This design comes from an exercise in tuning for small area on the open sky130 flow, not from production work. The RTL was checked by simulation tests, not by an equivalence proof against the original design. The series may have gaps, and a smaller design here may also do less where the tests do not look. Power and IR drop assume default switching activity.

<file path="flow/design.v">
module arbiter5(
	input	wire		clk,
	input	wire		rst_n,
	input	wire[4:0]	grant,
	output	wire[4:0]	arbitration
	);
	reg	prio4_3;	reg	prio4_2;	reg	prio4_1;	reg	prio4_0;
	reg	prio3_2;	reg	prio3_1;	reg	prio3_0;
	reg	prio2_1;	reg	prio2_0;
	reg	prio1_0;
	assign arbitration[4] = grant[4]& (~grant[3] | prio4_3) & (~grant[2] | prio4_2) &(~grant[1] | prio4_1)& (~grant[0] | prio4_0);
	assign arbitration[3] = grant[3]& (~grant[4] | ~prio4_3) & (~grant[2] | prio3_2) &(~grant[1] | prio3_1)& (~grant[0] | prio3_0);
	assign arbitration[2] = grant[2]& (~grant[4] | ~prio4_2) & (~grant[3] | ~prio3_2) &(~grant[1] | prio2_1)& (~grant[0] | prio2_0);
	assign arbitration[1] = grant[1]& (~grant[4] | ~prio4_1) & (~grant[3] | ~prio3_1) &(~grant[2] | ~prio2_1)& (~grant[0] | prio1_0);
	assign arbitration[0] = grant[0]& (~grant[4] | ~prio4_0) & (~grant[3] | ~prio3_0) &(~grant[2] | ~prio2_0)& (~grant[1] | ~prio1_0);
	always @(posedge clk or negedge rst_n) begin
		if (!rst_n) begin
			prio4_3		<=	1;
			prio4_2		<=	1;
			prio4_1		<=	1;
			prio4_0		<=	1;
			prio3_2		<=	1;
			prio3_1		<=	1;
			prio3_0		<=	1;
			prio2_1		<=	1;
			prio2_0		<=	1;
			prio1_0		<=	1;
		end
		else begin
			case(arbitration)
				5'b10000:begin
					prio4_3		<=	0;
					prio4_2		<=	0;
					prio4_1		<=	0;
					prio4_0		<=	0;
					prio3_2		<=	prio3_2;
					prio3_1		<=	prio3_1;
					prio3_0		<=	prio3_0;
					prio2_1		<=	prio2_1;
					prio2_0		<=	prio2_0;
					prio1_0		<=	prio1_0;
				end
				5'b01000:begin
					prio4_3		<=	1;
					prio4_2		<=	prio4_2;
					prio4_1		<=	prio4_1;
					prio4_0		<=	prio4_0;
					prio3_2		<=	0;
					prio3_1		<=	0;
					prio3_0		<=	0;
					prio2_1		<=	prio2_1;
					prio2_0		<=	prio2_0;
					prio1_0		<=	prio1_0;
				end
				5'b00100:begin
					prio4_3		<=	prio4_3;
					prio4_2		<=	1;
					prio4_1		<=	prio4_1;
					prio4_0		<=	prio4_0;
					prio3_2		<=	1;
					prio3_1		<=	prio3_1;
					prio3_0		<=	prio3_0;
					prio2_1		<=	0;
					prio2_0		<=	0;
					prio1_0		<=	prio1_0;
				end
				5'b00010:begin
					prio4_3		<=	prio4_3;
					prio4_2		<=	prio4_2;
					prio4_1		<=	1;
					prio4_0		<=	prio4_0;
					prio3_2		<=	prio3_2;
					prio3_1		<=	1;
					prio3_0		<=	prio3_0;
					prio2_1		<=	1;
					prio2_0		<=	prio2_0;
					prio1_0		<=	0;
				end
				5'b00001:begin
					prio4_3		<=	prio4_3;
					prio4_2		<=	prio4_2;
					prio4_1		<=	prio4_1;
					prio4_0		<=	1;
					prio3_2		<=	prio3_2;
					prio3_1		<=	prio3_1;
					prio3_0		<=	1;
					prio2_1		<=	prio2_1;
					prio2_0		<=	1;
					prio1_0		<=	1;
				end
				default: begin
					prio4_3		<=	prio4_3;
					prio4_2		<=	prio4_2;
					prio4_1		<=	prio4_1;
					prio4_0		<=	prio4_0;
					prio3_2		<=	prio3_2;
					prio3_1		<=	prio3_1;
					prio3_0		<=	prio3_0;
					prio2_1		<=	prio2_1;
					prio2_0		<=	prio2_0;
					prio1_0		<=	prio1_0;
				end
			endcase
		end
	end
endmodule
module fifo_sub #(
  parameter DEPTH = 8, 
  parameter WIDTH = 3,
  parameter DATASIZE=40
  ) (
  input wire[DATASIZE-1:0] wdata,
  output reg full,
  input wire wr_en,
  input wire rd_en,
  output reg[DATASIZE-1:0] rdata,
  output reg empty_n,
  output reg[WIDTH:0] count,  
  input wire fifo_clk,
  input wire rst_n
  );
  reg[DATASIZE-1:0] fifo[DEPTH-1:0];
  reg[WIDTH:0] r_ptr;
  reg[WIDTH:0] w_ptr;
  always@(posedge fifo_clk, negedge rst_n) begin
    if(!rst_n)
      r_ptr <= {(WIDTH+1){1'b0}};
    else if(empty_n && rd_en)
      r_ptr <= r_ptr+1'b1;
    else
      r_ptr <= r_ptr;
  end    
  always@(posedge fifo_clk, negedge rst_n) begin
    if(!rst_n)
      rdata <= 40'd0;
     else if(rd_en && !wr_en && !empty_n)
      rdata <= rdata;
    else if(wr_en && ((rd_en && w_ptr == r_ptr + 1'b1) ||(!empty_n && w_ptr == r_ptr)))
      rdata <= wdata;
    else if(rd_en)
      rdata <= fifo[r_ptr[WIDTH-1:0]+1'b1];
    else
      rdata <= rdata;
  end
  always@(posedge fifo_clk) begin
    if(rst_n && !full && wr_en)
      fifo[w_ptr[WIDTH-1:0]] <= wdata;
  end
  always@(posedge fifo_clk, negedge rst_n) begin
    if(!rst_n)
      w_ptr <= {(WIDTH+1){1'b0}};
    else if(!full & wr_en)
      w_ptr <= w_ptr+1'b1;
    else
      w_ptr <= w_ptr;
  end
  wire full_pre;
  wire full_hold;
  wire[WIDTH:0] r_ptr_add;
  wire[WIDTH:0] w_ptr_add;
  assign w_ptr_add = w_ptr +1'b1;
  assign r_ptr_add = r_ptr + 1'b1;
  assign full_pre = (!rd_en && w_ptr_add[WIDTH-1:0] == r_ptr[WIDTH-1:0] && w_ptr_add[WIDTH]^r_ptr[WIDTH]) || (rd_en && w_ptr[WIDTH-1:0] == r_ptr[WIDTH-1:0] && w_ptr[WIDTH]^r_ptr[WIDTH]);
  assign full_hold =(!rd_en && w_ptr[WIDTH-1:0] == r_ptr[WIDTH-1:0] && w_ptr[WIDTH]^r_ptr[WIDTH]) || (rd_en && w_ptr[WIDTH-1:0] == r_ptr_add[WIDTH-1:0] && w_ptr[WIDTH]^r_ptr_add[WIDTH]);
  always@(posedge fifo_clk, negedge rst_n) begin
    if(!rst_n)
      empty_n <= 1'b0;
    else if(rd_en && !wr_en && w_ptr == r_ptr_add)
      empty_n <= 1'b0;
    else if(!empty_n && !wr_en && w_ptr == r_ptr)
      empty_n <= 1'b0;
    else
      empty_n <= 1'b1;
  end
  always@(posedge fifo_clk, negedge rst_n) begin
    if(!rst_n)
      full <= 1'b0;
    else if(wr_en && full_pre)
      full <= 1'b1;
    else if(full && full_hold)
      full <=1'b1;
    else
      full <= 1'b0;
  end
  always@(posedge fifo_clk, negedge rst_n) begin
    if(!rst_n)begin
      count <= 4'b0;
    end
    else begin
        case({wr_en,rd_en})
          2'b10:begin
            if (count!=3'b100) begin
              count <= count +1;
            end
            else begin
              count <= count;
            end
          end
          2'b01:begin
            if(count!=3'b000)begin
              count <= count - 1;
            end
            else begin
              count <= count;
            end
          end
          default:begin
            count   <= count;
          end
        endcase
    end
  end
endmodule
module fifo_11#(
  parameter DEPTH=8,
  parameter WIDTH=3,
  parameter DATASIZE=40
  )(
  output wire[DATASIZE-1:0] N_data_out,
  output wire N_valid_out,
  output wire N_full_out,
  output wire[WIDTH:0] N_pressure_out,
  input wire[DATASIZE-1:0] N_data_in,
  input wire N_valid_in,
  input wire fifo_ready_N,
  output wire[DATASIZE-1:0] E_data_out,
  output wire E_valid_out,
  output wire E_full_out,
  output wire[WIDTH:0] E_pressure_out,
  input wire[DATASIZE-1:0] E_data_in,
  input wire E_valid_in,
  input wire fifo_ready_E,
  output wire[DATASIZE-1:0] S_data_out,
  output wire S_valid_out,
  output wire S_full_out,
  output wire[WIDTH:0] S_pressure_out,
  input wire[DATASIZE-1:0] S_data_in,
  input wire S_valid_in,
  input wire fifo_ready_S,
  output wire[DATASIZE-1:0] W_data_out,
  output wire W_valid_out,
  output wire W_full_out,
  output wire[WIDTH:0] W_pressure_out,
  input wire[DATASIZE-1:0] W_data_in,
  input wire W_valid_in,
  input wire fifo_ready_W,
  output wire[DATASIZE-1:0] L_data_out,
  output wire L_valid_out,
  output wire L_full_out,
  output wire[WIDTH:0] L_pressure_out,
  input wire[DATASIZE-1:0] L_data_in,
  input wire L_valid_in,
  input wire fifo_ready_L,
  input wire fifo_clk,
  input wire rst_n
  );
  fifo_sub #(
    .DEPTH(DEPTH),
    .WIDTH(WIDTH),
    .DATASIZE(DATASIZE)
    ) fifo_N_11 (
    .wdata(N_data_in),
    .full(N_full_out),
    .wr_en(N_valid_in),
    .rd_en(fifo_ready_N),
    .empty_n(N_valid_out),
    .rdata(N_data_out),
    .count(N_pressure_out),
    .fifo_clk(fifo_clk),
    .rst_n(rst_n)
    );
  fifo_sub #(
    .DEPTH(DEPTH),
    .WIDTH(WIDTH),
    .DATASIZE(DATASIZE)
    ) fifo_E_11 (
    .wdata(E_data_in),
    .full(E_full_out),
    .wr_en(E_valid_in),
    .rd_en(fifo_ready_E),
    .empty_n(E_valid_out),
    .rdata(E_data_out),
    .count(E_pressure_out),
    .fifo_clk(fifo_clk),
    .rst_n(rst_n)
    );
  fifo_sub #(
    .DEPTH(DEPTH),
    .WIDTH(WIDTH),
    .DATASIZE(DATASIZE)
    ) fifo_S_11 (
    .wdata(S_data_in),
    .full(S_full_out),
    .wr_en(S_valid_in),
    .rd_en(fifo_ready_S),
    .empty_n(S_valid_out),
    .rdata(S_data_out),
    .count(S_pressure_out),
    .fifo_clk(fifo_clk),
    .rst_n(rst_n)
    );
  fifo_sub #(
    .DEPTH(DEPTH),
    .WIDTH(WIDTH),
    .DATASIZE(DATASIZE)
    ) fifo_W_11 (
    .wdata(W_data_in),
    .full(W_full_out),
    .wr_en(W_valid_in),
    .rd_en(fifo_ready_W),
    .empty_n(W_valid_out),
    .rdata(W_data_out),
    .count(W_pressure_out),
    .fifo_clk(fifo_clk),
    .rst_n(rst_n)
    );
  fifo_sub #(
    .DEPTH(DEPTH),
    .WIDTH(WIDTH),
    .DATASIZE(DATASIZE)
    ) fifo_L_11 (
    .wdata(L_data_in),
    .full(L_full_out),
    .wr_en(L_valid_in),
    .rd_en(fifo_ready_L),
    .empty_n(L_valid_out),
    .rdata(L_data_out),
    .count(L_pressure_out),
    .fifo_clk(fifo_clk),
    .rst_n(rst_n)
    );
endmodule
module rc_11_sub#(
  parameter DEPTH=8,
  parameter WIDTH=3,
  parameter DATASIZE=40   
  )(
  output reg[DATASIZE-1:0] data_out,
  output reg[3:0] direction_out,
  input wire[DATASIZE-1:0] data_in,
  input wire valid_in,
  input wire rc_ready,
  input wire[WIDTH:0] N_pressure_in,
  input wire[WIDTH:0] E_pressure_in,
  input wire[WIDTH:0] S_pressure_in,
  input wire[WIDTH:0] W_pressure_in,
  input wire rc_clk,
  input wire rst_n
  );
  wire[3:0] dst;
  assign dst=data_in[35:32];
  reg[3:0] direction;
  always @ (*) begin
    case (dst)
      4'b0000:
        if (W_pressure_in<=N_pressure_in)
          direction=4'b1000;
        else
          direction=4'b0100;
      4'b0001:direction=4'b0100;
      4'b0010:
        if (E_pressure_in<=N_pressure_in)
          direction=4'b0010;
        else
          direction=4'b0100;
      4'b0100:direction=4'b1000;
      4'b0101:direction=4'b0000;
      4'b0110:direction=4'b0010;
      4'b1000:
        if (W_pressure_in<=S_pressure_in)
          direction=4'b1000;
        else
          direction=4'b0001;
      4'b1001:direction=4'b0001;
      4'b1010:
        if (E_pressure_in<=S_pressure_in)
          direction=4'b0010;
        else
          direction=4'b0001;
      default:direction=4'b1111;
      endcase
    end
  always@(posedge rc_clk, negedge rst_n) begin
    if(!rst_n)
      data_out<=40'b0;
    else if (rc_ready)
      data_out<=data_in;
    else
      data_out<=data_out;
  end
  always@(posedge rc_clk, negedge rst_n) begin
    if(!rst_n)
      direction_out<=4'b1111;
    else if(!valid_in & rc_ready)
      direction_out<=4'b1111;
    else if(!rc_ready)
      direction_out<=direction_out;
    else
      direction_out<=direction;
  end
endmodule
module rc_11#(
  parameter DEPTH=8,
  parameter WIDTH=3,
  parameter DATASIZE=40
  )(
  output wire[DATASIZE-1:0] data_out_1,
  output wire[3:0] direction_out_1,
  input wire[DATASIZE-1:0] N_data_in,
  input wire N_valid_in,
  input wire[WIDTH:0] N_pressure_in,
  input wire rc_ready_N,
  output wire[DATASIZE-1:0] data_out_2,
  output wire[3:0] direction_out_2,
  input wire[DATASIZE-1:0] E_data_in,
  input wire E_valid_in,
  input wire[WIDTH:0] E_pressure_in,
  input wire rc_ready_E,
  output wire[DATASIZE-1:0] data_out_3,
  output wire[3:0] direction_out_3,
  input wire[DATASIZE-1:0] W_data_in,
  input wire W_valid_in,
  input wire[WIDTH:0] W_pressure_in,
  input wire rc_ready_W,
  output wire[DATASIZE-1:0] data_out_4,
  output wire[3:0] direction_out_4,
  input wire[DATASIZE-1:0] S_data_in,
  input wire S_valid_in,
  input wire[WIDTH:0] S_pressure_in,
  input wire rc_ready_S,
  output wire[DATASIZE-1:0] data_out_5,
  output wire[3:0] direction_out_5,
  input wire[DATASIZE-1:0] L_data_in,
  input wire L_valid_in,
  input wire rc_ready_L,
  input wire rc_clk,
  input wire rst_n
  );
rc_11_sub #(
    .DEPTH(DEPTH),
    .WIDTH(WIDTH),
    .DATASIZE(DATASIZE)
    ) rc_11_N (
    .data_out(data_out_1),
    .direction_out(direction_out_1),
    .data_in(N_data_in),
    .valid_in(N_valid_in),
    .rc_ready(rc_ready_N),
    .N_pressure_in(N_pressure_in),
    .E_pressure_in(E_pressure_in),
    .S_pressure_in(S_pressure_in),
    .W_pressure_in(W_pressure_in),
    .rc_clk(rc_clk),
    .rst_n(rst_n)
    );
    rc_11_sub #(
    .DEPTH(DEPTH),
    .WIDTH(WIDTH),
    .DATASIZE(DATASIZE)
    ) rc_11_E (
    .data_out(data_out_2),
    .direction_out(direction_out_2),
    .data_in(E_data_in),
    .valid_in(E_valid_in),
    .rc_ready(rc_ready_E),
    .N_pressure_in(N_pressure_in),
    .E_pressure_in(E_pressure_in),
    .S_pressure_in(S_pressure_in),
    .W_pressure_in(W_pressure_in),
    .rc_clk(rc_clk),
    .rst_n(rst_n)
    );
    rc_11_sub #(
    .DEPTH(DEPTH),
    .WIDTH(WIDTH),
    .DATASIZE(DATASIZE)
    ) rc_11_W (
    .data_out(data_out_3),
    .direction_out(direction_out_3),
    .data_in(W_data_in),
    .valid_in(W_valid_in),
    .rc_ready(rc_ready_W),
    .N_pressure_in(N_pressure_in),
    .E_pressure_in(E_pressure_in),
    .S_pressure_in(S_pressure_in),
    .W_pressure_in(W_pressure_in),
    .rc_clk(rc_clk),
    .rst_n(rst_n)
    );
    rc_11_sub #(
    .DEPTH(DEPTH),
    .WIDTH(WIDTH),
    .DATASIZE(DATASIZE)
    ) rc_11_S (
    .data_out(data_out_4),
    .direction_out(direction_out_4),
    .data_in(S_data_in),
    .valid_in(S_valid_in),
    .rc_ready(rc_ready_S),
    .N_pressure_in(N_pressure_in),
    .E_pressure_in(E_pressure_in),
    .S_pressure_in(S_pressure_in),
    .W_pressure_in(W_pressure_in),
    .rc_clk(rc_clk),
    .rst_n(rst_n)
    );
    rc_11_sub #(
    .DEPTH(DEPTH),
    .WIDTH(WIDTH),
    .DATASIZE(DATASIZE)
    ) rc_11_L (
    .data_out(data_out_5),
    .direction_out(direction_out_5),
    .data_in(L_data_in),
    .valid_in(L_valid_in),
    .rc_ready(rc_ready_L),
    .N_pressure_in(N_pressure_in),
    .E_pressure_in(E_pressure_in),
    .S_pressure_in(S_pressure_in),
    .W_pressure_in(W_pressure_in),
    .rc_clk(rc_clk),
    .rst_n(rst_n)
    );
endmodule
module switch_alloc11#(
  parameter DEPTH=8,
  parameter WIDTH=3,
  parameter DATASIZE=40   
  )(
  input	wire	clk,
  input	wire	rst_n,
	input	wire[3:0]	L_label,
	input	wire[3:0]	N_label,
	input	wire[3:0]	E_label,
	input	wire[3:0]	S_label,
	input	wire[3:0]	W_label,
	input	wire[DATASIZE-1:0]	L_data_in,
	input	wire[DATASIZE-1:0]	E_data_in,
	input	wire[DATASIZE-1:0]	S_data_in,
	input	wire[DATASIZE-1:0]	W_data_in,
	input	wire[DATASIZE-1:0]	N_data_in,
	input	wire	N_full,
	input	wire	S_full,
	input	wire	E_full,
	input	wire	W_full,
	input 	wire[4:0]		L_arb_res,
	input		wire[4:0]		E_arb_res,
	input		wire[4:0]		S_arb_res,
	input 	wire[4:0]		W_arb_res,
	input 	wire[4:0]		N_arb_res,
	output	wire	[4:0]	grant_L,
	output	wire	[4:0]	grant_N,
	output	wire	[4:0]	grant_S,
	output	wire	[4:0]	grant_W,
	output	wire	[4:0]	grant_E,
	output	wire	N_ready,
	output	wire	S_ready,
	output	wire	E_ready,
	output	wire	W_ready,
	output	wire	L_ready,
	output	reg		L_data_valid,
	output	reg		E_data_valid,
	output	reg		S_data_valid,
	output	reg		W_data_valid,
	output	reg		N_data_valid,
	output	reg[DATASIZE-1:0]	L_data_out,
	output	reg[DATASIZE-1:0]	E_data_out,
	output	reg[DATASIZE-1:0]	S_data_out,
	output	reg[DATASIZE-1:0]	W_data_out,
	output	reg[DATASIZE-1:0]	N_data_out
	);
	wire	L_label_valid;
	wire	N_label_valid;
	wire	S_label_valid;
	wire	W_label_valid;
	wire	E_label_valid;
	assign  L_label_valid	= 	~(&L_label);
	assign  N_label_valid	= 	~(&N_label);
	assign  S_label_valid	= 	~(&S_label);
	assign  W_label_valid	= 	~(&W_label);
	assign  E_label_valid	= 	~(&E_label);
	assign grant_W = {L_label[3]&L_label_valid, W_label[3]&W_label_valid, N_label[3]&N_label_valid, E_label[3]&E_label_valid, S_label[3]&S_label_valid};	 
	assign grant_N = {L_label[2]&L_label_valid,W_label[2]&W_label_valid,N_label[2]&N_label_valid,E_label[2]&E_label_valid,S_label[2]&S_label_valid};	 
	assign grant_E = {L_label[1]&L_label_valid,W_label[1]&W_label_valid,N_label[1]&N_label_valid,E_label[1]&E_label_valid,S_label[1]&S_label_valid};	 
	assign grant_S = {L_label[0]&L_label_valid,W_label[0]&W_label_valid,N_label[0]&N_label_valid,E_label[0]&E_label_valid,S_label[0]&S_label_valid};	 
	assign grant_L = {~(|L_label),~(|W_label),~(|N_label),~(|E_label),~(|S_label)};	 
	reg[DATASIZE-1:0]	L_data_src;
	reg[DATASIZE-1:0]	E_data_src;
	reg[DATASIZE-1:0]	S_data_src;
	reg[DATASIZE-1:0]	W_data_src;
	reg[DATASIZE-1:0]	N_data_src;
	reg	L_port_valid;
	reg	N_port_valid;
	reg	E_port_valid;
	reg	W_port_valid;
	reg	S_port_valid;
	assign 	 L_ready =  ~L_label_valid | L_arb_res[4] | (W_arb_res[4] & ~W_full)| (E_arb_res[4] & ~E_full)| (N_arb_res[4] & ~N_full)| (S_arb_res[4] & ~S_full);
	assign 	 W_ready =  ~W_label_valid | L_arb_res[3] | (W_arb_res[3] & ~W_full)| (E_arb_res[3] & ~E_full)| (N_arb_res[3] & ~N_full)| (S_arb_res[3] & ~S_full);
	assign 	 N_ready =  ~N_label_valid | L_arb_res[2] | (W_arb_res[2] & ~W_full)| (E_arb_res[2] & ~E_full)| (N_arb_res[2] & ~N_full)| (S_arb_res[2] & ~S_full);
	assign 	 E_ready =  ~E_label_valid | L_arb_res[1] | (W_arb_res[1] & ~W_full)| (E_arb_res[1] & ~E_full)| (N_arb_res[1] & ~N_full)| (S_arb_res[1] & ~S_full);
	assign 	 S_ready =  ~S_label_valid | L_arb_res[0] | (W_arb_res[0] & ~W_full)| (E_arb_res[0] & ~E_full)| (N_arb_res[0] & ~N_full)| (S_arb_res[0] & ~S_full);
	always @(*) begin
		case(L_arb_res)
			5'b00001:begin
				L_data_src = S_data_in;
				L_port_valid = 1;
			end
			5'b00010:begin
				L_data_src= E_data_in;
				L_port_valid=1;
			end
			5'b00100:begin
				L_data_src=N_data_in;
				L_port_valid=1;
			end
			5'b01000:begin
				L_data_src=W_data_in;
				L_port_valid=1;
			end
			5'b10000:begin
				L_data_src=L_data_in;
				L_port_valid=1;
			end
			default:begin
				L_data_src	=	'hdeadface;
				L_port_valid=0;
			end
			endcase
	end
			always @(*) begin
		case(W_arb_res)
			5'b00001:begin
				W_data_src=S_data_in;
				W_port_valid=1;
			end
			5'b00010:begin
				W_data_src=E_data_in;
				W_port_valid=1;
			end
			5'b00100:begin
				W_data_src=N_data_in;
				W_port_valid=1;
			end
			5'b01000:begin
				W_data_src=W_data_in;
				W_port_valid=1;
			end
			5'b10000:begin
				W_data_src=L_data_in;
				W_port_valid=1;
			end
			default:begin
				W_data_src=	'hdeadface;
				W_port_valid=0;
			end
			endcase
	end
		always @(*) begin
		case(N_arb_res)
			5'b00001:begin
				N_data_src=S_data_in;
				N_port_valid=1;
			end
			5'b00010:begin
				N_data_src=E_data_in;
				N_port_valid=1;
			end
			5'b00100:begin
				N_data_src=N_data_in;
				N_port_valid=1;
			end
			5'b01000:begin
				N_data_src=W_data_in;
				N_port_valid=1;
			end
			5'b10000:begin
				N_data_src=L_data_in;
				N_port_valid=1;
			end
			default:begin
				N_data_src= 'hdeadface;
				N_port_valid=0;
			end
			endcase
	end
		always @(*) begin
		case(E_arb_res)
			5'b00001:begin
				E_data_src=S_data_in;
				E_port_valid=1;
			end
			5'b00010:begin
				E_data_src=E_data_in;
				E_port_valid=1;
			end
			5'b00100:begin
				E_data_src=N_data_in;
				E_port_valid=1;
			end
			5'b01000:begin
				E_data_src=W_data_in;
				E_port_valid=1;
			end
			5'b10000:begin
				E_data_src=L_data_in;
				E_port_valid=1;
			end
			default:begin
				E_data_src=	'hdeadface;
				E_port_valid=0;
			end
			endcase
	end
		always @(*) begin
		case(S_arb_res)
			5'b00001:begin
				S_data_src=S_data_in;
				S_port_valid=1;
			end
			5'b00010:begin
				S_data_src=E_data_in;
				S_port_valid=1;
			end
			5'b00100:begin
				S_data_src=N_data_in;
				S_port_valid=1;
			end
			5'b01000:begin
				S_data_src=W_data_in;
				S_port_valid=1;
			end
			5'b10000:begin
				S_data_src=L_data_in;
				S_port_valid=1;
			end
			default:begin
				S_data_src=	'hdeadface;
				S_port_valid=0;
			end
		endcase
		end
		always @(posedge clk or negedge rst_n) begin
			if (!rst_n) begin
					L_data_valid	<=		0;
					L_data_out	<=		0;
			end
			else begin
					L_data_valid	<=		L_port_valid;
					L_data_out	<=		L_data_src;
			end
		end
		always @(posedge clk or negedge rst_n) begin
			if (!rst_n) begin
					W_data_valid	<=		0;
					W_data_out	<=		0;
			end
			else if(!W_full)begin
					W_data_valid		<=		W_port_valid;
					W_data_out			<=		W_data_src;
			end
			else begin
					W_data_valid		<=		W_data_valid;
					W_data_out			<=		W_data_out;
			end
		end
		always @(posedge clk or negedge rst_n) begin
			if (!rst_n) begin
					E_data_valid	<=		0;
					E_data_out	<=		0;
			end
			else if(!E_full)begin
					E_data_valid		<=		E_port_valid;
					E_data_out			<=		E_data_src;
			end
			else begin
					E_data_valid		<=		E_data_valid;
					E_data_out			<=		E_data_out;
			end
		end
		always @(posedge clk or negedge rst_n) begin
			if (!rst_n) begin
					N_data_valid	<=		0;
					N_data_out	<=		0;
			end
			else if(!N_full)begin
					N_data_valid		<=		N_port_valid;
					N_data_out			<=		N_data_src;
			end
			else begin
					N_data_valid		<=		N_data_valid;
					N_data_out			<=		N_data_out;
			end
		end
		always @(posedge clk or negedge rst_n) begin
			if (!rst_n) begin
					S_data_valid	<=		0;
					S_data_out	<=		0;
			end
			else if(!S_full)begin
					S_data_valid		<=		S_port_valid;
					S_data_out			<=		S_data_src;
			end
			else begin
					S_data_valid		<=		S_data_valid;
					S_data_out			<=		S_data_out;
			end
		end
endmodule
module	SA11#(
  parameter DEPTH=8,
  parameter WIDTH=3,
  parameter DATASIZE=40   
  )(
  	input	wire	clk,
  	input	wire	rst_n,
  	input	wire[3:0]	L_label,
		input	wire[3:0]	N_label,
		input	wire[3:0]	E_label,
		input	wire[3:0]	S_label,
		input	wire[3:0]	W_label,
	input	wire[DATASIZE-1:0]	L_data_in,
	input	wire[DATASIZE-1:0]	E_data_in,
	input	wire[DATASIZE-1:0]	S_data_in,
	input	wire[DATASIZE-1:0]	W_data_in,
	input	wire[DATASIZE-1:0]	N_data_in,
	input	wire	N_full,
	input	wire	S_full,
	input	wire	E_full,
	input	wire	W_full,
	output	wire	N_ready,
	output	wire	S_ready,
	output	wire	E_ready,
	output	wire	W_ready,
	output	wire	L_ready,
	output	wire	L_data_valid,
	output	wire	E_data_valid,
	output	wire	S_data_valid,
	output	wire	W_data_valid,
	output	wire	N_data_valid,
	output	wire[DATASIZE-1:0]	L_data_out,
	output	wire[DATASIZE-1:0]	E_data_out,
	output	wire[DATASIZE-1:0]	S_data_out,
	output	wire[DATASIZE-1:0]	W_data_out,
	output	wire[DATASIZE-1:0]	N_data_out
  );
  wire[4:0]		L_arb_res;
	wire[4:0]		E_arb_res;
	wire[4:0]		S_arb_res;
	wire[4:0]		W_arb_res;
	wire[4:0]		N_arb_res;
	wire[4:0]		grant_L;
	wire[4:0]		grant_N;
	wire[4:0]		grant_S;
	wire[4:0]		grant_W;
	wire[4:0]		grant_E;
  	arbiter5 arbiterL(
		.clk(clk),
		.rst_n(rst_n),
		.grant(grant_L),
		.arbitration(L_arb_res)
		);
  	arbiter5 arbiterW(
		.clk(clk),
		.rst_n(rst_n),
		.grant(grant_W),
		.arbitration(W_arb_res)
		);
  	arbiter5 arbiterN(
		.clk(clk),
		.rst_n(rst_n),
		.grant(grant_N),
		.arbitration(N_arb_res)
		);
  	arbiter5 arbiterE(
		.clk(clk),
		.rst_n(rst_n),
		.grant(grant_E),
		.arbitration(E_arb_res)
		);
  	arbiter5 arbiterS(
		.clk(clk),
		.rst_n(rst_n),
		.grant(grant_S),
		.arbitration(S_arb_res)
		);
  	switch_alloc11	#(
    	.DEPTH(DEPTH),
    	.WIDTH(WIDTH),
    	.DATASIZE(DATASIZE)
    	) switch_alloc(
    	.clk(clk),
  		.rst_n(rst_n),
		.L_label(L_label),
		.N_label(N_label),
		.E_label(E_label),
		.S_label(S_label),
		.W_label(W_label),
		.L_data_in(L_data_in),
		.W_data_in(W_data_in),
		.N_data_in(N_data_in),
		.E_data_in(E_data_in),
		.S_data_in(S_data_in),
		.N_full(N_full),
		.S_full(S_full),
		.E_full(E_full),
		.W_full(W_full),
		.L_arb_res(L_arb_res),
		.E_arb_res(E_arb_res),
		.S_arb_res(S_arb_res),
		.W_arb_res(W_arb_res),
		.N_arb_res(N_arb_res),
		.grant_L(grant_L),
		.grant_N(grant_N),
		.grant_S(grant_S),
		.grant_W(grant_W),
		.grant_E(grant_E),
		.N_ready(N_ready),
		.L_ready(L_ready),
		.E_ready(E_ready),
		.S_ready(S_ready),
		.W_ready(W_ready),
		.L_data_valid(L_data_valid),
		.W_data_valid(W_data_valid),
		.N_data_valid(N_data_valid),
		.E_data_valid(E_data_valid),
		.S_data_valid(S_data_valid),
		.L_data_out(L_data_out),
		.W_data_out(W_data_out),
		.N_data_out(N_data_out),
		.E_data_out(E_data_out),
		.S_data_out(S_data_out)
    );
endmodule
module router11#(
  parameter DEPTH=4,
  parameter WIDTH=2,
  parameter DATASIZE=40   
  )(
	input 	wire	clk,
	input 	wire	rst_n,
  output  wire  full,
	input	wire	[DATASIZE-1:0]	L_data_in,
	input	wire	[DATASIZE-1:0]	W_data_in,
	input	wire	[DATASIZE-1:0]	N_data_in,
	input	wire	[DATASIZE-1:0]	E_data_in,
	input	wire	[DATASIZE-1:0]	S_data_in,
	output	wire	[DATASIZE-1:0]	L_data_out,
	output	wire	[DATASIZE-1:0]	W_data_out,
	output	wire	[DATASIZE-1:0]	N_data_out,
	output	wire	[DATASIZE-1:0]	E_data_out,
	output	wire	[DATASIZE-1:0]	S_data_out,
	input	wire	L_valid_in,
	input	wire	W_valid_in,
	input	wire	N_valid_in,
	input	wire	E_valid_in,
	input	wire	S_valid_in,
	output	wire	L_valid_out,
	output	wire	W_valid_out,
	output	wire	N_valid_out,
	output	wire	E_valid_out,
	output	wire	S_valid_out,
	input	wire[WIDTH:0]	W_prussure_in,
	input	wire[WIDTH:0]	N_prussure_in,
	input	wire[WIDTH:0]	E_prussure_in,
	input	wire[WIDTH:0]	S_prussure_in,
	output	wire[WIDTH:0]	W_prussure_out,
	output	wire[WIDTH:0]	N_prussure_out,
	output	wire[WIDTH:0]	E_prussure_out,
	output	wire[WIDTH:0]	S_prussure_out,
  output  wire[WIDTH:0] L_prussure_out,
	input	wire	W_full_in,
	input	wire	N_full_in,
	input	wire	E_full_in,
	input	wire	S_full_in,
	output	wire	W_full_out,
	output	wire	N_full_out,
	output	wire	E_full_out,
	output	wire	S_full_out
);
  wire	[DATASIZE-1:0]  L_data_out_fifo;
  wire	[DATASIZE-1:0]  W_data_out_fifo;
  wire	[DATASIZE-1:0]  N_data_out_fifo;
  wire	[DATASIZE-1:0]  E_data_out_fifo;
  wire	[DATASIZE-1:0]  S_data_out_fifo;
  wire	L_valid_out_fifo;
  wire	W_valid_out_fifo;
  wire	N_valid_out_fifo;
  wire	E_valid_out_fifo;
  wire	S_valid_out_fifo;
  wire  L_ready;
  wire  W_ready;
  wire  N_ready;
  wire  E_ready;
  wire  S_ready;
  fifo_11	#(
      .DEPTH(DEPTH),
      .WIDTH(WIDTH),
      .DATASIZE(DATASIZE)
      ) fifo(
  		.N_data_out(N_data_out_fifo),
  		.N_valid_out(N_valid_out_fifo),
  		.N_full_out(N_full_out),
  		.N_pressure_out(N_prussure_out),
  		.N_data_in(N_data_in),
  		.N_valid_in(N_valid_in),
  		.fifo_ready_N(N_ready),
      .E_data_out(E_data_out_fifo),
      .E_valid_out(E_valid_out_fifo),
      .E_full_out(E_full_out),
      .E_pressure_out(E_prussure_out),
      .E_data_in(E_data_in),
      .E_valid_in(E_valid_in),
      .fifo_ready_E(E_ready),
      .S_data_out(S_data_out_fifo),
      .S_valid_out(S_valid_out_fifo),
      .S_full_out(S_full_out),
      .S_pressure_out(S_prussure_out),
      .S_data_in(S_data_in),
      .S_valid_in(S_valid_in),
      .fifo_ready_S(S_ready),
      .W_data_out(W_data_out_fifo),
      .W_valid_out(W_valid_out_fifo),
      .W_full_out(W_full_out),
      .W_pressure_out(W_prussure_out),
      .W_data_in(W_data_in),
      .W_valid_in(W_valid_in),
      .fifo_ready_W(W_ready),
      .L_data_out(L_data_out_fifo),
      .L_valid_out(L_valid_out_fifo),
      .L_full_out(full),
      .L_pressure_out(L_prussure_out),
      .L_data_in(L_data_in),
      .L_valid_in(L_valid_in),
      .fifo_ready_L(L_ready),
      .fifo_clk(clk),
      .rst_n(rst_n)
  );
    wire[3:0] L_label;
    wire[3:0] N_label;
    wire[3:0] E_label;
    wire[3:0] S_label;
    wire[3:0] W_label;
    wire  [DATASIZE-1:0]  L_data_out_rc;
    wire  [DATASIZE-1:0]  W_data_out_rc;
    wire  [DATASIZE-1:0]  N_data_out_rc;
    wire  [DATASIZE-1:0]  E_data_out_rc;
    wire  [DATASIZE-1:0]  S_data_out_rc;
   rc_11#(
      .DEPTH(DEPTH),
      .WIDTH(WIDTH),
      .DATASIZE(DATASIZE)
      ) RC(
      .data_out_1(N_data_out_rc),
      .direction_out_1(N_label),
      .N_data_in(N_data_out_fifo),
      .N_valid_in(N_valid_out_fifo),
      .N_pressure_in(N_prussure_in),
      .rc_ready_N(N_ready),
      .data_out_2(E_data_out_rc),
      .direction_out_2(E_label),
      .E_data_in(E_data_out_fifo),
      .E_valid_in(E_valid_out_fifo),
      .E_pressure_in(E_prussure_in),
      .rc_ready_E(E_ready),
      .data_out_3(W_data_out_rc),
      .direction_out_3(W_label),
      .W_data_in(W_data_out_fifo),
      .W_valid_in(W_valid_out_fifo),
      .W_pressure_in(W_prussure_in),
      .rc_ready_W(W_ready),
      .data_out_4(S_data_out_rc),
      .direction_out_4(S_label),
      .S_data_in(S_data_out_fifo),
      .S_valid_in(S_valid_out_fifo),
      .S_pressure_in(S_prussure_in),
      .rc_ready_S(S_ready),
      .data_out_5(L_data_out_rc),
      .direction_out_5(L_label),
      .L_data_in(L_data_out_fifo),
      .L_valid_in(L_valid_out_fifo),
      .rc_ready_L(L_ready),
      .rc_clk(clk),
      .rst_n(rst_n)
  );
   SA11#(
      .DEPTH(DEPTH),
      .WIDTH(WIDTH),
      .DATASIZE(DATASIZE)
  ) SA(
    .clk(clk),
    .rst_n(rst_n),
    .L_label(L_label),
    .W_label(W_label),
    .N_label(N_label),
    .E_label(E_label),
    .S_label(S_label),
    .L_data_in(L_data_out_rc),
    .W_data_in(W_data_out_rc),
    .N_data_in(N_data_out_rc),
    .E_data_in(E_data_out_rc),
    .S_data_in(S_data_out_rc),
    .N_full(N_full_in),
    .S_full(S_full_in),
    .E_full(E_full_in),
    .W_full(W_full_in),
    .N_ready(N_ready),
    .W_ready(W_ready),
    .E_ready(E_ready),
    .S_ready(S_ready),
    .L_ready(L_ready),
    .L_data_valid(L_valid_out),
    .W_data_valid(W_valid_out),
    .N_data_valid(N_valid_out),
    .E_data_valid(E_valid_out),
    .S_data_valid(S_valid_out),
    .L_data_out(L_data_out),
    .E_data_out(E_data_out),
    .S_data_out(S_data_out),
    .W_data_out(W_data_out),
    .N_data_out(N_data_out)
  );
endmodule
</file>
<file path="flow/config.mk">
export PLATFORM = sky130hd
export DESIGN_NAME = router11
export DESIGN_NICKNAME = router11
export VERILOG_FILES = /design/flow/design.v
export SDC_FILE = /design/flow/constraint.sdc
export NUM_CORES = 4
export LEC_CHECK = 0
export CAP_MARGIN = 20
export CELL_PAD_IN_SITES_DETAIL_PLACEMENT = 1
export CELL_PAD_IN_SITES_GLOBAL_PLACEMENT = 2
export CORE_MARGIN = 2
export CORE_UTILIZATION = 35
export PLACE_DENSITY = 0.45
export SLEW_MARGIN = 20
</file>
<file path="flow/constraint.sdc">
create_clock -name core_clock -period 5.0 [get_ports {clk}]
set_input_delay 1.0000 -clock core_clock [delete_from_list [all_inputs] [get_ports {clk}]]
set_output_delay 1.0000 -clock core_clock [all_outputs]
set_load 0.01 [all_outputs]
</file>
<file path="flow/run.sh">
#!/bin/bash
# synth_recipe.tcl (not shown) runs the flow's synth.tcl, then flattens the netlist and writes it again
# the make line also repeats each setting of config.mk as NAME=value (left out here)
make -C /OpenROAD-flow-scripts/flow DESIGN_CONFIG=/design/flow/config.mk WORK_HOME=/design/flow/orfs CLKGATE_MAP_FILE= SYNTH_SCRIPT=/design/flow/synth_recipe.tcl finish
</file>
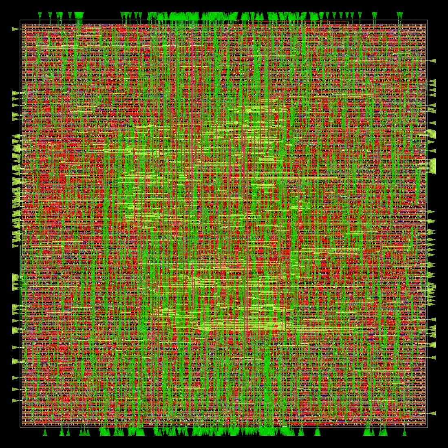
Figure 1: run 1, routing view.
routed vias: 44500
met3 wire length: 14800 µm

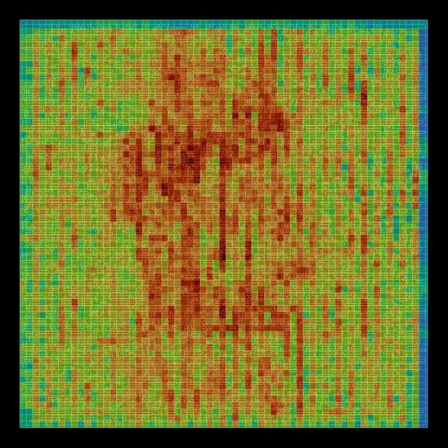
Figure 2: run 1, routing congestion.
GRT Resource Usage Total: 0.278
gr busiest metal: met2
met2 usage: 0.459
final core utilization: 0.427
met3 Usage GRT: 0.0443

==> out/metrics.cfg, run 1 <==
[status]
status = finished clean

[placement]
placed_area_um2 = 73500
place_ws_ps = 828
gp_congestion = 0.917
hpwl_um = 182000

[synth]
yosys_warnings = 4
synth_cell_types = 74
synthFlopType = edfxtp_1
synth_xor_area_frac = 0.00894
synth_edf_count = 800
synthSimpleGateAreaFrac = 0.0651
synth_top_family_by_area = multiplexers
postSynthCellCount = 4617
synth_area_leaders = edfxtp_1 37%, dfrtp_1 25%, mux4_2 6.9%
synth_compound_area_frac = 0.110
synth_area_um2 = 65700
ys_async_sr_fraction = 0.477
synthMuxAreaShare = 0.129
ys_seq_area_frac = 0.645
synth.largest_area_cell = edfxtp_1
syn_avg_cell_area_um2 = 14.2
ys_ff_latch = 1530
synth-adder-area-share = 0.00800

[finish]
fin_nets = 5307
final_common_cell = edfxtp_1
drive_gt1_frac = 0.205
fin_cells = 7681
fin_area_um2 = 79400
syn2layout_area_growth_pct = 21.0

[timing]
slew_headroom = 0.350
period_share = 0.781
fin_worst_skew_ps = 29.6
min_period_ps = 3910
fin_ws_ps = 1090
hold_viol = 0
slew_violations = 0
tightest_slew_ps = 975
grt_setup_unrepaired = no
timing.hold.ws_ps = 154
max_freq_ghz = 0.256
tns_ps = 0

[power]
maxPowerGroup = combinational logic
internal_power_uw = 38500
p_switching_uw = 28900
p_seq_uw = 23800
pwr-share-clk = 0.195
peakVddDrop_mv = 0.901
pg_comb_uw = 30500
seqPwrFrac = 0.353
p_leak_uw = 0.0295

[routing]
dr.pass1.iters = 14
dr.max_layer_used = met4
dr.first_iter.drc_count = 4911
ant_nets = 0
drt_wl_total_um = 267000
route.met2.wl_um = 130000
drc = 0
wl_met1_um = 113000

[cts]
clock-sinks = 1530
cts_hold_buf = 0
clock_tree.buffer_depth = 3
cts_tree = done
cts_buffers = 176
htree_levels = 4
cts.clk_slew.worst_paths_ps = 60
root_buffer = clkbuf_16
clk_latency_ps = 830
postCtsSetupBuffers = 0

[die]
initial_core_util = 0.353
die_area_um2 = 191000
num_rows = 158
chipWidth_um = 437
die_h_um = 437

[critical_path]
critPathLaunchType = register
crit_slowest_cell = and4_2
timing.setup.critical_path_class = reg -> reg
cp_data_arrival_time_ps = 4570
path_max_fanout = 24
max_stage_delay_ps = 710
cp_num_buf_inv = 2
crit_required_ps = 5670
endpoint_kind = register

[global_routing]
antenna_found_initial = 11
grt_pass1_wl_um = 376000
grt-ovfl-total = 0
grt_pass1_vias = 46200

[run]
cap_violations = 0

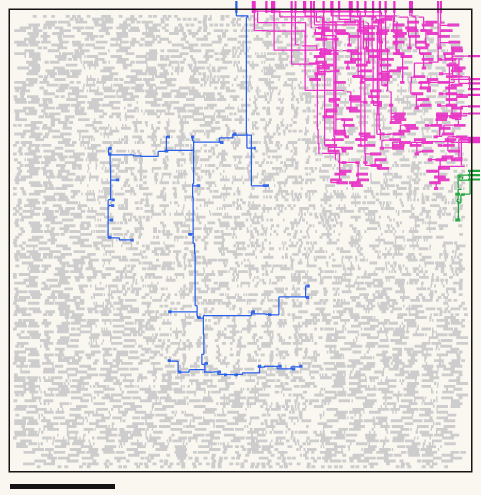
Figure 3: run 1, nets reached from selected ports.
Bar = 100 µm.
port	colour	bits	direction	end cells	buffers	wire
S_data_in	magenta	40	input	200	40	4620 µm
S_prussure_in	green	3	input	4	3	120 µm
E_full_in	blue	1	input	33	2	1070 µm
Buffers on Ports: 447
Ports: 448

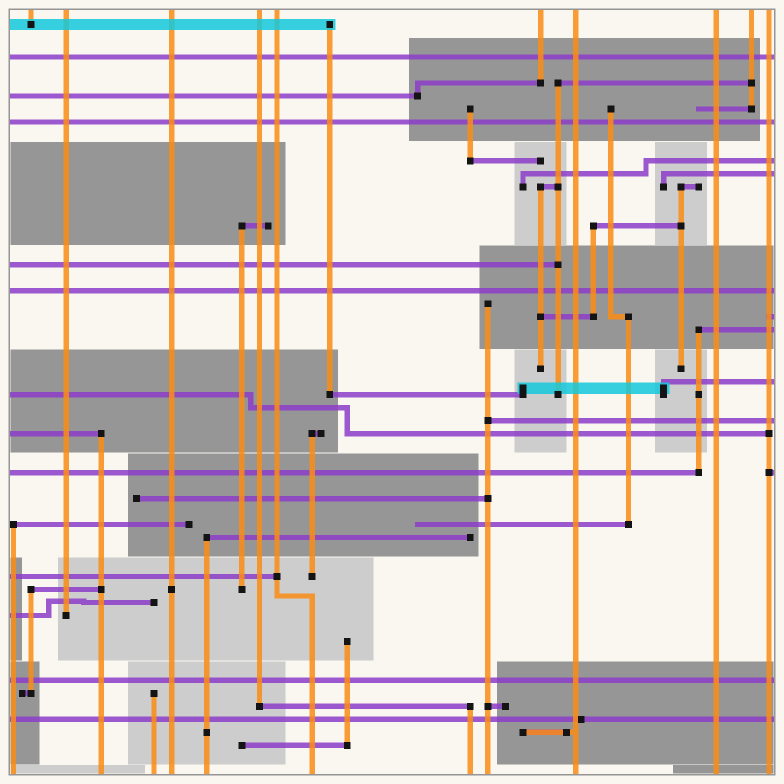
Figure 4: run 1, a small window of the routed layout.
Window x 318 to 338, y 318 to 338 µm. Cells in grey, sequential cells in the stronger grey; small squares are vias.
layer	colour
metal 3	cyan
metal 1	purple
metal 2	orange
netlist names of flops here include	fifo.fifo_S_11.fifo (3), RC.rc_11_S.data_out (2)
sequential cells in the window	6
cells with their middle in the window	12
most frequent	nand2_1 (4), dfrtp_1 (3), edfxtp_1 (3)

==> run 1: layout make-up <==
| class | instances | area [µm²] |
|---|---|---|
| antenna | 4 | 10.0 |
| fill | 18700 | 106000 |
| timing repair buffer | 591 | 5880 |
| inverter | 203 | 762 |
| clock buffer | 275 | 5270 |
| tap | 2480 | 3100 |
| clock inverter | 58 | 636 |
| sequential | 1530 | 42400 |
| multi-input combinational | 2540 | 21400 |
==> run 1: worst paths after layout <==
check,from,end,slack (ps),cells after the start
setup / recovery,RC.rc_11_L.direction_out[2],SA.switch_alloc.W_data_out[25],1090,8
hold / removal,rst_n,fifo.fifo_L_11.rdata[35],150,1
setup reg to reg,RC.rc_11_L.direction_out[2],SA.switch_alloc.W_data_out[25],1090,8
hold reg to reg,fifo.fifo_N_11.rdata[21],RC.rc_11_N.data_out[21],460,2
max in group asynchronous,rst_n,fifo.fifo_E_11.rdata[7],3210,3
min in group core_clock,fifo.fifo_N_11.rdata[21],RC.rc_11_N.data_out[21],460,2
==> run 1: cells in the mapped netlist (5+ instances only) <==
| library cell | n |
|---|---|
| nand3b_1 | 6 |
| o211a_1 | 6 |
| dfstp_2 | 70 |
| nand3_1 | 114 |
| nand2b_1 | 9 |
| a32o_1 | 5 |
| and2_1 | 5 |
| nor3_1 | 22 |
| xnor2_1 | 45 |
| o311ai_0 | 6 |
| a222oi_1 | 203 |
| a31oi_1 | 117 |
| ha_1 | 42 |
| mux4_2 | 200 |
| a32oi_1 | 130 |
| or4_1 | 5 |
| nor4_1 | 6 |
| a22oi_1 | 206 |
| and3_1 | 38 |
| nor2_1 | 156 |
| o21a_1 | 31 |
| mux2i_1 | 20 |
| buf_1 | 28 |
| a21oi_1 | 18 |
| o21ai_0 | 47 |
| o311a_1 | 14 |
| mux2_1 | 24 |
| a311oi_1 | 9 |
| a22o_1 | 5 |
| nor2b_1 | 13 |
| edfxtp_1 | 800 |
| nand2_1 | 578 |
| xor2_1 | 22 |
| buf_2 | 59 |
| clkbuf_1 | 251 |
| mux2_4 | 22 |
| and4_1 | 8 |
| a21o_1 | 28 |
| o22ai_1 | 11 |
| or3_1 | 12 |
| o21bai_1 | 21 |
| dfrtp_1 | 660 |
| inv_1 | 199 |
| mux2_2 | 282 |
==> run 1: metrics by stage <==
stage	total power [µW]	utilization
after floorplan	40200	-
after global placement	54300	0.396
after detailed placement	54700	0.396
after CTS	68100	0.427
after global routing	70800	0.427
final	67500	0.427
Figure 5. Pin placement (run 1).
Pins as bars across the die edge, other pins in grey.
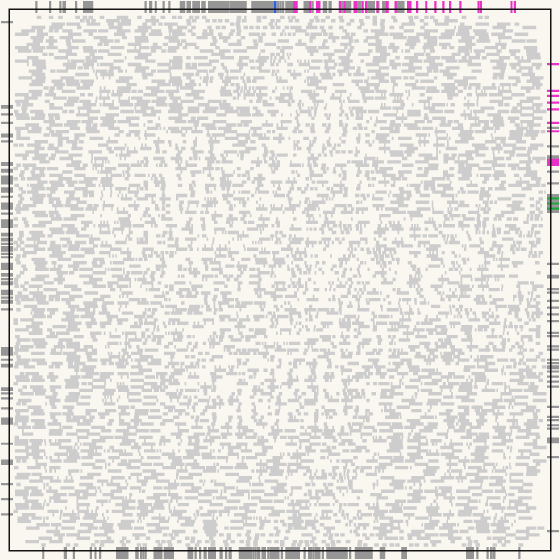

## Run 2: what changed since run 1
--- a/flow/design.v
+++ b/flow/design.v
@@ -114,5 +114,5 @@
   input wire wr_en,
   input wire rd_en,
-  output reg[DATASIZE-1:0] rdata,
+  output wire[DATASIZE-1:0] rdata,
   output reg empty_n,
   output reg[WIDTH:0] count,  
@@ -128,21 +128,8 @@
     else if(empty_n && rd_en)
       r_ptr <= r_ptr+1'b1;
-    else
-      r_ptr <= r_ptr;
-  end    
-  always@(posedge fifo_clk, negedge rst_n) begin
-    if(!rst_n)
-      rdata <= 40'd0;
-     else if(rd_en && !wr_en && !empty_n)
-      rdata <= rdata;
-    else if(wr_en && ((rd_en && w_ptr == r_ptr + 1'b1) ||(!empty_n && w_ptr == r_ptr)))
-      rdata <= wdata;
-    else if(rd_en)
-      rdata <= fifo[r_ptr[WIDTH-1:0]+1'b1];
-    else
-      rdata <= rdata;
   end
+  assign rdata = fifo[r_ptr[WIDTH-1:0]];
   always@(posedge fifo_clk) begin
-    if(rst_n && !full && wr_en)
+    if(!full && wr_en)
       fifo[w_ptr[WIDTH-1:0]] <= wdata;
   end
@@ -381,8 +368,6 @@
       endcase
     end
-  always@(posedge rc_clk, negedge rst_n) begin
-    if(!rst_n)
-      data_out<=40'b0;
-    else if (rc_ready)
+  always@(posedge rc_clk) begin
+    if (rc_ready)
       data_out<=data_in;
     else
@@ -601,209 +586,48 @@
 	assign 	 S_ready =  ~S_label_valid | L_arb_res[0] | (W_arb_res[0] & ~W_full)| (E_arb_res[0] & ~E_full)| (N_arb_res[0] & ~N_full)| (S_arb_res[0] & ~S_full);
 	always @(*) begin
-		case(L_arb_res)
-			5'b00001:begin
-				L_data_src = S_data_in;
-				L_port_valid = 1;
-			end
-			5'b00010:begin
-				L_data_src= E_data_in;
-				L_port_valid=1;
-			end
-			5'b00100:begin
-				L_data_src=N_data_in;
-				L_port_valid=1;
-			end
-			5'b01000:begin
-				L_data_src=W_data_in;
-				L_port_valid=1;
-			end
-			5'b10000:begin
-				L_data_src=L_data_in;
-				L_port_valid=1;
-			end
-			default:begin
-				L_data_src	=	'hdeadface;
-				L_port_valid=0;
-			end
-			endcase
+		L_data_src = ({DATASIZE{L_arb_res[0]}} & S_data_in) | ({DATASIZE{L_arb_res[1]}} & E_data_in) | ({DATASIZE{L_arb_res[2]}} & N_data_in) | ({DATASIZE{L_arb_res[3]}} & W_data_in) | ({DATASIZE{L_arb_res[4]}} & L_data_in);
+		L_port_valid = |L_arb_res;
+	end
+	always @(*) begin
+		W_data_src = ({DATASIZE{W_arb_res[0]}} & S_data_in) | ({DATASIZE{W_arb_res[1]}} & E_data_in) | ({DATASIZE{W_arb_res[2]}} & N_data_in) | ({DATASIZE{W_arb_res[3]}} & W_data_in) | ({DATASIZE{W_arb_res[4]}} & L_data_in);
+		W_port_valid = |W_arb_res;
+	end
+	always @(*) begin
+		N_data_src = ({DATASIZE{N_arb_res[0]}} & S_data_in) | ({DATASIZE{N_arb_res[1]}} & E_data_in) | ({DATASIZE{N_arb_res[2]}} & N_data_in) | ({DATASIZE{N_arb_res[3]}} & W_data_in) | ({DATASIZE{N_arb_res[4]}} & L_data_in);
+		N_port_valid = |N_arb_res;
+	end
+	always @(*) begin
+		E_data_src = ({DATASIZE{E_arb_res[0]}} & S_data_in) | ({DATASIZE{E_arb_res[1]}} & E_data_in) | ({DATASIZE{E_arb_res[2]}} & N_data_in) | ({DATASIZE{E_arb_res[3]}} & W_data_in) | ({DATASIZE{E_arb_res[4]}} & L_data_in);
+		E_port_valid = |E_arb_res;
+	end
+	always @(*) begin
+		S_data_src = ({DATASIZE{S_arb_res[0]}} & S_data_in) | ({DATASIZE{S_arb_res[1]}} & E_data_in) | ({DATASIZE{S_arb_res[2]}} & N_data_in) | ({DATASIZE{S_arb_res[3]}} & W_data_in) | ({DATASIZE{S_arb_res[4]}} & L_data_in);
+		S_port_valid = |S_arb_res;
+	end
+	always @(posedge clk or negedge rst_n) begin
+		if (!rst_n) L_data_valid <= 0;
+		else L_data_valid <= L_port_valid;
+	end
+	always @(posedge clk) L_data_out <= L_data_src;
+	always @(posedge clk or negedge rst_n) begin
+		if (!rst_n) W_data_valid <= 0;
+		else if (!W_full) W_data_valid <= W_port_valid;
 	end
-			always @(*) begin
-		case(W_arb_res)
-			5'b00001:begin
-				W_data_src=S_data_in;
-				W_port_valid=1;
-			end
-			5'b00010:begin
-				W_data_src=E_data_in;
-				W_port_valid=1;
-			end
-			5'b00100:begin
-				W_data_src=N_data_in;
-				W_port_valid=1;
-			end
-			5'b01000:begin
-				W_data_src=W_data_in;
-				W_port_valid=1;
-			end
-			5'b10000:begin
-				W_data_src=L_data_in;
-				W_port_valid=1;
-			end
-			default:begin
-				W_data_src=	'hdeadface;
-				W_port_valid=0;
-			end
-			endcase
+	always @(posedge clk) if (!W_full) W_data_out <= W_data_src;
+	always @(posedge clk or negedge rst_n) begin
+		if (!rst_n) E_data_valid <= 0;
+		else if (!E_full) E_data_valid <= E_port_valid;
 	end
-		always @(*) begin
-		case(N_arb_res)
-			5'b00001:begin
-				N_data_src=S_data_in;
-				N_port_valid=1;
-			end
-			5'b00010:begin
-				N_data_src=E_data_in;
-				N_port_valid=1;
-			end
-			5'b00100:begin
-				N_data_src=N_data_in;
-				N_port_valid=1;
-			end
-			5'b01000:begin
-				N_data_src=W_data_in;
-				N_port_valid=1;
-			end
-			5'b10000:begin
-				N_data_src=L_data_in;
-				N_port_valid=1;
-			end
-			default:begin
-				N_data_src= 'hdeadface;
-				N_port_valid=0;
-			end
-			endcase
+	always @(posedge clk) if (!E_full) E_data_out <= E_data_src;
+	always @(posedge clk or negedge rst_n) begin
+		if (!rst_n) N_data_valid <= 0;
+		else if (!N_full) N_data_valid <= N_port_valid;
 	end
-		always @(*) begin
-		case(E_arb_res)
-			5'b00001:begin
-				E_data_src=S_data_in;
-				E_port_valid=1;
-			end
-			5'b00010:begin
-				E_data_src=E_data_in;
-				E_port_valid=1;
-			end
-			5'b00100:begin
-				E_data_src=N_data_in;
-				E_port_valid=1;
-			end
-			5'b01000:begin
-				E_data_src=W_data_in;
-				E_port_valid=1;
-			end
-			5'b10000:begin
-				E_data_src=L_data_in;
-				E_port_valid=1;
-			end
-			default:begin
-				E_data_src=	'hdeadface;
-				E_port_valid=0;
-			end
-			endcase
+	always @(posedge clk) if (!N_full) N_data_out <= N_data_src;
+	always @(posedge clk or negedge rst_n) begin
+		if (!rst_n) S_data_valid <= 0;
+		else if (!S_full) S_data_valid <= S_port_valid;
 	end
-		always @(*) begin
-		case(S_arb_res)
-			5'b00001:begin
-				S_data_src=S_data_in;
-				S_port_valid=1;
-			end
-			5'b00010:begin
-				S_data_src=E_data_in;
-				S_port_valid=1;
-			end
-			5'b00100:begin
-				S_data_src=N_data_in;
-				S_port_valid=1;
-			end
-			5'b01000:begin
-				S_data_src=W_data_in;
-				S_port_valid=1;
-			end
-			5'b10000:begin
-				S_data_src=L_data_in;
-				S_port_valid=1;
-			end
-			default:begin
-				S_data_src=	'hdeadface;
-				S_port_valid=0;
-			end
-		endcase
-		end
-		always @(posedge clk or negedge rst_n) begin
-			if (!rst_n) begin
-					L_data_valid	<=		0;
-					L_data_out	<=		0;
-			end
-			else begin
-					L_data_valid	<=		L_port_valid;
-					L_data_out	<=		L_data_src;
-			end
-		end
-		always @(posedge clk or negedge rst_n) begin
-			if (!rst_n) begin
-					W_data_valid	<=		0;
-					W_data_out	<=		0;
-			end
-			else if(!W_full)begin
-					W_data_valid		<=		W_port_valid;
-					W_data_out			<=		W_data_src;
-			end
-			else begin
-					W_data_valid		<=		W_data_valid;
-					W_data_out			<=		W_data_out;
-			end
-		end
-		always @(posedge clk or negedge rst_n) begin
-			if (!rst_n) begin
-					E_data_valid	<=		0;
-					E_data_out	<=		0;
-			end
-			else if(!E_full)begin
-					E_data_valid		<=		E_port_valid;
-					E_data_out			<=		E_data_src;
-			end
-			else begin
-					E_data_valid		<=		E_data_valid;
-					E_data_out			<=		E_data_out;
-			end
-		end
-		always @(posedge clk or negedge rst_n) begin
-			if (!rst_n) begin
-					N_data_valid	<=		0;
-					N_data_out	<=		0;
-			end
-			else if(!N_full)begin
-					N_data_valid		<=		N_port_valid;
-					N_data_out			<=		N_data_src;
-			end
-			else begin
-					N_data_valid		<=		N_data_valid;
-					N_data_out			<=		N_data_out;
-			end
-		end
-		always @(posedge clk or negedge rst_n) begin
-			if (!rst_n) begin
-					S_data_valid	<=		0;
-					S_data_out	<=		0;
-			end
-			else if(!S_full)begin
-					S_data_valid		<=		S_port_valid;
-					S_data_out			<=		S_data_src;
-			end
-			else begin
-					S_data_valid		<=		S_data_valid;
-					S_data_out			<=		S_data_out;
-			end
-		end
+	always @(posedge clk) if (!S_full) S_data_out <= S_data_src;
 endmodule
 module	SA11#(
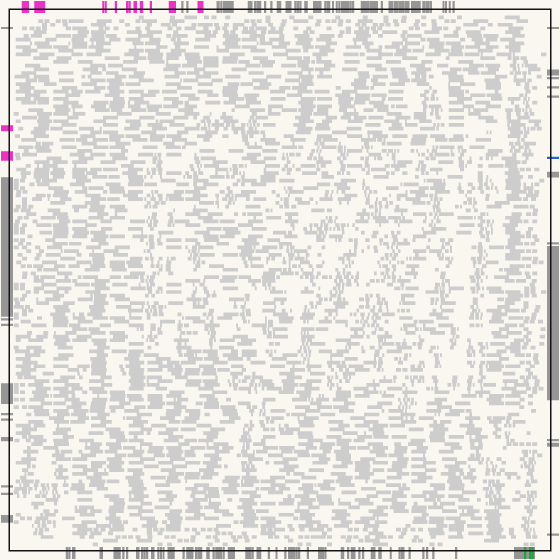
Figure 6: run 2, pin placement.
Pins as bars across the die edge, other pins in grey.
port	colour	pins	direction	edge
E_full_in	blue	1	input	right
S_data_in	magenta	40	input	32 top, 8 left
S_prussure_in	green	3	input	bottom
chip width: 396 µm
Die H: 396 µm

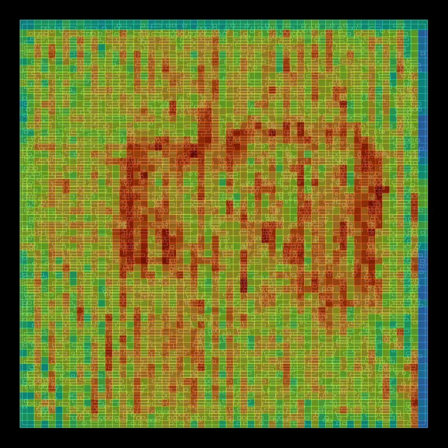
Figure 7: run 2, routing congestion.
GRT Resource Usage Total: 0.259
final core utilization: 0.431
met2 usage: 0.428
WL/cell: 35.8 µm

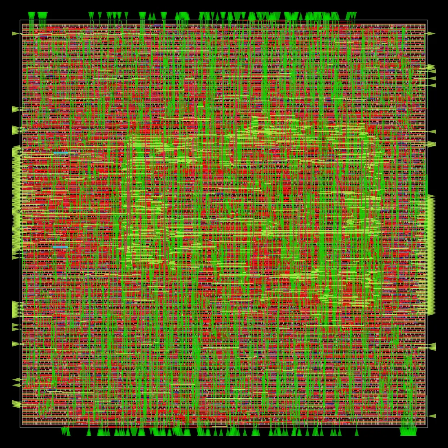
Figure 8: run 2, routing view.
total routed wirelength: 204000 µm
metal2 WL: 99500 µm
met3 wire length: 13700 µm
met1 WL: 85800 µm
top routing layer used: met5

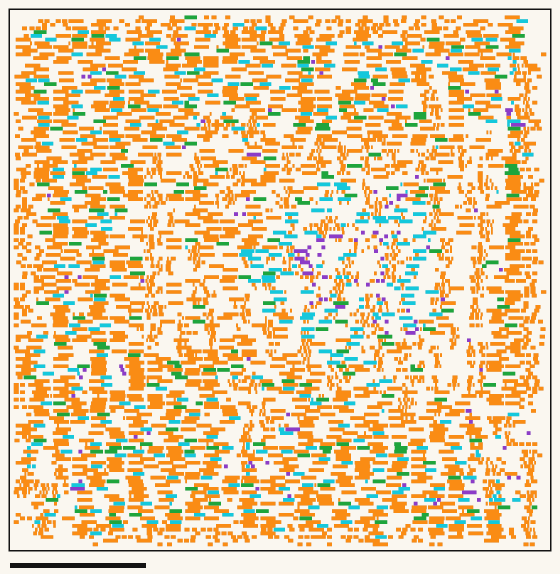
Figure 9: run 2, cell sizes after repair.
Bar = 100 µm.
size	colour	cells	share
_0 and _1 cells	orange	3020	82%
_3 and _4 cells	purple	113	3.1%
_6 and larger	green	192	5.2%
_2 cells	cyan	357	9.7%
bufs w/o clock: 536
Area Growth Syn to Fin: 22.2%

==> run 2 against run 1 <==
  * Critical endpoint is now fifo.fifo_N_11.count[2]
  * Via count shrank 25%
  * Global-route usage shrank 1.8 points
  * Synthesized cell count shrank 33%
  * Still clean on timing, DRC and antenna
  * Die area shrank 18%
  * Largest power group is now registers
  * Fmax shrank 4.7%
==> out/metrics.cfg, run 2 <==
[synth]
synthMuxAreaShare = 0.0911  ; was 0.129
yosysMostFrequentCell = edfxtp_1  ; unchanged
synthFlopType = edfxtp_1  ; unchanged
synthDominantCellAreaShare = 0.649  ; was 0.366
ys_async_sr_fraction = 0.0977  ; was 0.477
synth_area_um2 = 53700  ; was 65700 µm²
ys_ff_latch = 1330  ; was 1530
synth_top_family_by_area = compound AO/OA/AOI/OAI gates  ; was multiplexers
synth-adder-area-share = 0.00979  ; was 0.00800
synth_edf_count = 1160  ; was 800
synth.largest_area_cell = edfxtp_1  ; unchanged
postSynthCellCount = 3072  ; was 4617
synth_compound_area_frac = 0.0972  ; was 0.110
synth_area_leaders = edfxtp_1 65%, mux4_2 8.6%, a222oi_1 3.8%  ; was edfxtp_1 37%, dfrtp_1 25%, mux4_2 6.9%
syn_avg_cell_area_um2 = 17.5  ; was 14.2 µm²
ys_seq_area_frac = 0.726  ; was 0.645
synthSimpleGateAreaFrac = 0.0444  ; was 0.0651
synth_xor_area_frac = 0.0108  ; was 0.00894
synth_cell_types = 81  ; was 74
yosys_warnings = 4  ; unchanged
yosys-top-cells-count = 1160 x edfxtp_1, 254 x nand2_1, 205 x a222oi_1, 204 x mux4_2, 202 x a22oi_1  ; was 800 x edfxtp_1, 660 x dfrtp_1, 578 x nand2_1, 282 x mux2_2, 251 x clkbuf_1

[routing]
ant_nets = 0  ; unchanged
drc = 0  ; unchanged
dr.first_iter.drc_count = 4820  ; was 4911
vias_per_cell = 5.82  ; was 5.79
dr.pass1.iters = 14  ; unchanged
vias = 33200  ; was 44500

[cts]
htree_levels = 4  ; unchanged
clock_tree.buffer_depth = 3  ; unchanged
root_buffer = clkbuf_16  ; unchanged
cts.clk_slew.worst_paths_ps = 60  ; about the same
cts_buffers = 152  ; was 176
cts_tree = done  ; unchanged
cts_hold_buf = 0  ; unchanged
cts_resized = 0  ; unchanged
clock-sinks = 1330  ; was 1530
clk_latency_ps = 790  ; was 830 ps
postCtsSetupBuffers = 0  ; unchanged

[timing]
finalSetupViolCount = 0  ; unchanged
slew_violations = 0  ; unchanged
fin_ws_ps = 903  ; was 1090 ps
period_share = 0.819  ; was 0.781
slew_headroom = 0.344  ; was 0.350
timing.hold.ws_ps = 187  ; was 154 ps
min_period_ps = 4100  ; was 3910 ps
grt_setup_unrepaired = no  ; unchanged
tightest_slew_ps = 984  ; was 975 ps
hold_viol = 0  ; unchanged
tns_ps = 0  ; unchanged
max_freq_ghz = 0.244  ; was 0.256 GHz
fin_worst_skew_ps = 27.4  ; was 29.6 ps

[status]
status = finished clean  ; unchanged

[finish]
layout_common_cells = 1160 x edfxtp_1, 446 x clkdlybuf4s50_1, 253 x nand2_1  ; was 800 x edfxtp_1, 655 x dfrtp_1, 577 x nand2_1
fin_nets = 3823  ; was 5307
final_common_cell = edfxtp_1  ; unchanged
fin_area_um2 = 65600  ; was 79400 µm²
fin_cells = 5714  ; was 7681
drive_gt1_frac = 0.180  ; was 0.205

[global_routing]
grt_pass1_wl_um = 284000  ; was 376000 µm
grt_pass1_vias = 34600  ; was 46200
antenna_found_initial = 13  ; was 11
grt_max_degree = 58  ; was 110
grt-ovfl-total = 0  ; unchanged

[critical_path]
max_stage_delay_ps = 720  ; was 710 ps
endpoint_kind = register  ; unchanged
path_cells = nand3_1 > nand2_1 > and4b_2 > a222oi_1 > nand4b_1 > nand2b_1 > xnor2_1 > ha_1 > or3_1 > mux4_2  ; was nand3_1 > nand3_1 > and4_2 > buf_4 > nor4_1 > a21oi_4 > buf_4 > a32oi_1
cp_data_arrival_time_ps = 4740  ; was 4570 ps
crit_required_ps = 5640  ; was 5670 ps
timing.setup.critical_path_class = reg -> reg  ; unchanged
crit_slowest_cell = nand4b_1  ; was and4_2
critPathLaunchType = register  ; unchanged
critical_path.startpoint = RC.rc_11_N.direction_out[0]  ; was RC.rc_11_L.direction_out[2]
r2r-start = RC.rc_11_N.direction_out[0]  ; was RC.rc_11_L.direction_out[2]
path_max_fanout = 10  ; was 24

[placement]
place_ws_ps = 397  ; was 828 ps
dp.cells = 5434  ; was 7344
numPortBuffers = 447  ; unchanged
placed_area_um2 = 60700  ; was 73500 µm²
hpwl_um = 142000  ; was 182000 µm
gp_congestion = 0.890  ; was 0.917

[power]
peakVddDrop_mv = 0.487  ; was 0.901 mV
p_leak_uw = 0.0225  ; was 0.0295 µW
finalPower_uw = 53400  ; was 67500 µW
power_density_nw_per_um2 = 814  ; was 849 nW/µm²

[die]
pin_count = 448  ; unchanged
core_um2 = 152000  ; was 186000 µm²
die_area_um2 = 157000  ; was 191000 µm²
initial_core_util = 0.353  ; about the same
num_rows = 143  ; was 158

[run]
cap_violations = 0  ; unchanged

[worst_hold_path]
hold_class = in -> async  ; unchanged

## run 2: changes by cell type after synthesis, moves of 59 or more
cell	delta
nand2_1	-324
nor2_1	-100
a31oi_1	-109
nand3_1	-59
mux2_2	-276
edfxtp_1	+360
clkbuf_1	-119
dfrtp_1	-600
inv_1	-129
a32oi_1	-108
## run 2: kinds of logic (layout without fill, tap and decap cells)
group	count (synthesis)	after routing
other	0	2
muxes	232	232
and+or+nand+nor	501	501
xor gates and xnor gates	66	66
buffers and inverters	277	887
DFF	1330	1330
AOI/OAI and AO/OA	624	624
adders and majority gates	42	42
## run 2: worst paths after layout
kind	to	slack, ps	depth (start not counted)
min reg2reg	fifo.fifo_E_11.w_ptr[2]	480	1
max	fifo.fifo_N_11.count[2]	900	10
min	fifo.fifo_E_11.w_ptr[1]	190	1
max reg2reg	fifo.fifo_N_11.count[2]	900	10
min in group core_clock	fifo.fifo_E_11.w_ptr[2]	480	1
max in group asynchronous	fifo.fifo_N_11.r_ptr[0]	3770	2
## run 2: worst max-delay path: cells and delay by family, from the launching register on
kind | cells | cell delay (ps)
AOI/OAI and AO/OA | 1 | 500
xor gates and xnor gates | 1 | 100
DFF | 1 | 700
adders and majority gates | 1 | 210
and+or+nand+nor | 6 | 1960
muxes | 1 | 470
## run 2: per-layer routing
metal | wire length, µm | GRT usage
met5 | 24 | 0
met4 | 5370 | 0.0680
met3 | 13700 | 0.0454
met2 | 99500 | 0.428
met1 | 85800 | 0.354
## run 2: final cells by class
| type | count | area [µm²] |
|---|---|---|
| Timing Repair Buffer | 536 | 5160 |
| Clock inverter | 72 | 678 |
| Fill cell | 14600 | 86500 |
| Clock buffer | 206 | 4240 |
| Tap cell | 2030 | 2540 |
| Antenna cell | 2 | 5.00 |
| Inverter | 73 | 274 |
| Sequential cell | 1330 | 39000 |
| Multi-Input combinational cell | 1465 | 13700 |
## run 2: power breakdown
| part | total (µW) | switching [µW] | internal, µW |
|---|---|---|---|
| sequential | 22300 | 4690 | 17600 |
| combinational | 20100 | 12500 | 7610 |
| clock | 11000 | 4600 | 6400 |
| total | 53400 | 21700 | 31600 |
--- run 3: outline of the changes from run 2 ---
flow/design.v: 946 -> 650 lines; modules unchanged: 0
  arbiter5: edited, 106 -> 32 lines
  fifo_sub: edited, 94 -> 72 lines
  fifo_11: edited, 119 -> 69 lines
  rc_11_sub: edited, 67 -> 44 lines
  rc_11: edited, 123 -> 61 lines
  ao_grp: new, 15 lines
  aoi_grp: new, 16 lines
  ao_mux: new, 21 lines
  switch_alloc11: edited, 123 -> 116 lines
  SA11: edited, 125 -> 125 lines
  router11: edited, 189 -> 79 lines
==> module fifo_11 as of run 3 <==
module fifo_11#(
  parameter DEPTH=8,
  parameter WIDTH=3,
  parameter DATASIZE=40
  )(
  output wire[DATASIZE-1:0] N_data_out,
  output wire[3:0] N_dst,
  output wire N_valid_out,
  output wire N_full_out,
  output wire[WIDTH:0] N_pressure_out,
  input  wire[DATASIZE-1:0] N_data_in,
  input  wire N_valid_in,
  input  wire fifo_ready_N,
  output wire[DATASIZE-1:0] E_data_out,
  output wire[3:0] E_dst,
  output wire E_valid_out,
  output wire E_full_out,
  output wire[WIDTH:0] E_pressure_out,
  input  wire[DATASIZE-1:0] E_data_in,
  input  wire E_valid_in,
  input  wire fifo_ready_E,
  output wire[DATASIZE-1:0] S_data_out,
  output wire[3:0] S_dst,
  output wire S_valid_out,
  output wire S_full_out,
  output wire[WIDTH:0] S_pressure_out,
  input  wire[DATASIZE-1:0] S_data_in,
  input  wire S_valid_in,
  input  wire fifo_ready_S,
  output wire[DATASIZE-1:0] W_data_out,
  output wire[3:0] W_dst,
  output wire W_valid_out,
  output wire W_full_out,
  output wire[WIDTH:0] W_pressure_out,
  input  wire[DATASIZE-1:0] W_data_in,
  input  wire W_valid_in,
  input  wire fifo_ready_W,
  output wire[DATASIZE-1:0] L_data_out,
  output wire[3:0] L_dst,
  output wire L_valid_out,
  output wire L_full_out,
  output wire[WIDTH:0] L_pressure_out,
  input  wire[DATASIZE-1:0] L_data_in,
  input  wire L_valid_in,
  input  wire fifo_ready_L,
  input  wire fifo_clk,
  input  wire rst_n
  );
  fifo_sub #(.DEPTH(DEPTH), .WIDTH(WIDTH), .DATASIZE(DATASIZE)) fifo_N_11 (
    .wdata(N_data_in), .full(N_full_out), .wr_en(N_valid_in), .rd_en(fifo_ready_N),
    .empty_n(N_valid_out), .count(N_pressure_out), .head_dst(N_dst), .rc_data(N_data_out),
    .fifo_clk(fifo_clk), .rst_n(rst_n));
  fifo_sub #(.DEPTH(DEPTH), .WIDTH(WIDTH), .DATASIZE(DATASIZE)) fifo_E_11 (
    .wdata(E_data_in), .full(E_full_out), .wr_en(E_valid_in), .rd_en(fifo_ready_E),
    .empty_n(E_valid_out), .count(E_pressure_out), .head_dst(E_dst), .rc_data(E_data_out),
    .fifo_clk(fifo_clk), .rst_n(rst_n));
  fifo_sub #(.DEPTH(DEPTH), .WIDTH(WIDTH), .DATASIZE(DATASIZE)) fifo_S_11 (
    .wdata(S_data_in), .full(S_full_out), .wr_en(S_valid_in), .rd_en(fifo_ready_S),
    .empty_n(S_valid_out), .count(S_pressure_out), .head_dst(S_dst), .rc_data(S_data_out),
    .fifo_clk(fifo_clk), .rst_n(rst_n));
  fifo_sub #(.DEPTH(DEPTH), .WIDTH(WIDTH), .DATASIZE(DATASIZE)) fifo_W_11 (
    .wdata(W_data_in), .full(W_full_out), .wr_en(W_valid_in), .rd_en(fifo_ready_W),
    .empty_n(W_valid_out), .count(W_pressure_out), .head_dst(W_dst), .rc_data(W_data_out),
    .fifo_clk(fifo_clk), .rst_n(rst_n));
  fifo_sub #(.DEPTH(DEPTH), .WIDTH(WIDTH), .DATASIZE(DATASIZE)) fifo_L_11 (
    .wdata(L_data_in), .full(L_full_out), .wr_en(L_valid_in), .rd_en(fifo_ready_L),
    .empty_n(L_valid_out), .count(L_pressure_out), .head_dst(L_dst), .rc_data(L_data_out),
    .fifo_clk(fifo_clk), .rst_n(rst_n));
endmodule
==> module switch_alloc11 as of run 3 <==
module switch_alloc11#(
  parameter DEPTH=8,
  parameter WIDTH=3,
  parameter DATASIZE=40
  )(
  input  wire clk,
  input  wire rst_n,
  input  wire[4:0] L_req,
  input  wire[4:0] N_req,
  input  wire[4:0] E_req,
  input  wire[4:0] S_req,
  input  wire[4:0] W_req,
  input  wire[DATASIZE-1:0] L_data_in,
  input  wire[DATASIZE-1:0] E_data_in,
  input  wire[DATASIZE-1:0] S_data_in,
  input  wire[DATASIZE-1:0] W_data_in,
  input  wire[DATASIZE-1:0] N_data_in,
  input  wire N_full,
  input  wire S_full,
  input  wire E_full,
  input  wire W_full,
  input  wire[4:0] L_arb_res,
  input  wire[4:0] E_arb_res,
  input  wire[4:0] S_arb_res,
  input  wire[4:0] W_arb_res,
  input  wire[4:0] N_arb_res,
  output wire[4:0] grant_L,
  output wire[4:0] grant_N,
  output wire[4:0] grant_S,
  output wire[4:0] grant_W,
  output wire[4:0] grant_E,
  output wire N_ready,
  output wire S_ready,
  output wire E_ready,
  output wire W_ready,
  output wire L_ready,
  output reg  L_data_valid,
  output reg  E_data_valid,
  output reg  S_data_valid,
  output reg  W_data_valid,
  output reg  N_data_valid,
  output wire[DATASIZE-1:0] L_data_out,
  output wire[DATASIZE-1:0] E_data_out,
  output wire[DATASIZE-1:0] S_data_out,
  output wire[DATASIZE-1:0] W_data_out,
  output wire[DATASIZE-1:0] N_data_out
  );
  wire L_label_valid = |L_req;
  wire N_label_valid = |N_req;
  wire S_label_valid = |S_req;
  wire W_label_valid = |W_req;
  wire E_label_valid = |E_req;
  assign grant_W = {L_req[4], W_req[4], N_req[4], E_req[4], S_req[4]};
  assign grant_N = {L_req[3], W_req[3], N_req[3], E_req[3], S_req[3]};
  assign grant_E = {L_req[2], W_req[2], N_req[2], E_req[2], S_req[2]};
  assign grant_S = {L_req[1], W_req[1], N_req[1], E_req[1], S_req[1]};
  assign grant_L = {L_req[0], W_req[0], N_req[0], E_req[0], S_req[0]};
  assign L_ready = ~L_label_valid | L_arb_res[4] | (W_arb_res[4] & ~W_full) | (E_arb_res[4] & ~E_full) | (N_arb_res[4] & ~N_full) | (S_arb_res[4] & ~S_full);
  assign W_ready = ~W_label_valid | L_arb_res[3] | (W_arb_res[3] & ~W_full) | (E_arb_res[3] & ~E_full) | (N_arb_res[3] & ~N_full) | (S_arb_res[3] & ~S_full);
  assign N_ready = ~N_label_valid | L_arb_res[2] | (W_arb_res[2] & ~W_full) | (E_arb_res[2] & ~E_full) | (N_arb_res[2] & ~N_full) | (S_arb_res[2] & ~S_full);
  assign E_ready = ~E_label_valid | L_arb_res[1] | (W_arb_res[1] & ~W_full) | (E_arb_res[1] & ~E_full) | (N_arb_res[1] & ~N_full) | (S_arb_res[1] & ~S_full);
  assign S_ready = ~S_label_valid | L_arb_res[0] | (W_arb_res[0] & ~W_full) | (E_arb_res[0] & ~E_full) | (N_arb_res[0] & ~N_full) | (S_arb_res[0] & ~S_full);
  always @(posedge clk or negedge rst_n) begin
    if (!rst_n) begin
      L_data_valid <= 1'b0;
      W_data_valid <= 1'b0;
      N_data_valid <= 1'b0;
      E_data_valid <= 1'b0;
      S_data_valid <= 1'b0;
    end else begin
      L_data_valid <= |L_arb_res;
      if (!W_full) W_data_valid <= |W_arb_res;
      if (!N_full) N_data_valid <= |N_arb_res;
      if (!E_full) E_data_valid <= |E_arb_res;
      if (!S_full) S_data_valid <= |S_arb_res;
    end
  end
  localparam DW = DATASIZE - 2;    
  localparam DL = DATASIZE - 4;    
  function [DW-1:0] drop_lo;
    input [DATASIZE-1:0] f;
    drop_lo = {f[DATASIZE-1:34], f[31:0]};
  endfunction
  function [DW-1:0] drop_hi;
    input [DATASIZE-1:0] f;
    drop_hi = {f[DATASIZE-1:36], f[33:0]};
  endfunction
  function [DL-1:0] drop_dst;
    input [DATASIZE-1:0] f;
    drop_dst = {f[DATASIZE-1:36], f[31:0]};
  endfunction
  wire[5*DW-1:0] srcs_lo = {drop_lo(L_data_in), drop_lo(W_data_in), drop_lo(N_data_in), drop_lo(E_data_in), drop_lo(S_data_in)};
  wire[5*DW-1:0] srcs_hi = {drop_hi(L_data_in), drop_hi(W_data_in), drop_hi(N_data_in), drop_hi(E_data_in), drop_hi(S_data_in)};
  wire[5*DL-1:0] srcs_l  = {drop_dst(L_data_in), drop_dst(W_data_in), drop_dst(N_data_in), drop_dst(E_data_in), drop_dst(S_data_in)};
  reg[DL-1:0] L_q;
  reg[DW-1:0] W_q, N_q, E_q, S_q;
  wire[DL-1:0] L_nxt;
  wire[DW-1:0] W_nxt, N_nxt, E_nxt, S_nxt;
  ao_mux #(.N(5), .W(DL)) mux_L (.sel(L_arb_res), .in(srcs_l), .out(L_nxt));
  ao_mux #(.N(6), .W(DW)) mux_W (.sel({W_full, W_arb_res & {5{~W_full}}}), .in({W_q, srcs_lo}), .out(W_nxt));
  ao_mux #(.N(6), .W(DW)) mux_N (.sel({N_full, N_arb_res & {5{~N_full}}}), .in({N_q, srcs_hi}), .out(N_nxt));
  ao_mux #(.N(6), .W(DW)) mux_E (.sel({E_full, E_arb_res & {5{~E_full}}}), .in({E_q, srcs_lo}), .out(E_nxt));
  ao_mux #(.N(6), .W(DW)) mux_S (.sel({S_full, S_arb_res & {5{~S_full}}}), .in({S_q, srcs_hi}), .out(S_nxt));
  always @(posedge clk) begin
    L_q <= L_nxt;
    W_q <= W_nxt;
    N_q <= N_nxt;
    E_q <= E_nxt;
    S_q <= S_nxt;
  end
  assign L_data_out = {L_q[DL-1:32], 4'b0101, L_q[31:0]};
  assign W_data_out = {W_q[DW-1:32], 2'b00, W_q[31:0]};
  assign E_data_out = {E_q[DW-1:32], 2'b10, E_q[31:0]};
  assign N_data_out = {N_q[DW-1:34], 2'b00, N_q[33:0]};
  assign S_data_out = {S_q[DW-1:34], 2'b10, S_q[33:0]};
endmodule
==> module aoi_grp as of run 3 <==
module aoi_grp #(
  parameter N = 3,
  parameter W = 40
  )(
  input  wire[N-1:0]   sel,
  input  wire[N*W-1:0] in,
  output reg[W-1:0]    out_n
  );
  integer i;
  always @(*) begin
    out_n = {W{1'b0}};
    for (i = 0; i < N; i = i + 1)
      out_n = out_n | ({W{sel[i]}} & in[i*W +: W]);
    out_n = ~out_n;
  end
endmodule
==> module ao_mux as of run 3 <==
module ao_mux #(
  parameter N = 2,
  parameter W = 40
  )(
  input  wire[N-1:0]   sel,
  input  wire[N*W-1:0] in,
  output wire[W-1:0]   out
  );
  generate
    if (N <= 2) begin : g_small
      ao_grp #(.N(N), .W(W)) g0 (.sel(sel), .in(in), .out(out));
    end else begin : g_grouped
      localparam NA = 3;
      localparam NB = N - 3;
      wire[W-1:0] a_n, b_n;
      aoi_grp #(.N(NA), .W(W)) ga (.sel(sel[NA-1:0]), .in(in[NA*W-1:0]), .out_n(a_n));
      aoi_grp #(.N(NB), .W(W)) gb (.sel(sel[N-1:NA]), .in(in[N*W-1:NA*W]), .out_n(b_n));
      assign out = ~(a_n & b_n);
    end
  endgenerate
endmodule
==> module SA11 as of run 3 <==
module	SA11#(
  parameter DEPTH=8,
  parameter WIDTH=3,
  parameter DATASIZE=40   
  )(
  	input	wire	clk,
  	input	wire	rst_n,
  	input	wire[4:0]	L_req,
		input	wire[4:0]	N_req,
		input	wire[4:0]	E_req,
		input	wire[4:0]	S_req,
		input	wire[4:0]	W_req,
	input	wire[DATASIZE-1:0]	L_data_in,
	input	wire[DATASIZE-1:0]	E_data_in,
	input	wire[DATASIZE-1:0]	S_data_in,
	input	wire[DATASIZE-1:0]	W_data_in,
	input	wire[DATASIZE-1:0]	N_data_in,
	input	wire	N_full,
	input	wire	S_full,
	input	wire	E_full,
	input	wire	W_full,
	output	wire	N_ready,
	output	wire	S_ready,
	output	wire	E_ready,
	output	wire	W_ready,
	output	wire	L_ready,
	output	wire	L_data_valid,
	output	wire	E_data_valid,
	output	wire	S_data_valid,
	output	wire	W_data_valid,
	output	wire	N_data_valid,
	output	wire[DATASIZE-1:0]	L_data_out,
	output	wire[DATASIZE-1:0]	E_data_out,
	output	wire[DATASIZE-1:0]	S_data_out,
	output	wire[DATASIZE-1:0]	W_data_out,
	output	wire[DATASIZE-1:0]	N_data_out
  );
  wire[4:0]		L_arb_res;
	wire[4:0]		E_arb_res;
	wire[4:0]		S_arb_res;
	wire[4:0]		W_arb_res;
	wire[4:0]		N_arb_res;
	wire[4:0]		grant_L;
	wire[4:0]		grant_N;
	wire[4:0]		grant_S;
	wire[4:0]		grant_W;
	wire[4:0]		grant_E;
  	arbiter5 arbiterL(
		.clk(clk),
		.rst_n(rst_n),
		.grant(grant_L),
		.arbitration(L_arb_res)
		);
  	arbiter5 arbiterW(
		.clk(clk),
		.rst_n(rst_n),
		.grant(grant_W),
		.arbitration(W_arb_res)
		);
  	arbiter5 arbiterN(
		.clk(clk),
		.rst_n(rst_n),
		.grant(grant_N),
		.arbitration(N_arb_res)
		);
  	arbiter5 arbiterE(
		.clk(clk),
		.rst_n(rst_n),
		.grant(grant_E),
		.arbitration(E_arb_res)
		);
  	arbiter5 arbiterS(
		.clk(clk),
		.rst_n(rst_n),
		.grant(grant_S),
		.arbitration(S_arb_res)
		);
  	switch_alloc11	#(
    	.DEPTH(DEPTH),
    	.WIDTH(WIDTH),
    	.DATASIZE(DATASIZE)
    	) switch_alloc(
    	.clk(clk),
  		.rst_n(rst_n),
		.L_req(L_req),
		.N_req(N_req),
		.E_req(E_req),
		.S_req(S_req),
		.W_req(W_req),
		.L_data_in(L_data_in),
		.W_data_in(W_data_in),
		.N_data_in(N_data_in),
		.E_data_in(E_data_in),
		.S_data_in(S_data_in),
		.N_full(N_full),
		.S_full(S_full),
		.E_full(E_full),
		.W_full(W_full),
		.L_arb_res(L_arb_res),
		.E_arb_res(E_arb_res),
		.S_arb_res(S_arb_res),
		.W_arb_res(W_arb_res),
		.N_arb_res(N_arb_res),
		.grant_L(grant_L),
		.grant_N(grant_N),
		.grant_S(grant_S),
		.grant_W(grant_W),
		.grant_E(grant_E),
		.N_ready(N_ready),
		.L_ready(L_ready),
		.E_ready(E_ready),
		.S_ready(S_ready),
		.W_ready(W_ready),
		.L_data_valid(L_data_valid),
		.W_data_valid(W_data_valid),
		.N_data_valid(N_data_valid),
		.E_data_valid(E_data_valid),
		.S_data_valid(S_data_valid),
		.L_data_out(L_data_out),
		.W_data_out(W_data_out),
		.N_data_out(N_data_out),
		.E_data_out(E_data_out),
		.S_data_out(S_data_out)
    );
endmodule
==> flow/flow/run.sh (new file) <==
#!/bin/bash
# Layout flow: the standard ORFS flow (standard.sh, unchanged synthesis), with
#  - small (buf_1) port buffers instead of the default buffer cell,
#  - clock tree built from clkbuf_8 sink clusters of up to 15 registers
#    (80 um diameter), without dummy loads.
# The make run's full output goes to standard_flow.log in the work folder
# (each step also keeps its own log under orfs/logs).
set -euo pipefail
export BUFFER_PORTS_ARGS="-buffer_cell sky130_fd_sc_hd__buf_1"
export CTS_ARGS="-sink_clustering_enable -repair_clock_nets -dont_use_dummy_load -sink_clustering_size 15 -sink_clustering_max_diameter 80 -buf_list sky130_fd_sc_hd__clkbuf_8"
bash standard.sh finish > standard_flow.log 2>&1
==> flow/standard.sh (new file) <==
#!/bin/bash
# synth_recipe.tcl (not shown) runs the flow's synth.tcl, then flattens the netlist and writes it again
# the make line also repeats each setting of config.mk as NAME=value (left out here)
make -C /OpenROAD-flow-scripts/flow DESIGN_CONFIG=/design/flow/config.mk WORK_HOME=/design/flow/orfs CLKGATE_MAP_FILE= SYNTH_SCRIPT=/design/flow/synth_recipe.tcl "${@:-finish}"
--- a/flow/config.mk
+++ b/flow/config.mk
@@ -9,6 +9,7 @@
 export CELL_PAD_IN_SITES_DETAIL_PLACEMENT = 1
 export CELL_PAD_IN_SITES_GLOBAL_PLACEMENT = 2
-export CORE_MARGIN = 2
-export CORE_UTILIZATION = 35
+export CORE_AREA = 2.3 2.72 393.3 391.68
+export DIE_AREA = 0 0 395.675 395.675
 export PLACE_DENSITY = 0.45
 export SLEW_MARGIN = 20
+export SYNTH_HIERARCHICAL = 1
removed: flow/run.sh
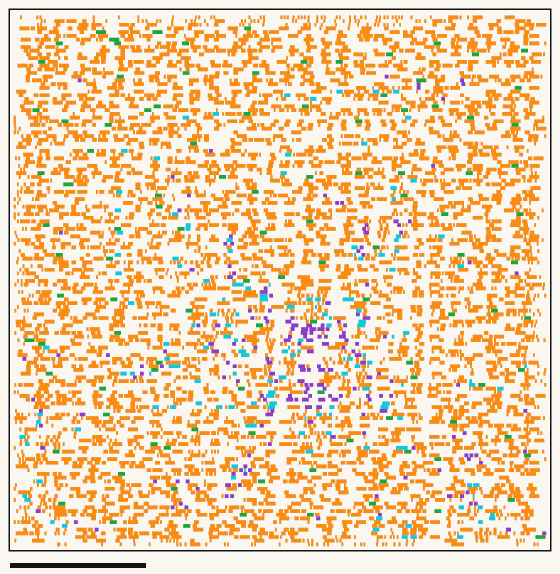
Figure 10: run 3, cell sizes after repair.
Bar = 100 µm.
size	colour	cells	share
_6 and larger	green	110	2.4%
_2 cells	cyan	148	3.2%
_0 and _1 cells	orange	4224	90%
_3 and _4 cells	purple	193	4.1%
cell area after layout: 54400 µm²
setup ws final: 367 ps
bufs w/o clock: 585
Area Growth Syn to Fin: 7.38%

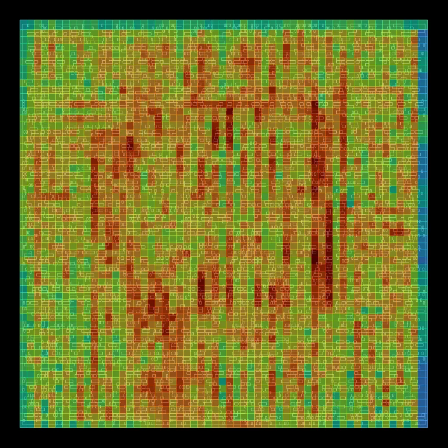
Figure 11: run 3, routing congestion.
WL/cell: 35.3 µm
met1 GRT Util: 0.410

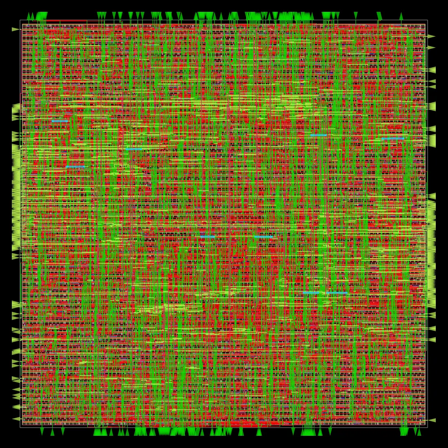
Figure 12: run 3, routing view.
GRT Resource Usage Total: 0.292
total routed wirelength: 237000 µm

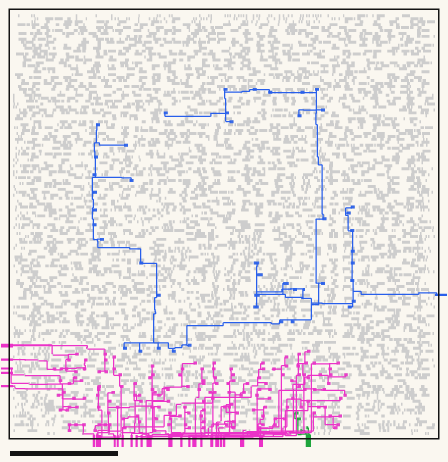
Figure 13: run 3, nets reached from selected ports.
Bar = 100 µm.
port	colour	bits	direction	end cells	buffers	wire
S_prussure_in	green	3	input	4	3	60.8 µm
S_data_in	magenta	40	input	160	40	4070 µm
E_full_in	blue	1	input	45	3	1450 µm
Buffers on Ports: 435

==> run 3 against run 2 <==
  * Die area unchanged
  * Utilization decreased by 7.4 points
  * Sequential share of layout area decreased by 11 points
  * Sequential power decreased by 7%
  * Register-to-register slack lost 540 ps
  * Critical path type unchanged
  * Largest cell class unchanged
  * Highest routed layer unchanged
==> out/metrics.cfg, run 3 <==
[status]
status = finished clean  ; unchanged

[cts]
clk_latency_ps = 860  ; was 790 ps
htree_levels = 3  ; was 4
postCtsSetupBuffers = 0  ; unchanged
clock_tree.buffer_depth = 3  ; unchanged
clock-sinks = 1293  ; was 1330
cts_hold_buf = 0  ; unchanged
root_buffer = clkbuf_8  ; was clkbuf_16
cts_buffers = 103  ; was 152
cts_tree = done  ; unchanged

[synth]
synthMuxAreaShare = 0.00581  ; was 0.0911
synthDominantCellAreaShare = 0.470  ; was 0.649
synth_edf_count = 5  ; was 1160
synth_cell_types = 67  ; was 81
yosysMostFrequentCell = dfxtp_1  ; was edfxtp_1
ys_ff_latch = 1293  ; was 1330
synth_area_leaders = dfxtp_1 47%, a22o_1 14%, a222oi_1 11%  ; was edfxtp_1 65%, mux4_2 8.6%, a222oi_1 3.8%
synth-adder-area-share = 0.00395  ; was 0.00979
synthSimpleGateAreaFrac = 0.0733  ; was 0.0444
synth_xor_area_frac = 0.00346  ; was 0.0108
syn_avg_cell_area_um2 = 11.4  ; was 17.5 µm²
synth_top_family_by_area = compound AO/OA/AOI/OAI gates  ; unchanged
postSynthCellCount = 4430  ; was 3072
synth_area_um2 = 50600  ; was 53700 µm²
synth.largest_area_cell = dfxtp_1  ; was edfxtp_1
synthFlopType = dfxtp_1  ; was edfxtp_1
yosys-top-cells-count = 1188 x dfxtp_1, 800 x a22o_1, 540 x a222oi_1, 458 x nand2_1, 210 x a22oi_1  ; was 1160 x edfxtp_1, 254 x nand2_1, 205 x a222oi_1, 204 x mux4_2, 202 x a22oi_1
synth_compound_area_frac = 0.319  ; was 0.0972
ys_async_sr_fraction = 0.0773  ; was 0.0977

[power]
power_density_nw_per_um2 = 847  ; was 814 nW/µm²
p_leak_uw = 0.0214  ; was 0.0225 µW

[die]
core_um2 = 152000  ; unchanged
initial_core_util = 0.333  ; was 0.353
num_rows = 143  ; unchanged
die_h_um = 396  ; unchanged
chipWidth_um = 396  ; unchanged
die_area_um2 = 157000  ; unchanged

[run]
cap_violations = 0  ; unchanged

[routing]
ant_nets = 0  ; unchanged
vias = 42100  ; was 33200
vias_per_cell = 6.27  ; was 5.82
wl_met1_um = 107000  ; was 85800 µm
dr.pass1.iters = 14  ; unchanged
drc = 0  ; unchanged
route.met2.wl_um = 107000  ; was 99500 µm
dr.first_iter.drc_count = 5483  ; was 4820
wl_met3_um = 16900  ; was 13700 µm

[critical_path]
cp_data_arrival_time_ps = 5180  ; was 4740 ps
r2r_slack_ps = 370  ; was 900 ps
reg2reg_depth = 14  ; was 10
critical_path.startpoint = fifo.fifo_N_11.rc_data[34]  ; was RC.rc_11_N.direction_out[0]
crit_required_ps = 5550  ; was 5640 ps
path_cells = nor2_1 > a2111oi_1 > buf_4 > and4_4 > and2_1 > nor2b_4 > nor4_1 > o211ai_1 > inv_2 > nor3b_2 > buf_4 > a222oi_1 > nand2_1 > mux4_2  ; was nand3_1 > nand2_1 > and4b_2 > a222oi_1 > nand4b_1 > nand2b_1 > xnor2_1 > ha_1 > or3_1 > mux4_2
r2r-start = fifo.fifo_N_11.rc_data[34]  ; was RC.rc_11_N.direction_out[0]
max_stage_delay_ps = 740  ; was 720 ps
r2r-end = RC.rc_11_N.horiz  ; was fifo.fifo_N_11.count[2]
crit_end = RC.rc_11_N.horiz  ; was fifo.fifo_N_11.count[2]
cp_common_cell = buf_4
crit_slowest_cell = nor3b_2  ; was nand4b_1
path_max_fanout = 30  ; was 10
timing.setup.critical_path_class = reg -> reg  ; unchanged

[placement]
placed_area_um2 = 52900  ; was 60700 µm²
place_ws_ps = 380  ; was 397 ps
gp_congestion = 0.867  ; was 0.890
hpwl_um = 160000  ; was 142000 µm

[finish]
final_common_cell = dfxtp_1  ; was edfxtp_1
drive_gt1_frac = 0.0965  ; was 0.180
layout_common_cells = 1188 x dfxtp_1, 800 x a22o_1, 540 x a222oi_1  ; was 1160 x edfxtp_1, 446 x clkdlybuf4s50_1, 253 x nand2_1
fill_cells = 16800  ; was 14600

[global_routing]
antenna_found_initial = 24  ; was 13
grt_pass1_wl_um = 334000  ; was 284000 µm

[timing]
tns_ps = 0  ; unchanged
max_freq_ghz = 0.216  ; was 0.244 GHz
slew_headroom = 0.263  ; was 0.344
hold_viol = 0  ; unchanged
slew_violations = 0  ; unchanged
tightest_slew_ps = 1100  ; was 984 ps
finalSetupViolCount = 0  ; unchanged
fin_worst_skew_ps = 93.9  ; was 27.4 ps
min_period_ps = 4630  ; was 4100 ps

[worst_hold_path]
hold_class = in -> async  ; unchanged

[run 3: cell count changes in the layout (fill, tap and decap cells not counted), moves of 55 or more]
cell,delta
a222oi_1,+335
a22o_1,+795
buf_1,+430
buf_4,+55
clkbuf_16,-157
clkbuf_8,+90
clkdlybuf4s50_1,-446
dfstp_2,-70
dfxtp_1,+1148
edfxtp_1,-1155
mux4_2,-199
nand2_1,+205
[run 3: layout make-up]
cell class | count | area, µm² | share of cell area
repair buffers | 585 | 2860 | 0.0525
well taps | 2030 | 2540 | 0.0467
flip-flops and latches | 1293 | 26400 | 0.486
multi-input cells | 2636 | 20900 | 0.384
inverters | 58 | 218 | 0.00400
clock buffers | 103 | 1420 | 0.0261
diodes | 8 | 20.0 | 0.000368
[run 3: cell families after synthesis]
family | Yosys count
compound gates | 1814
flops | 1293
simple gates | 757
buf+inv | 511
xor+xnor | 20
mux | 20
fa+ha+maj | 13
other cells | 2
[run 3: modules after synthesis, one instance, submodules excluded, excerpt]
module / copies in the design / flops+latches
rc_11_sub: 5 / 2
arbiter5: 5 / 10
[run 3: layer usage]
metal	global-route usage	vias up
met5	0	-
met1	0.410	22000
met3	0.0510	271
li1	-	18300
met4	0.0811	18
met2	0.458	1554
[run 3: where the power goes]
part / switching, µW / leakage [µW] / total (µW) / internal (µW)
Sequential: 5430 / 0.0112 / 20800 / 15400
Clock: 3620 / 0.000741 / 5460 / 1840
Combinational: 11600 / 0.00947 / 19800 / 8170
Total: 20700 / 0.0214 / 46100 / 25400
[run 3: metrics by stage]
stage | cells | util | total power [µW] | hold slack (ps)
finish | 6713 | 0.358 | 46100 | 176
global placement | 6602 | 0.348 | 40500 | 449
floorplan | 4440 | - | 32600 | 447
detailed placement | 6602 | 0.348 | 40700 | 454
global route | 6706 | 0.357 | 48900 | 195
CTS | 6705 | 0.357 | 46300 | 173
[run 3: worst max-delay path, delay by kind of cell, from the launching register on]
family / cells / cell delay [ps]
AOI/OAI and AO/OA: 3 / 850
DFF: 1 / 630
buffers and inverters: 3 / 920
muxes: 1 / 300
and+or+nand+nor: 7 / 1680
## Run 4: what changed since run 3
==> flow/flow/run.sh (replaced) <==
#!/bin/bash
# Layout flow: the standard ORFS flow (standard.sh, unchanged synthesis), with
#  - small (buf_1) port buffers instead of the default buffer cell,
#  - clock tree built from clkbuf_8 sink clusters of up to 14 registers
#    (50 um diameter), without dummy loads.
# The make run's full output goes to standard_flow.log in the work folder
# (each step also keeps its own log under orfs/logs).
set -euo pipefail
export BUFFER_PORTS_ARGS="-buffer_cell sky130_fd_sc_hd__buf_1"
export CTS_ARGS="-sink_clustering_enable -repair_clock_nets -dont_use_dummy_load -sink_clustering_size 14 -sink_clustering_max_diameter 50 -buf_list sky130_fd_sc_hd__clkbuf_8"
bash standard.sh finish > standard_flow.log 2>&1
==> run 4 against run 3 <==
  * Largest cell class unchanged
  * Non-clock buffer count unchanged
  * Clock skew increased by 13 ps
  * Still clean on timing, DRC and antenna
  * Sequential share of layout area decreased by 0.80 points
  * Setup slack got worse by 26 ps
  * Wire length increased by 0.20%
  * Highest routed layer unchanged
  * Fmax decreased by 0.56%
  * Die area unchanged
  * Via count increased by 0.84%
  * Clock power increased by 25%
  * Utilization increased by 0.60 points
  * Hold slack got worse by 37 ps
==> out/metrics.cfg, run 4 <==
[status]
status = finished clean  ; unchanged

[synth]
ys_async_sr_fraction = 0.0773  ; unchanged
syn_avg_cell_area_um2 = 11.4  ; unchanged
yosys-top-cells-count = 1188 x dfxtp_1, 800 x a22o_1, 540 x a222oi_1, 458 x nand2_1, 210 x a22oi_1  ; unchanged
synth.largest_area_cell = dfxtp_1  ; unchanged
synth_cell_types = 67  ; unchanged
ys_seq_area_frac = 0.522  ; unchanged
synth_area_um2 = 50600  ; unchanged
synthDominantCellAreaShare = 0.470  ; unchanged
synth_area_leaders = dfxtp_1 47%, a22o_1 14%, a222oi_1 11%  ; unchanged
synthFlopType = dfxtp_1  ; unchanged

[power]
p_comb_frac = 0.417  ; was 0.430
power_density_nw_per_um2 = 859  ; was 847 nW/µm²
internal_power_uw = 26500  ; was 25400 µW
p_leak_uw = 0.0218  ; was 0.0214 µW
seqPwrFrac = 0.439  ; was 0.452
p_switching_uw = 21000  ; was 20700 µW
p_sw_frac = 0.441  ; was 0.449
pwr-share-clk = 0.144  ; was 0.118

[critical_path]
r2r-end = RC.rc_11_N.horiz  ; unchanged
cp_data_arrival_time_ps = 5250  ; was 5180 ps
endpoint_kind = register  ; unchanged
r2r-start = fifo.fifo_N_11.rc_data[34]  ; unchanged
r2r_slack_ps = 340  ; was 370 ps
critPathLaunchType = register  ; unchanged
crit_end = RC.rc_11_N.horiz  ; unchanged
cp_common_cell = buf_4  ; unchanged
max_stage_delay_ps = 750  ; was 740 ps
crit_slowest_cell = nor3b_2  ; unchanged
crit_required_ps = 5600  ; was 5550 ps
path_max_fanout = 30  ; unchanged
timing.setup.critical_path_class = reg -> reg  ; unchanged

[timing]
period_share = 0.932  ; was 0.927
slew_violations = 0  ; unchanged
min_period_ps = 4660  ; was 4630 ps
max_freq_ghz = 0.215  ; was 0.216 GHz
slew_headroom = 0.273  ; was 0.263
hold_viol = 0  ; unchanged
grt_setup_unrepaired = no  ; unchanged
finalSetupViolCount = 0  ; unchanged

[die]
initial_core_util = 0.333  ; unchanged
chipWidth_um = 396  ; unchanged
core_um2 = 152000  ; unchanged
num_rows = 143  ; unchanged
die_area_um2 = 157000  ; unchanged

[cts]
clock-sinks = 1293  ; unchanged
root_buffer = clkbuf_8  ; unchanged
htree_levels = 4  ; was 3
cts_buffers = 168  ; was 103
clock_tree.buffer_depth = 3  ; unchanged
cts.clk_slew.worst_paths_ps = 70  ; was 100 ps
cts_hold_buf = 0  ; unchanged
postCtsSetupBuffers = 0  ; unchanged

[finish]
final_common_cell = dfxtp_1  ; unchanged
fill_cells = 16800  ; about the same
fin_nets = 4978  ; was 4913

[global_routing]
grt_pass1_wl_um = 335000  ; was 334000 µm
grt_pass1_vias = 41900  ; was 41500
grt-ovfl-total = 0  ; unchanged
antenna_found_initial = 22  ; was 24

[placement]
numPortBuffers = 435  ; unchanged
gp_congestion = 0.867  ; unchanged

[routing]
vias_per_cell = 6.26  ; was 6.27
dr.pass1.iters = 14  ; unchanged
ant_nets = 0  ; unchanged
dr.first_iter.drc_count = 5505  ; was 5483
drc = 0  ; unchanged

[worst_hold_path]
hold_class = in -> async  ; unchanged

[run]
cap_violations = 0  ; unchanged

-- run 4: cell counts after synthesis --
No cell type changed its count.
-- run 4: critical path: cells and delay by family, from the launching register on --
kind / cells / cell delay [ps]
multiplexers: 1 / 290
buffers and inverters: 3 / 930
flip-flops: 1 / 630
AND/OR/NAND/NOR: 7 / 1730
AO/OA/AOI/OAI: 3 / 790
-- run 4: through the flow --
step	hold slack [ps]	instance area (µm²)	instances	total power [µW]	util
after floorplan	447	50700	4440	32600	-
after global placement	449	52900	6602	40500	0.348
after detailed placement	454	52900	6602	40700	0.348
after CTS	153	55300	6770	47700	0.363
after global routing	165	55300	6773	50300	0.363
final	140	55300	6783	47500	0.364
-- run 4: cells by family after synthesis --
logic type | count (synthesis) | share of synthesized area
xor gates and xnor gates | 20 | 0.00346
buffers and inverters | 511 | 0.0718
AOI/OAI and AO/OA | 1814 | 0.319
other | 2 | 0.000148
DFF | 1293 | 0.522
and+or+nand+nor | 757 | 0.0733
adders and majority gates | 13 | 0.00395
muxes | 20 | 0.00581
-- run 4: routing by layer --
layer | part of all wire | wire, µm
met1 | 0.45 | 107000
met2 | 0.45 | 107000
met3 | 0.072 | 17000
met4 | 0.025 | 5930
met5 | 0.00018 | 43
-- run 4: final cells by class --
| cell class | instances | area (µm²) | share of cell area |
|---|---|---|---|
| flip-flops and latches | 1293 | 26400 | 0.478 |
| multi-input cells | 2636 | 20900 | 0.378 |
| repair buffers | 585 | 2860 | 0.0516 |
| well taps | 2030 | 2540 | 0.0459 |
| clock buffers | 168 | 2310 | 0.0418 |
| inverters | 58 | 218 | 0.00394 |
| diodes | 13 | 32.5 | 0.000588 |
-- run 4: power by group through the flow --
stage          clock (µW)  combinational, µW  sequential [µW]
3_5_place_dp            0              19800            20900
6_report             6830              19800            20900
5_1_grt              7460              21500            21400
3_3_place_gp            0              19600            20900
2_1_floorplan           0              14200            18400
4_1_cts              7070              19900            20700
-- run 4: modules after synthesis (local to each module, per instance), excerpt --
module | times used | flops+latches | area (µm²) | cells
arbiter5 | 5 | 10 | 566 | 57
rc_11_sub | 5 | 2 | 184 | 14
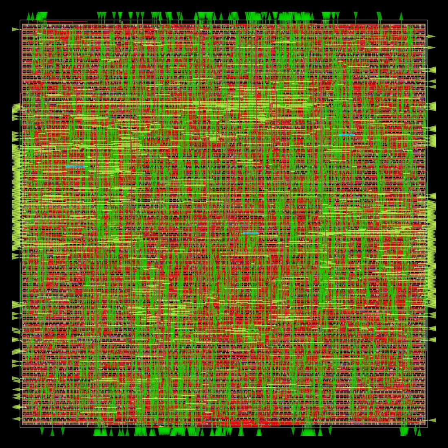
Figure 14: run 4, routing view.
GRT Resource Usage Total: 0.293
routed vias: 42500
total routed wirelength: 237000 µm

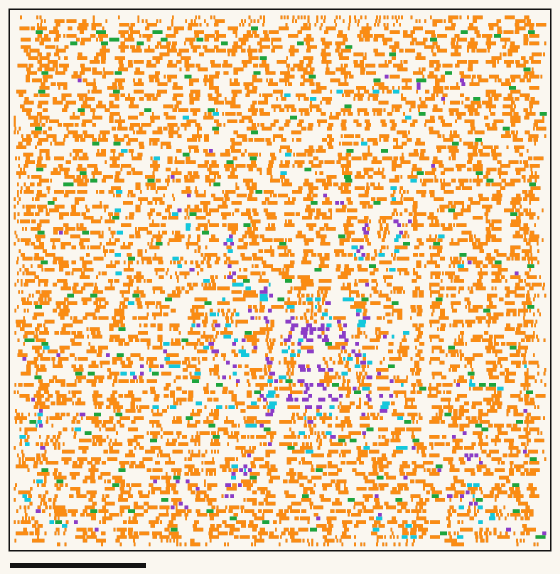
Figure 15: run 4, cell sizes after repair.
Bar = 100 µm.
size	colour	cells	share
_2 cells	cyan	148	3.1%
_0 and _1 cells	orange	4224	89%
_3 and _4 cells	purple	193	4.1%
_6 and larger	green	175	3.7%
setup ws final: 341 ps
cell area after layout: 55300 µm²
Area Growth Syn to Fin: 9.18%

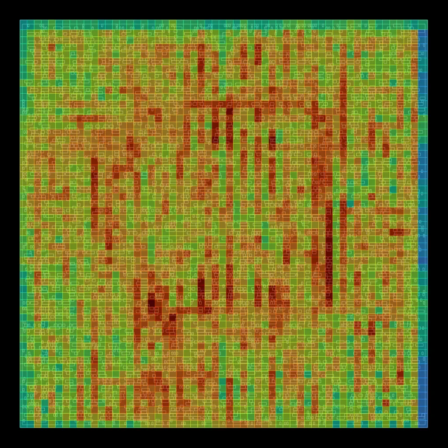
Figure 16: run 4, routing congestion.
met1 GRT Util: 0.411
WL/cell: 35.0 µm
met2 usage: 0.461
final core utilization: 0.364
met3 Usage GRT: 0.0554

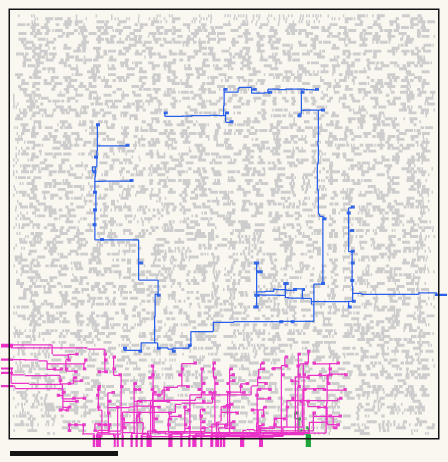
Figure 17: run 4, nets reached from selected ports.
Bar = 100 µm.
port	colour	bits	direction	end cells	buffers	wire
S_data_in	magenta	40	input	160	40	4110 µm
E_full_in	blue	1	input	45	3	1430 µm
S_prussure_in	green	3	input	4	3	59.5 µm

==> port drivers added, routing unchanged <==
The flow's constraints put no driver on any port. The routed layouts listed below were extracted and timed again, unchanged, in two steps.
Step 1: set_driving_cell puts a clkbuf_16 on clk and a buf_2 on each other input, an assumption about the parent block.
Step 2 moves the port delays by t, midway between the first and last clock arrival at a register: inputs arrive t later, outputs are due t later. That takes back most of the time a late clock gives input paths.
Slacks: ideal ports / drivers / drivers and shift; pairs: ideal ports / drivers.
run | shift t [ns] | setup WS [ns] | hold WS [ns] | worst register clock-pin slew, ns | worst slew at a driven data input, ns
run 1 | 0.917 | 1.094 / 1.094 / 0.837 | 0.154 / 0.109 / 0.463 | 0.06 / 0.06 | 0.14
run 2 | 0.857 | 0.903 / 0.903 / 0.393 | 0.187 / 0.158 / 0.481 | 0.06 / 0.06 | 0.12
run 3 | 0.891 | 0.367 / 0.367 / 0.367 | 0.176 / 0.119 / 0.477 | 0.12 / 0.12 | 0.20
run 4 | 0.944 | 0.341 / 0.341 / 0.341 | 0.140 / 0.083 / 0.460 | 0.09 / 0.09 | 0.18
After both steps setup and hold are still met in every run listed. For run 2, which loses most, drivers alone change the setup slack by 0.000 ns; drivers and shift together by -0.510 ns.
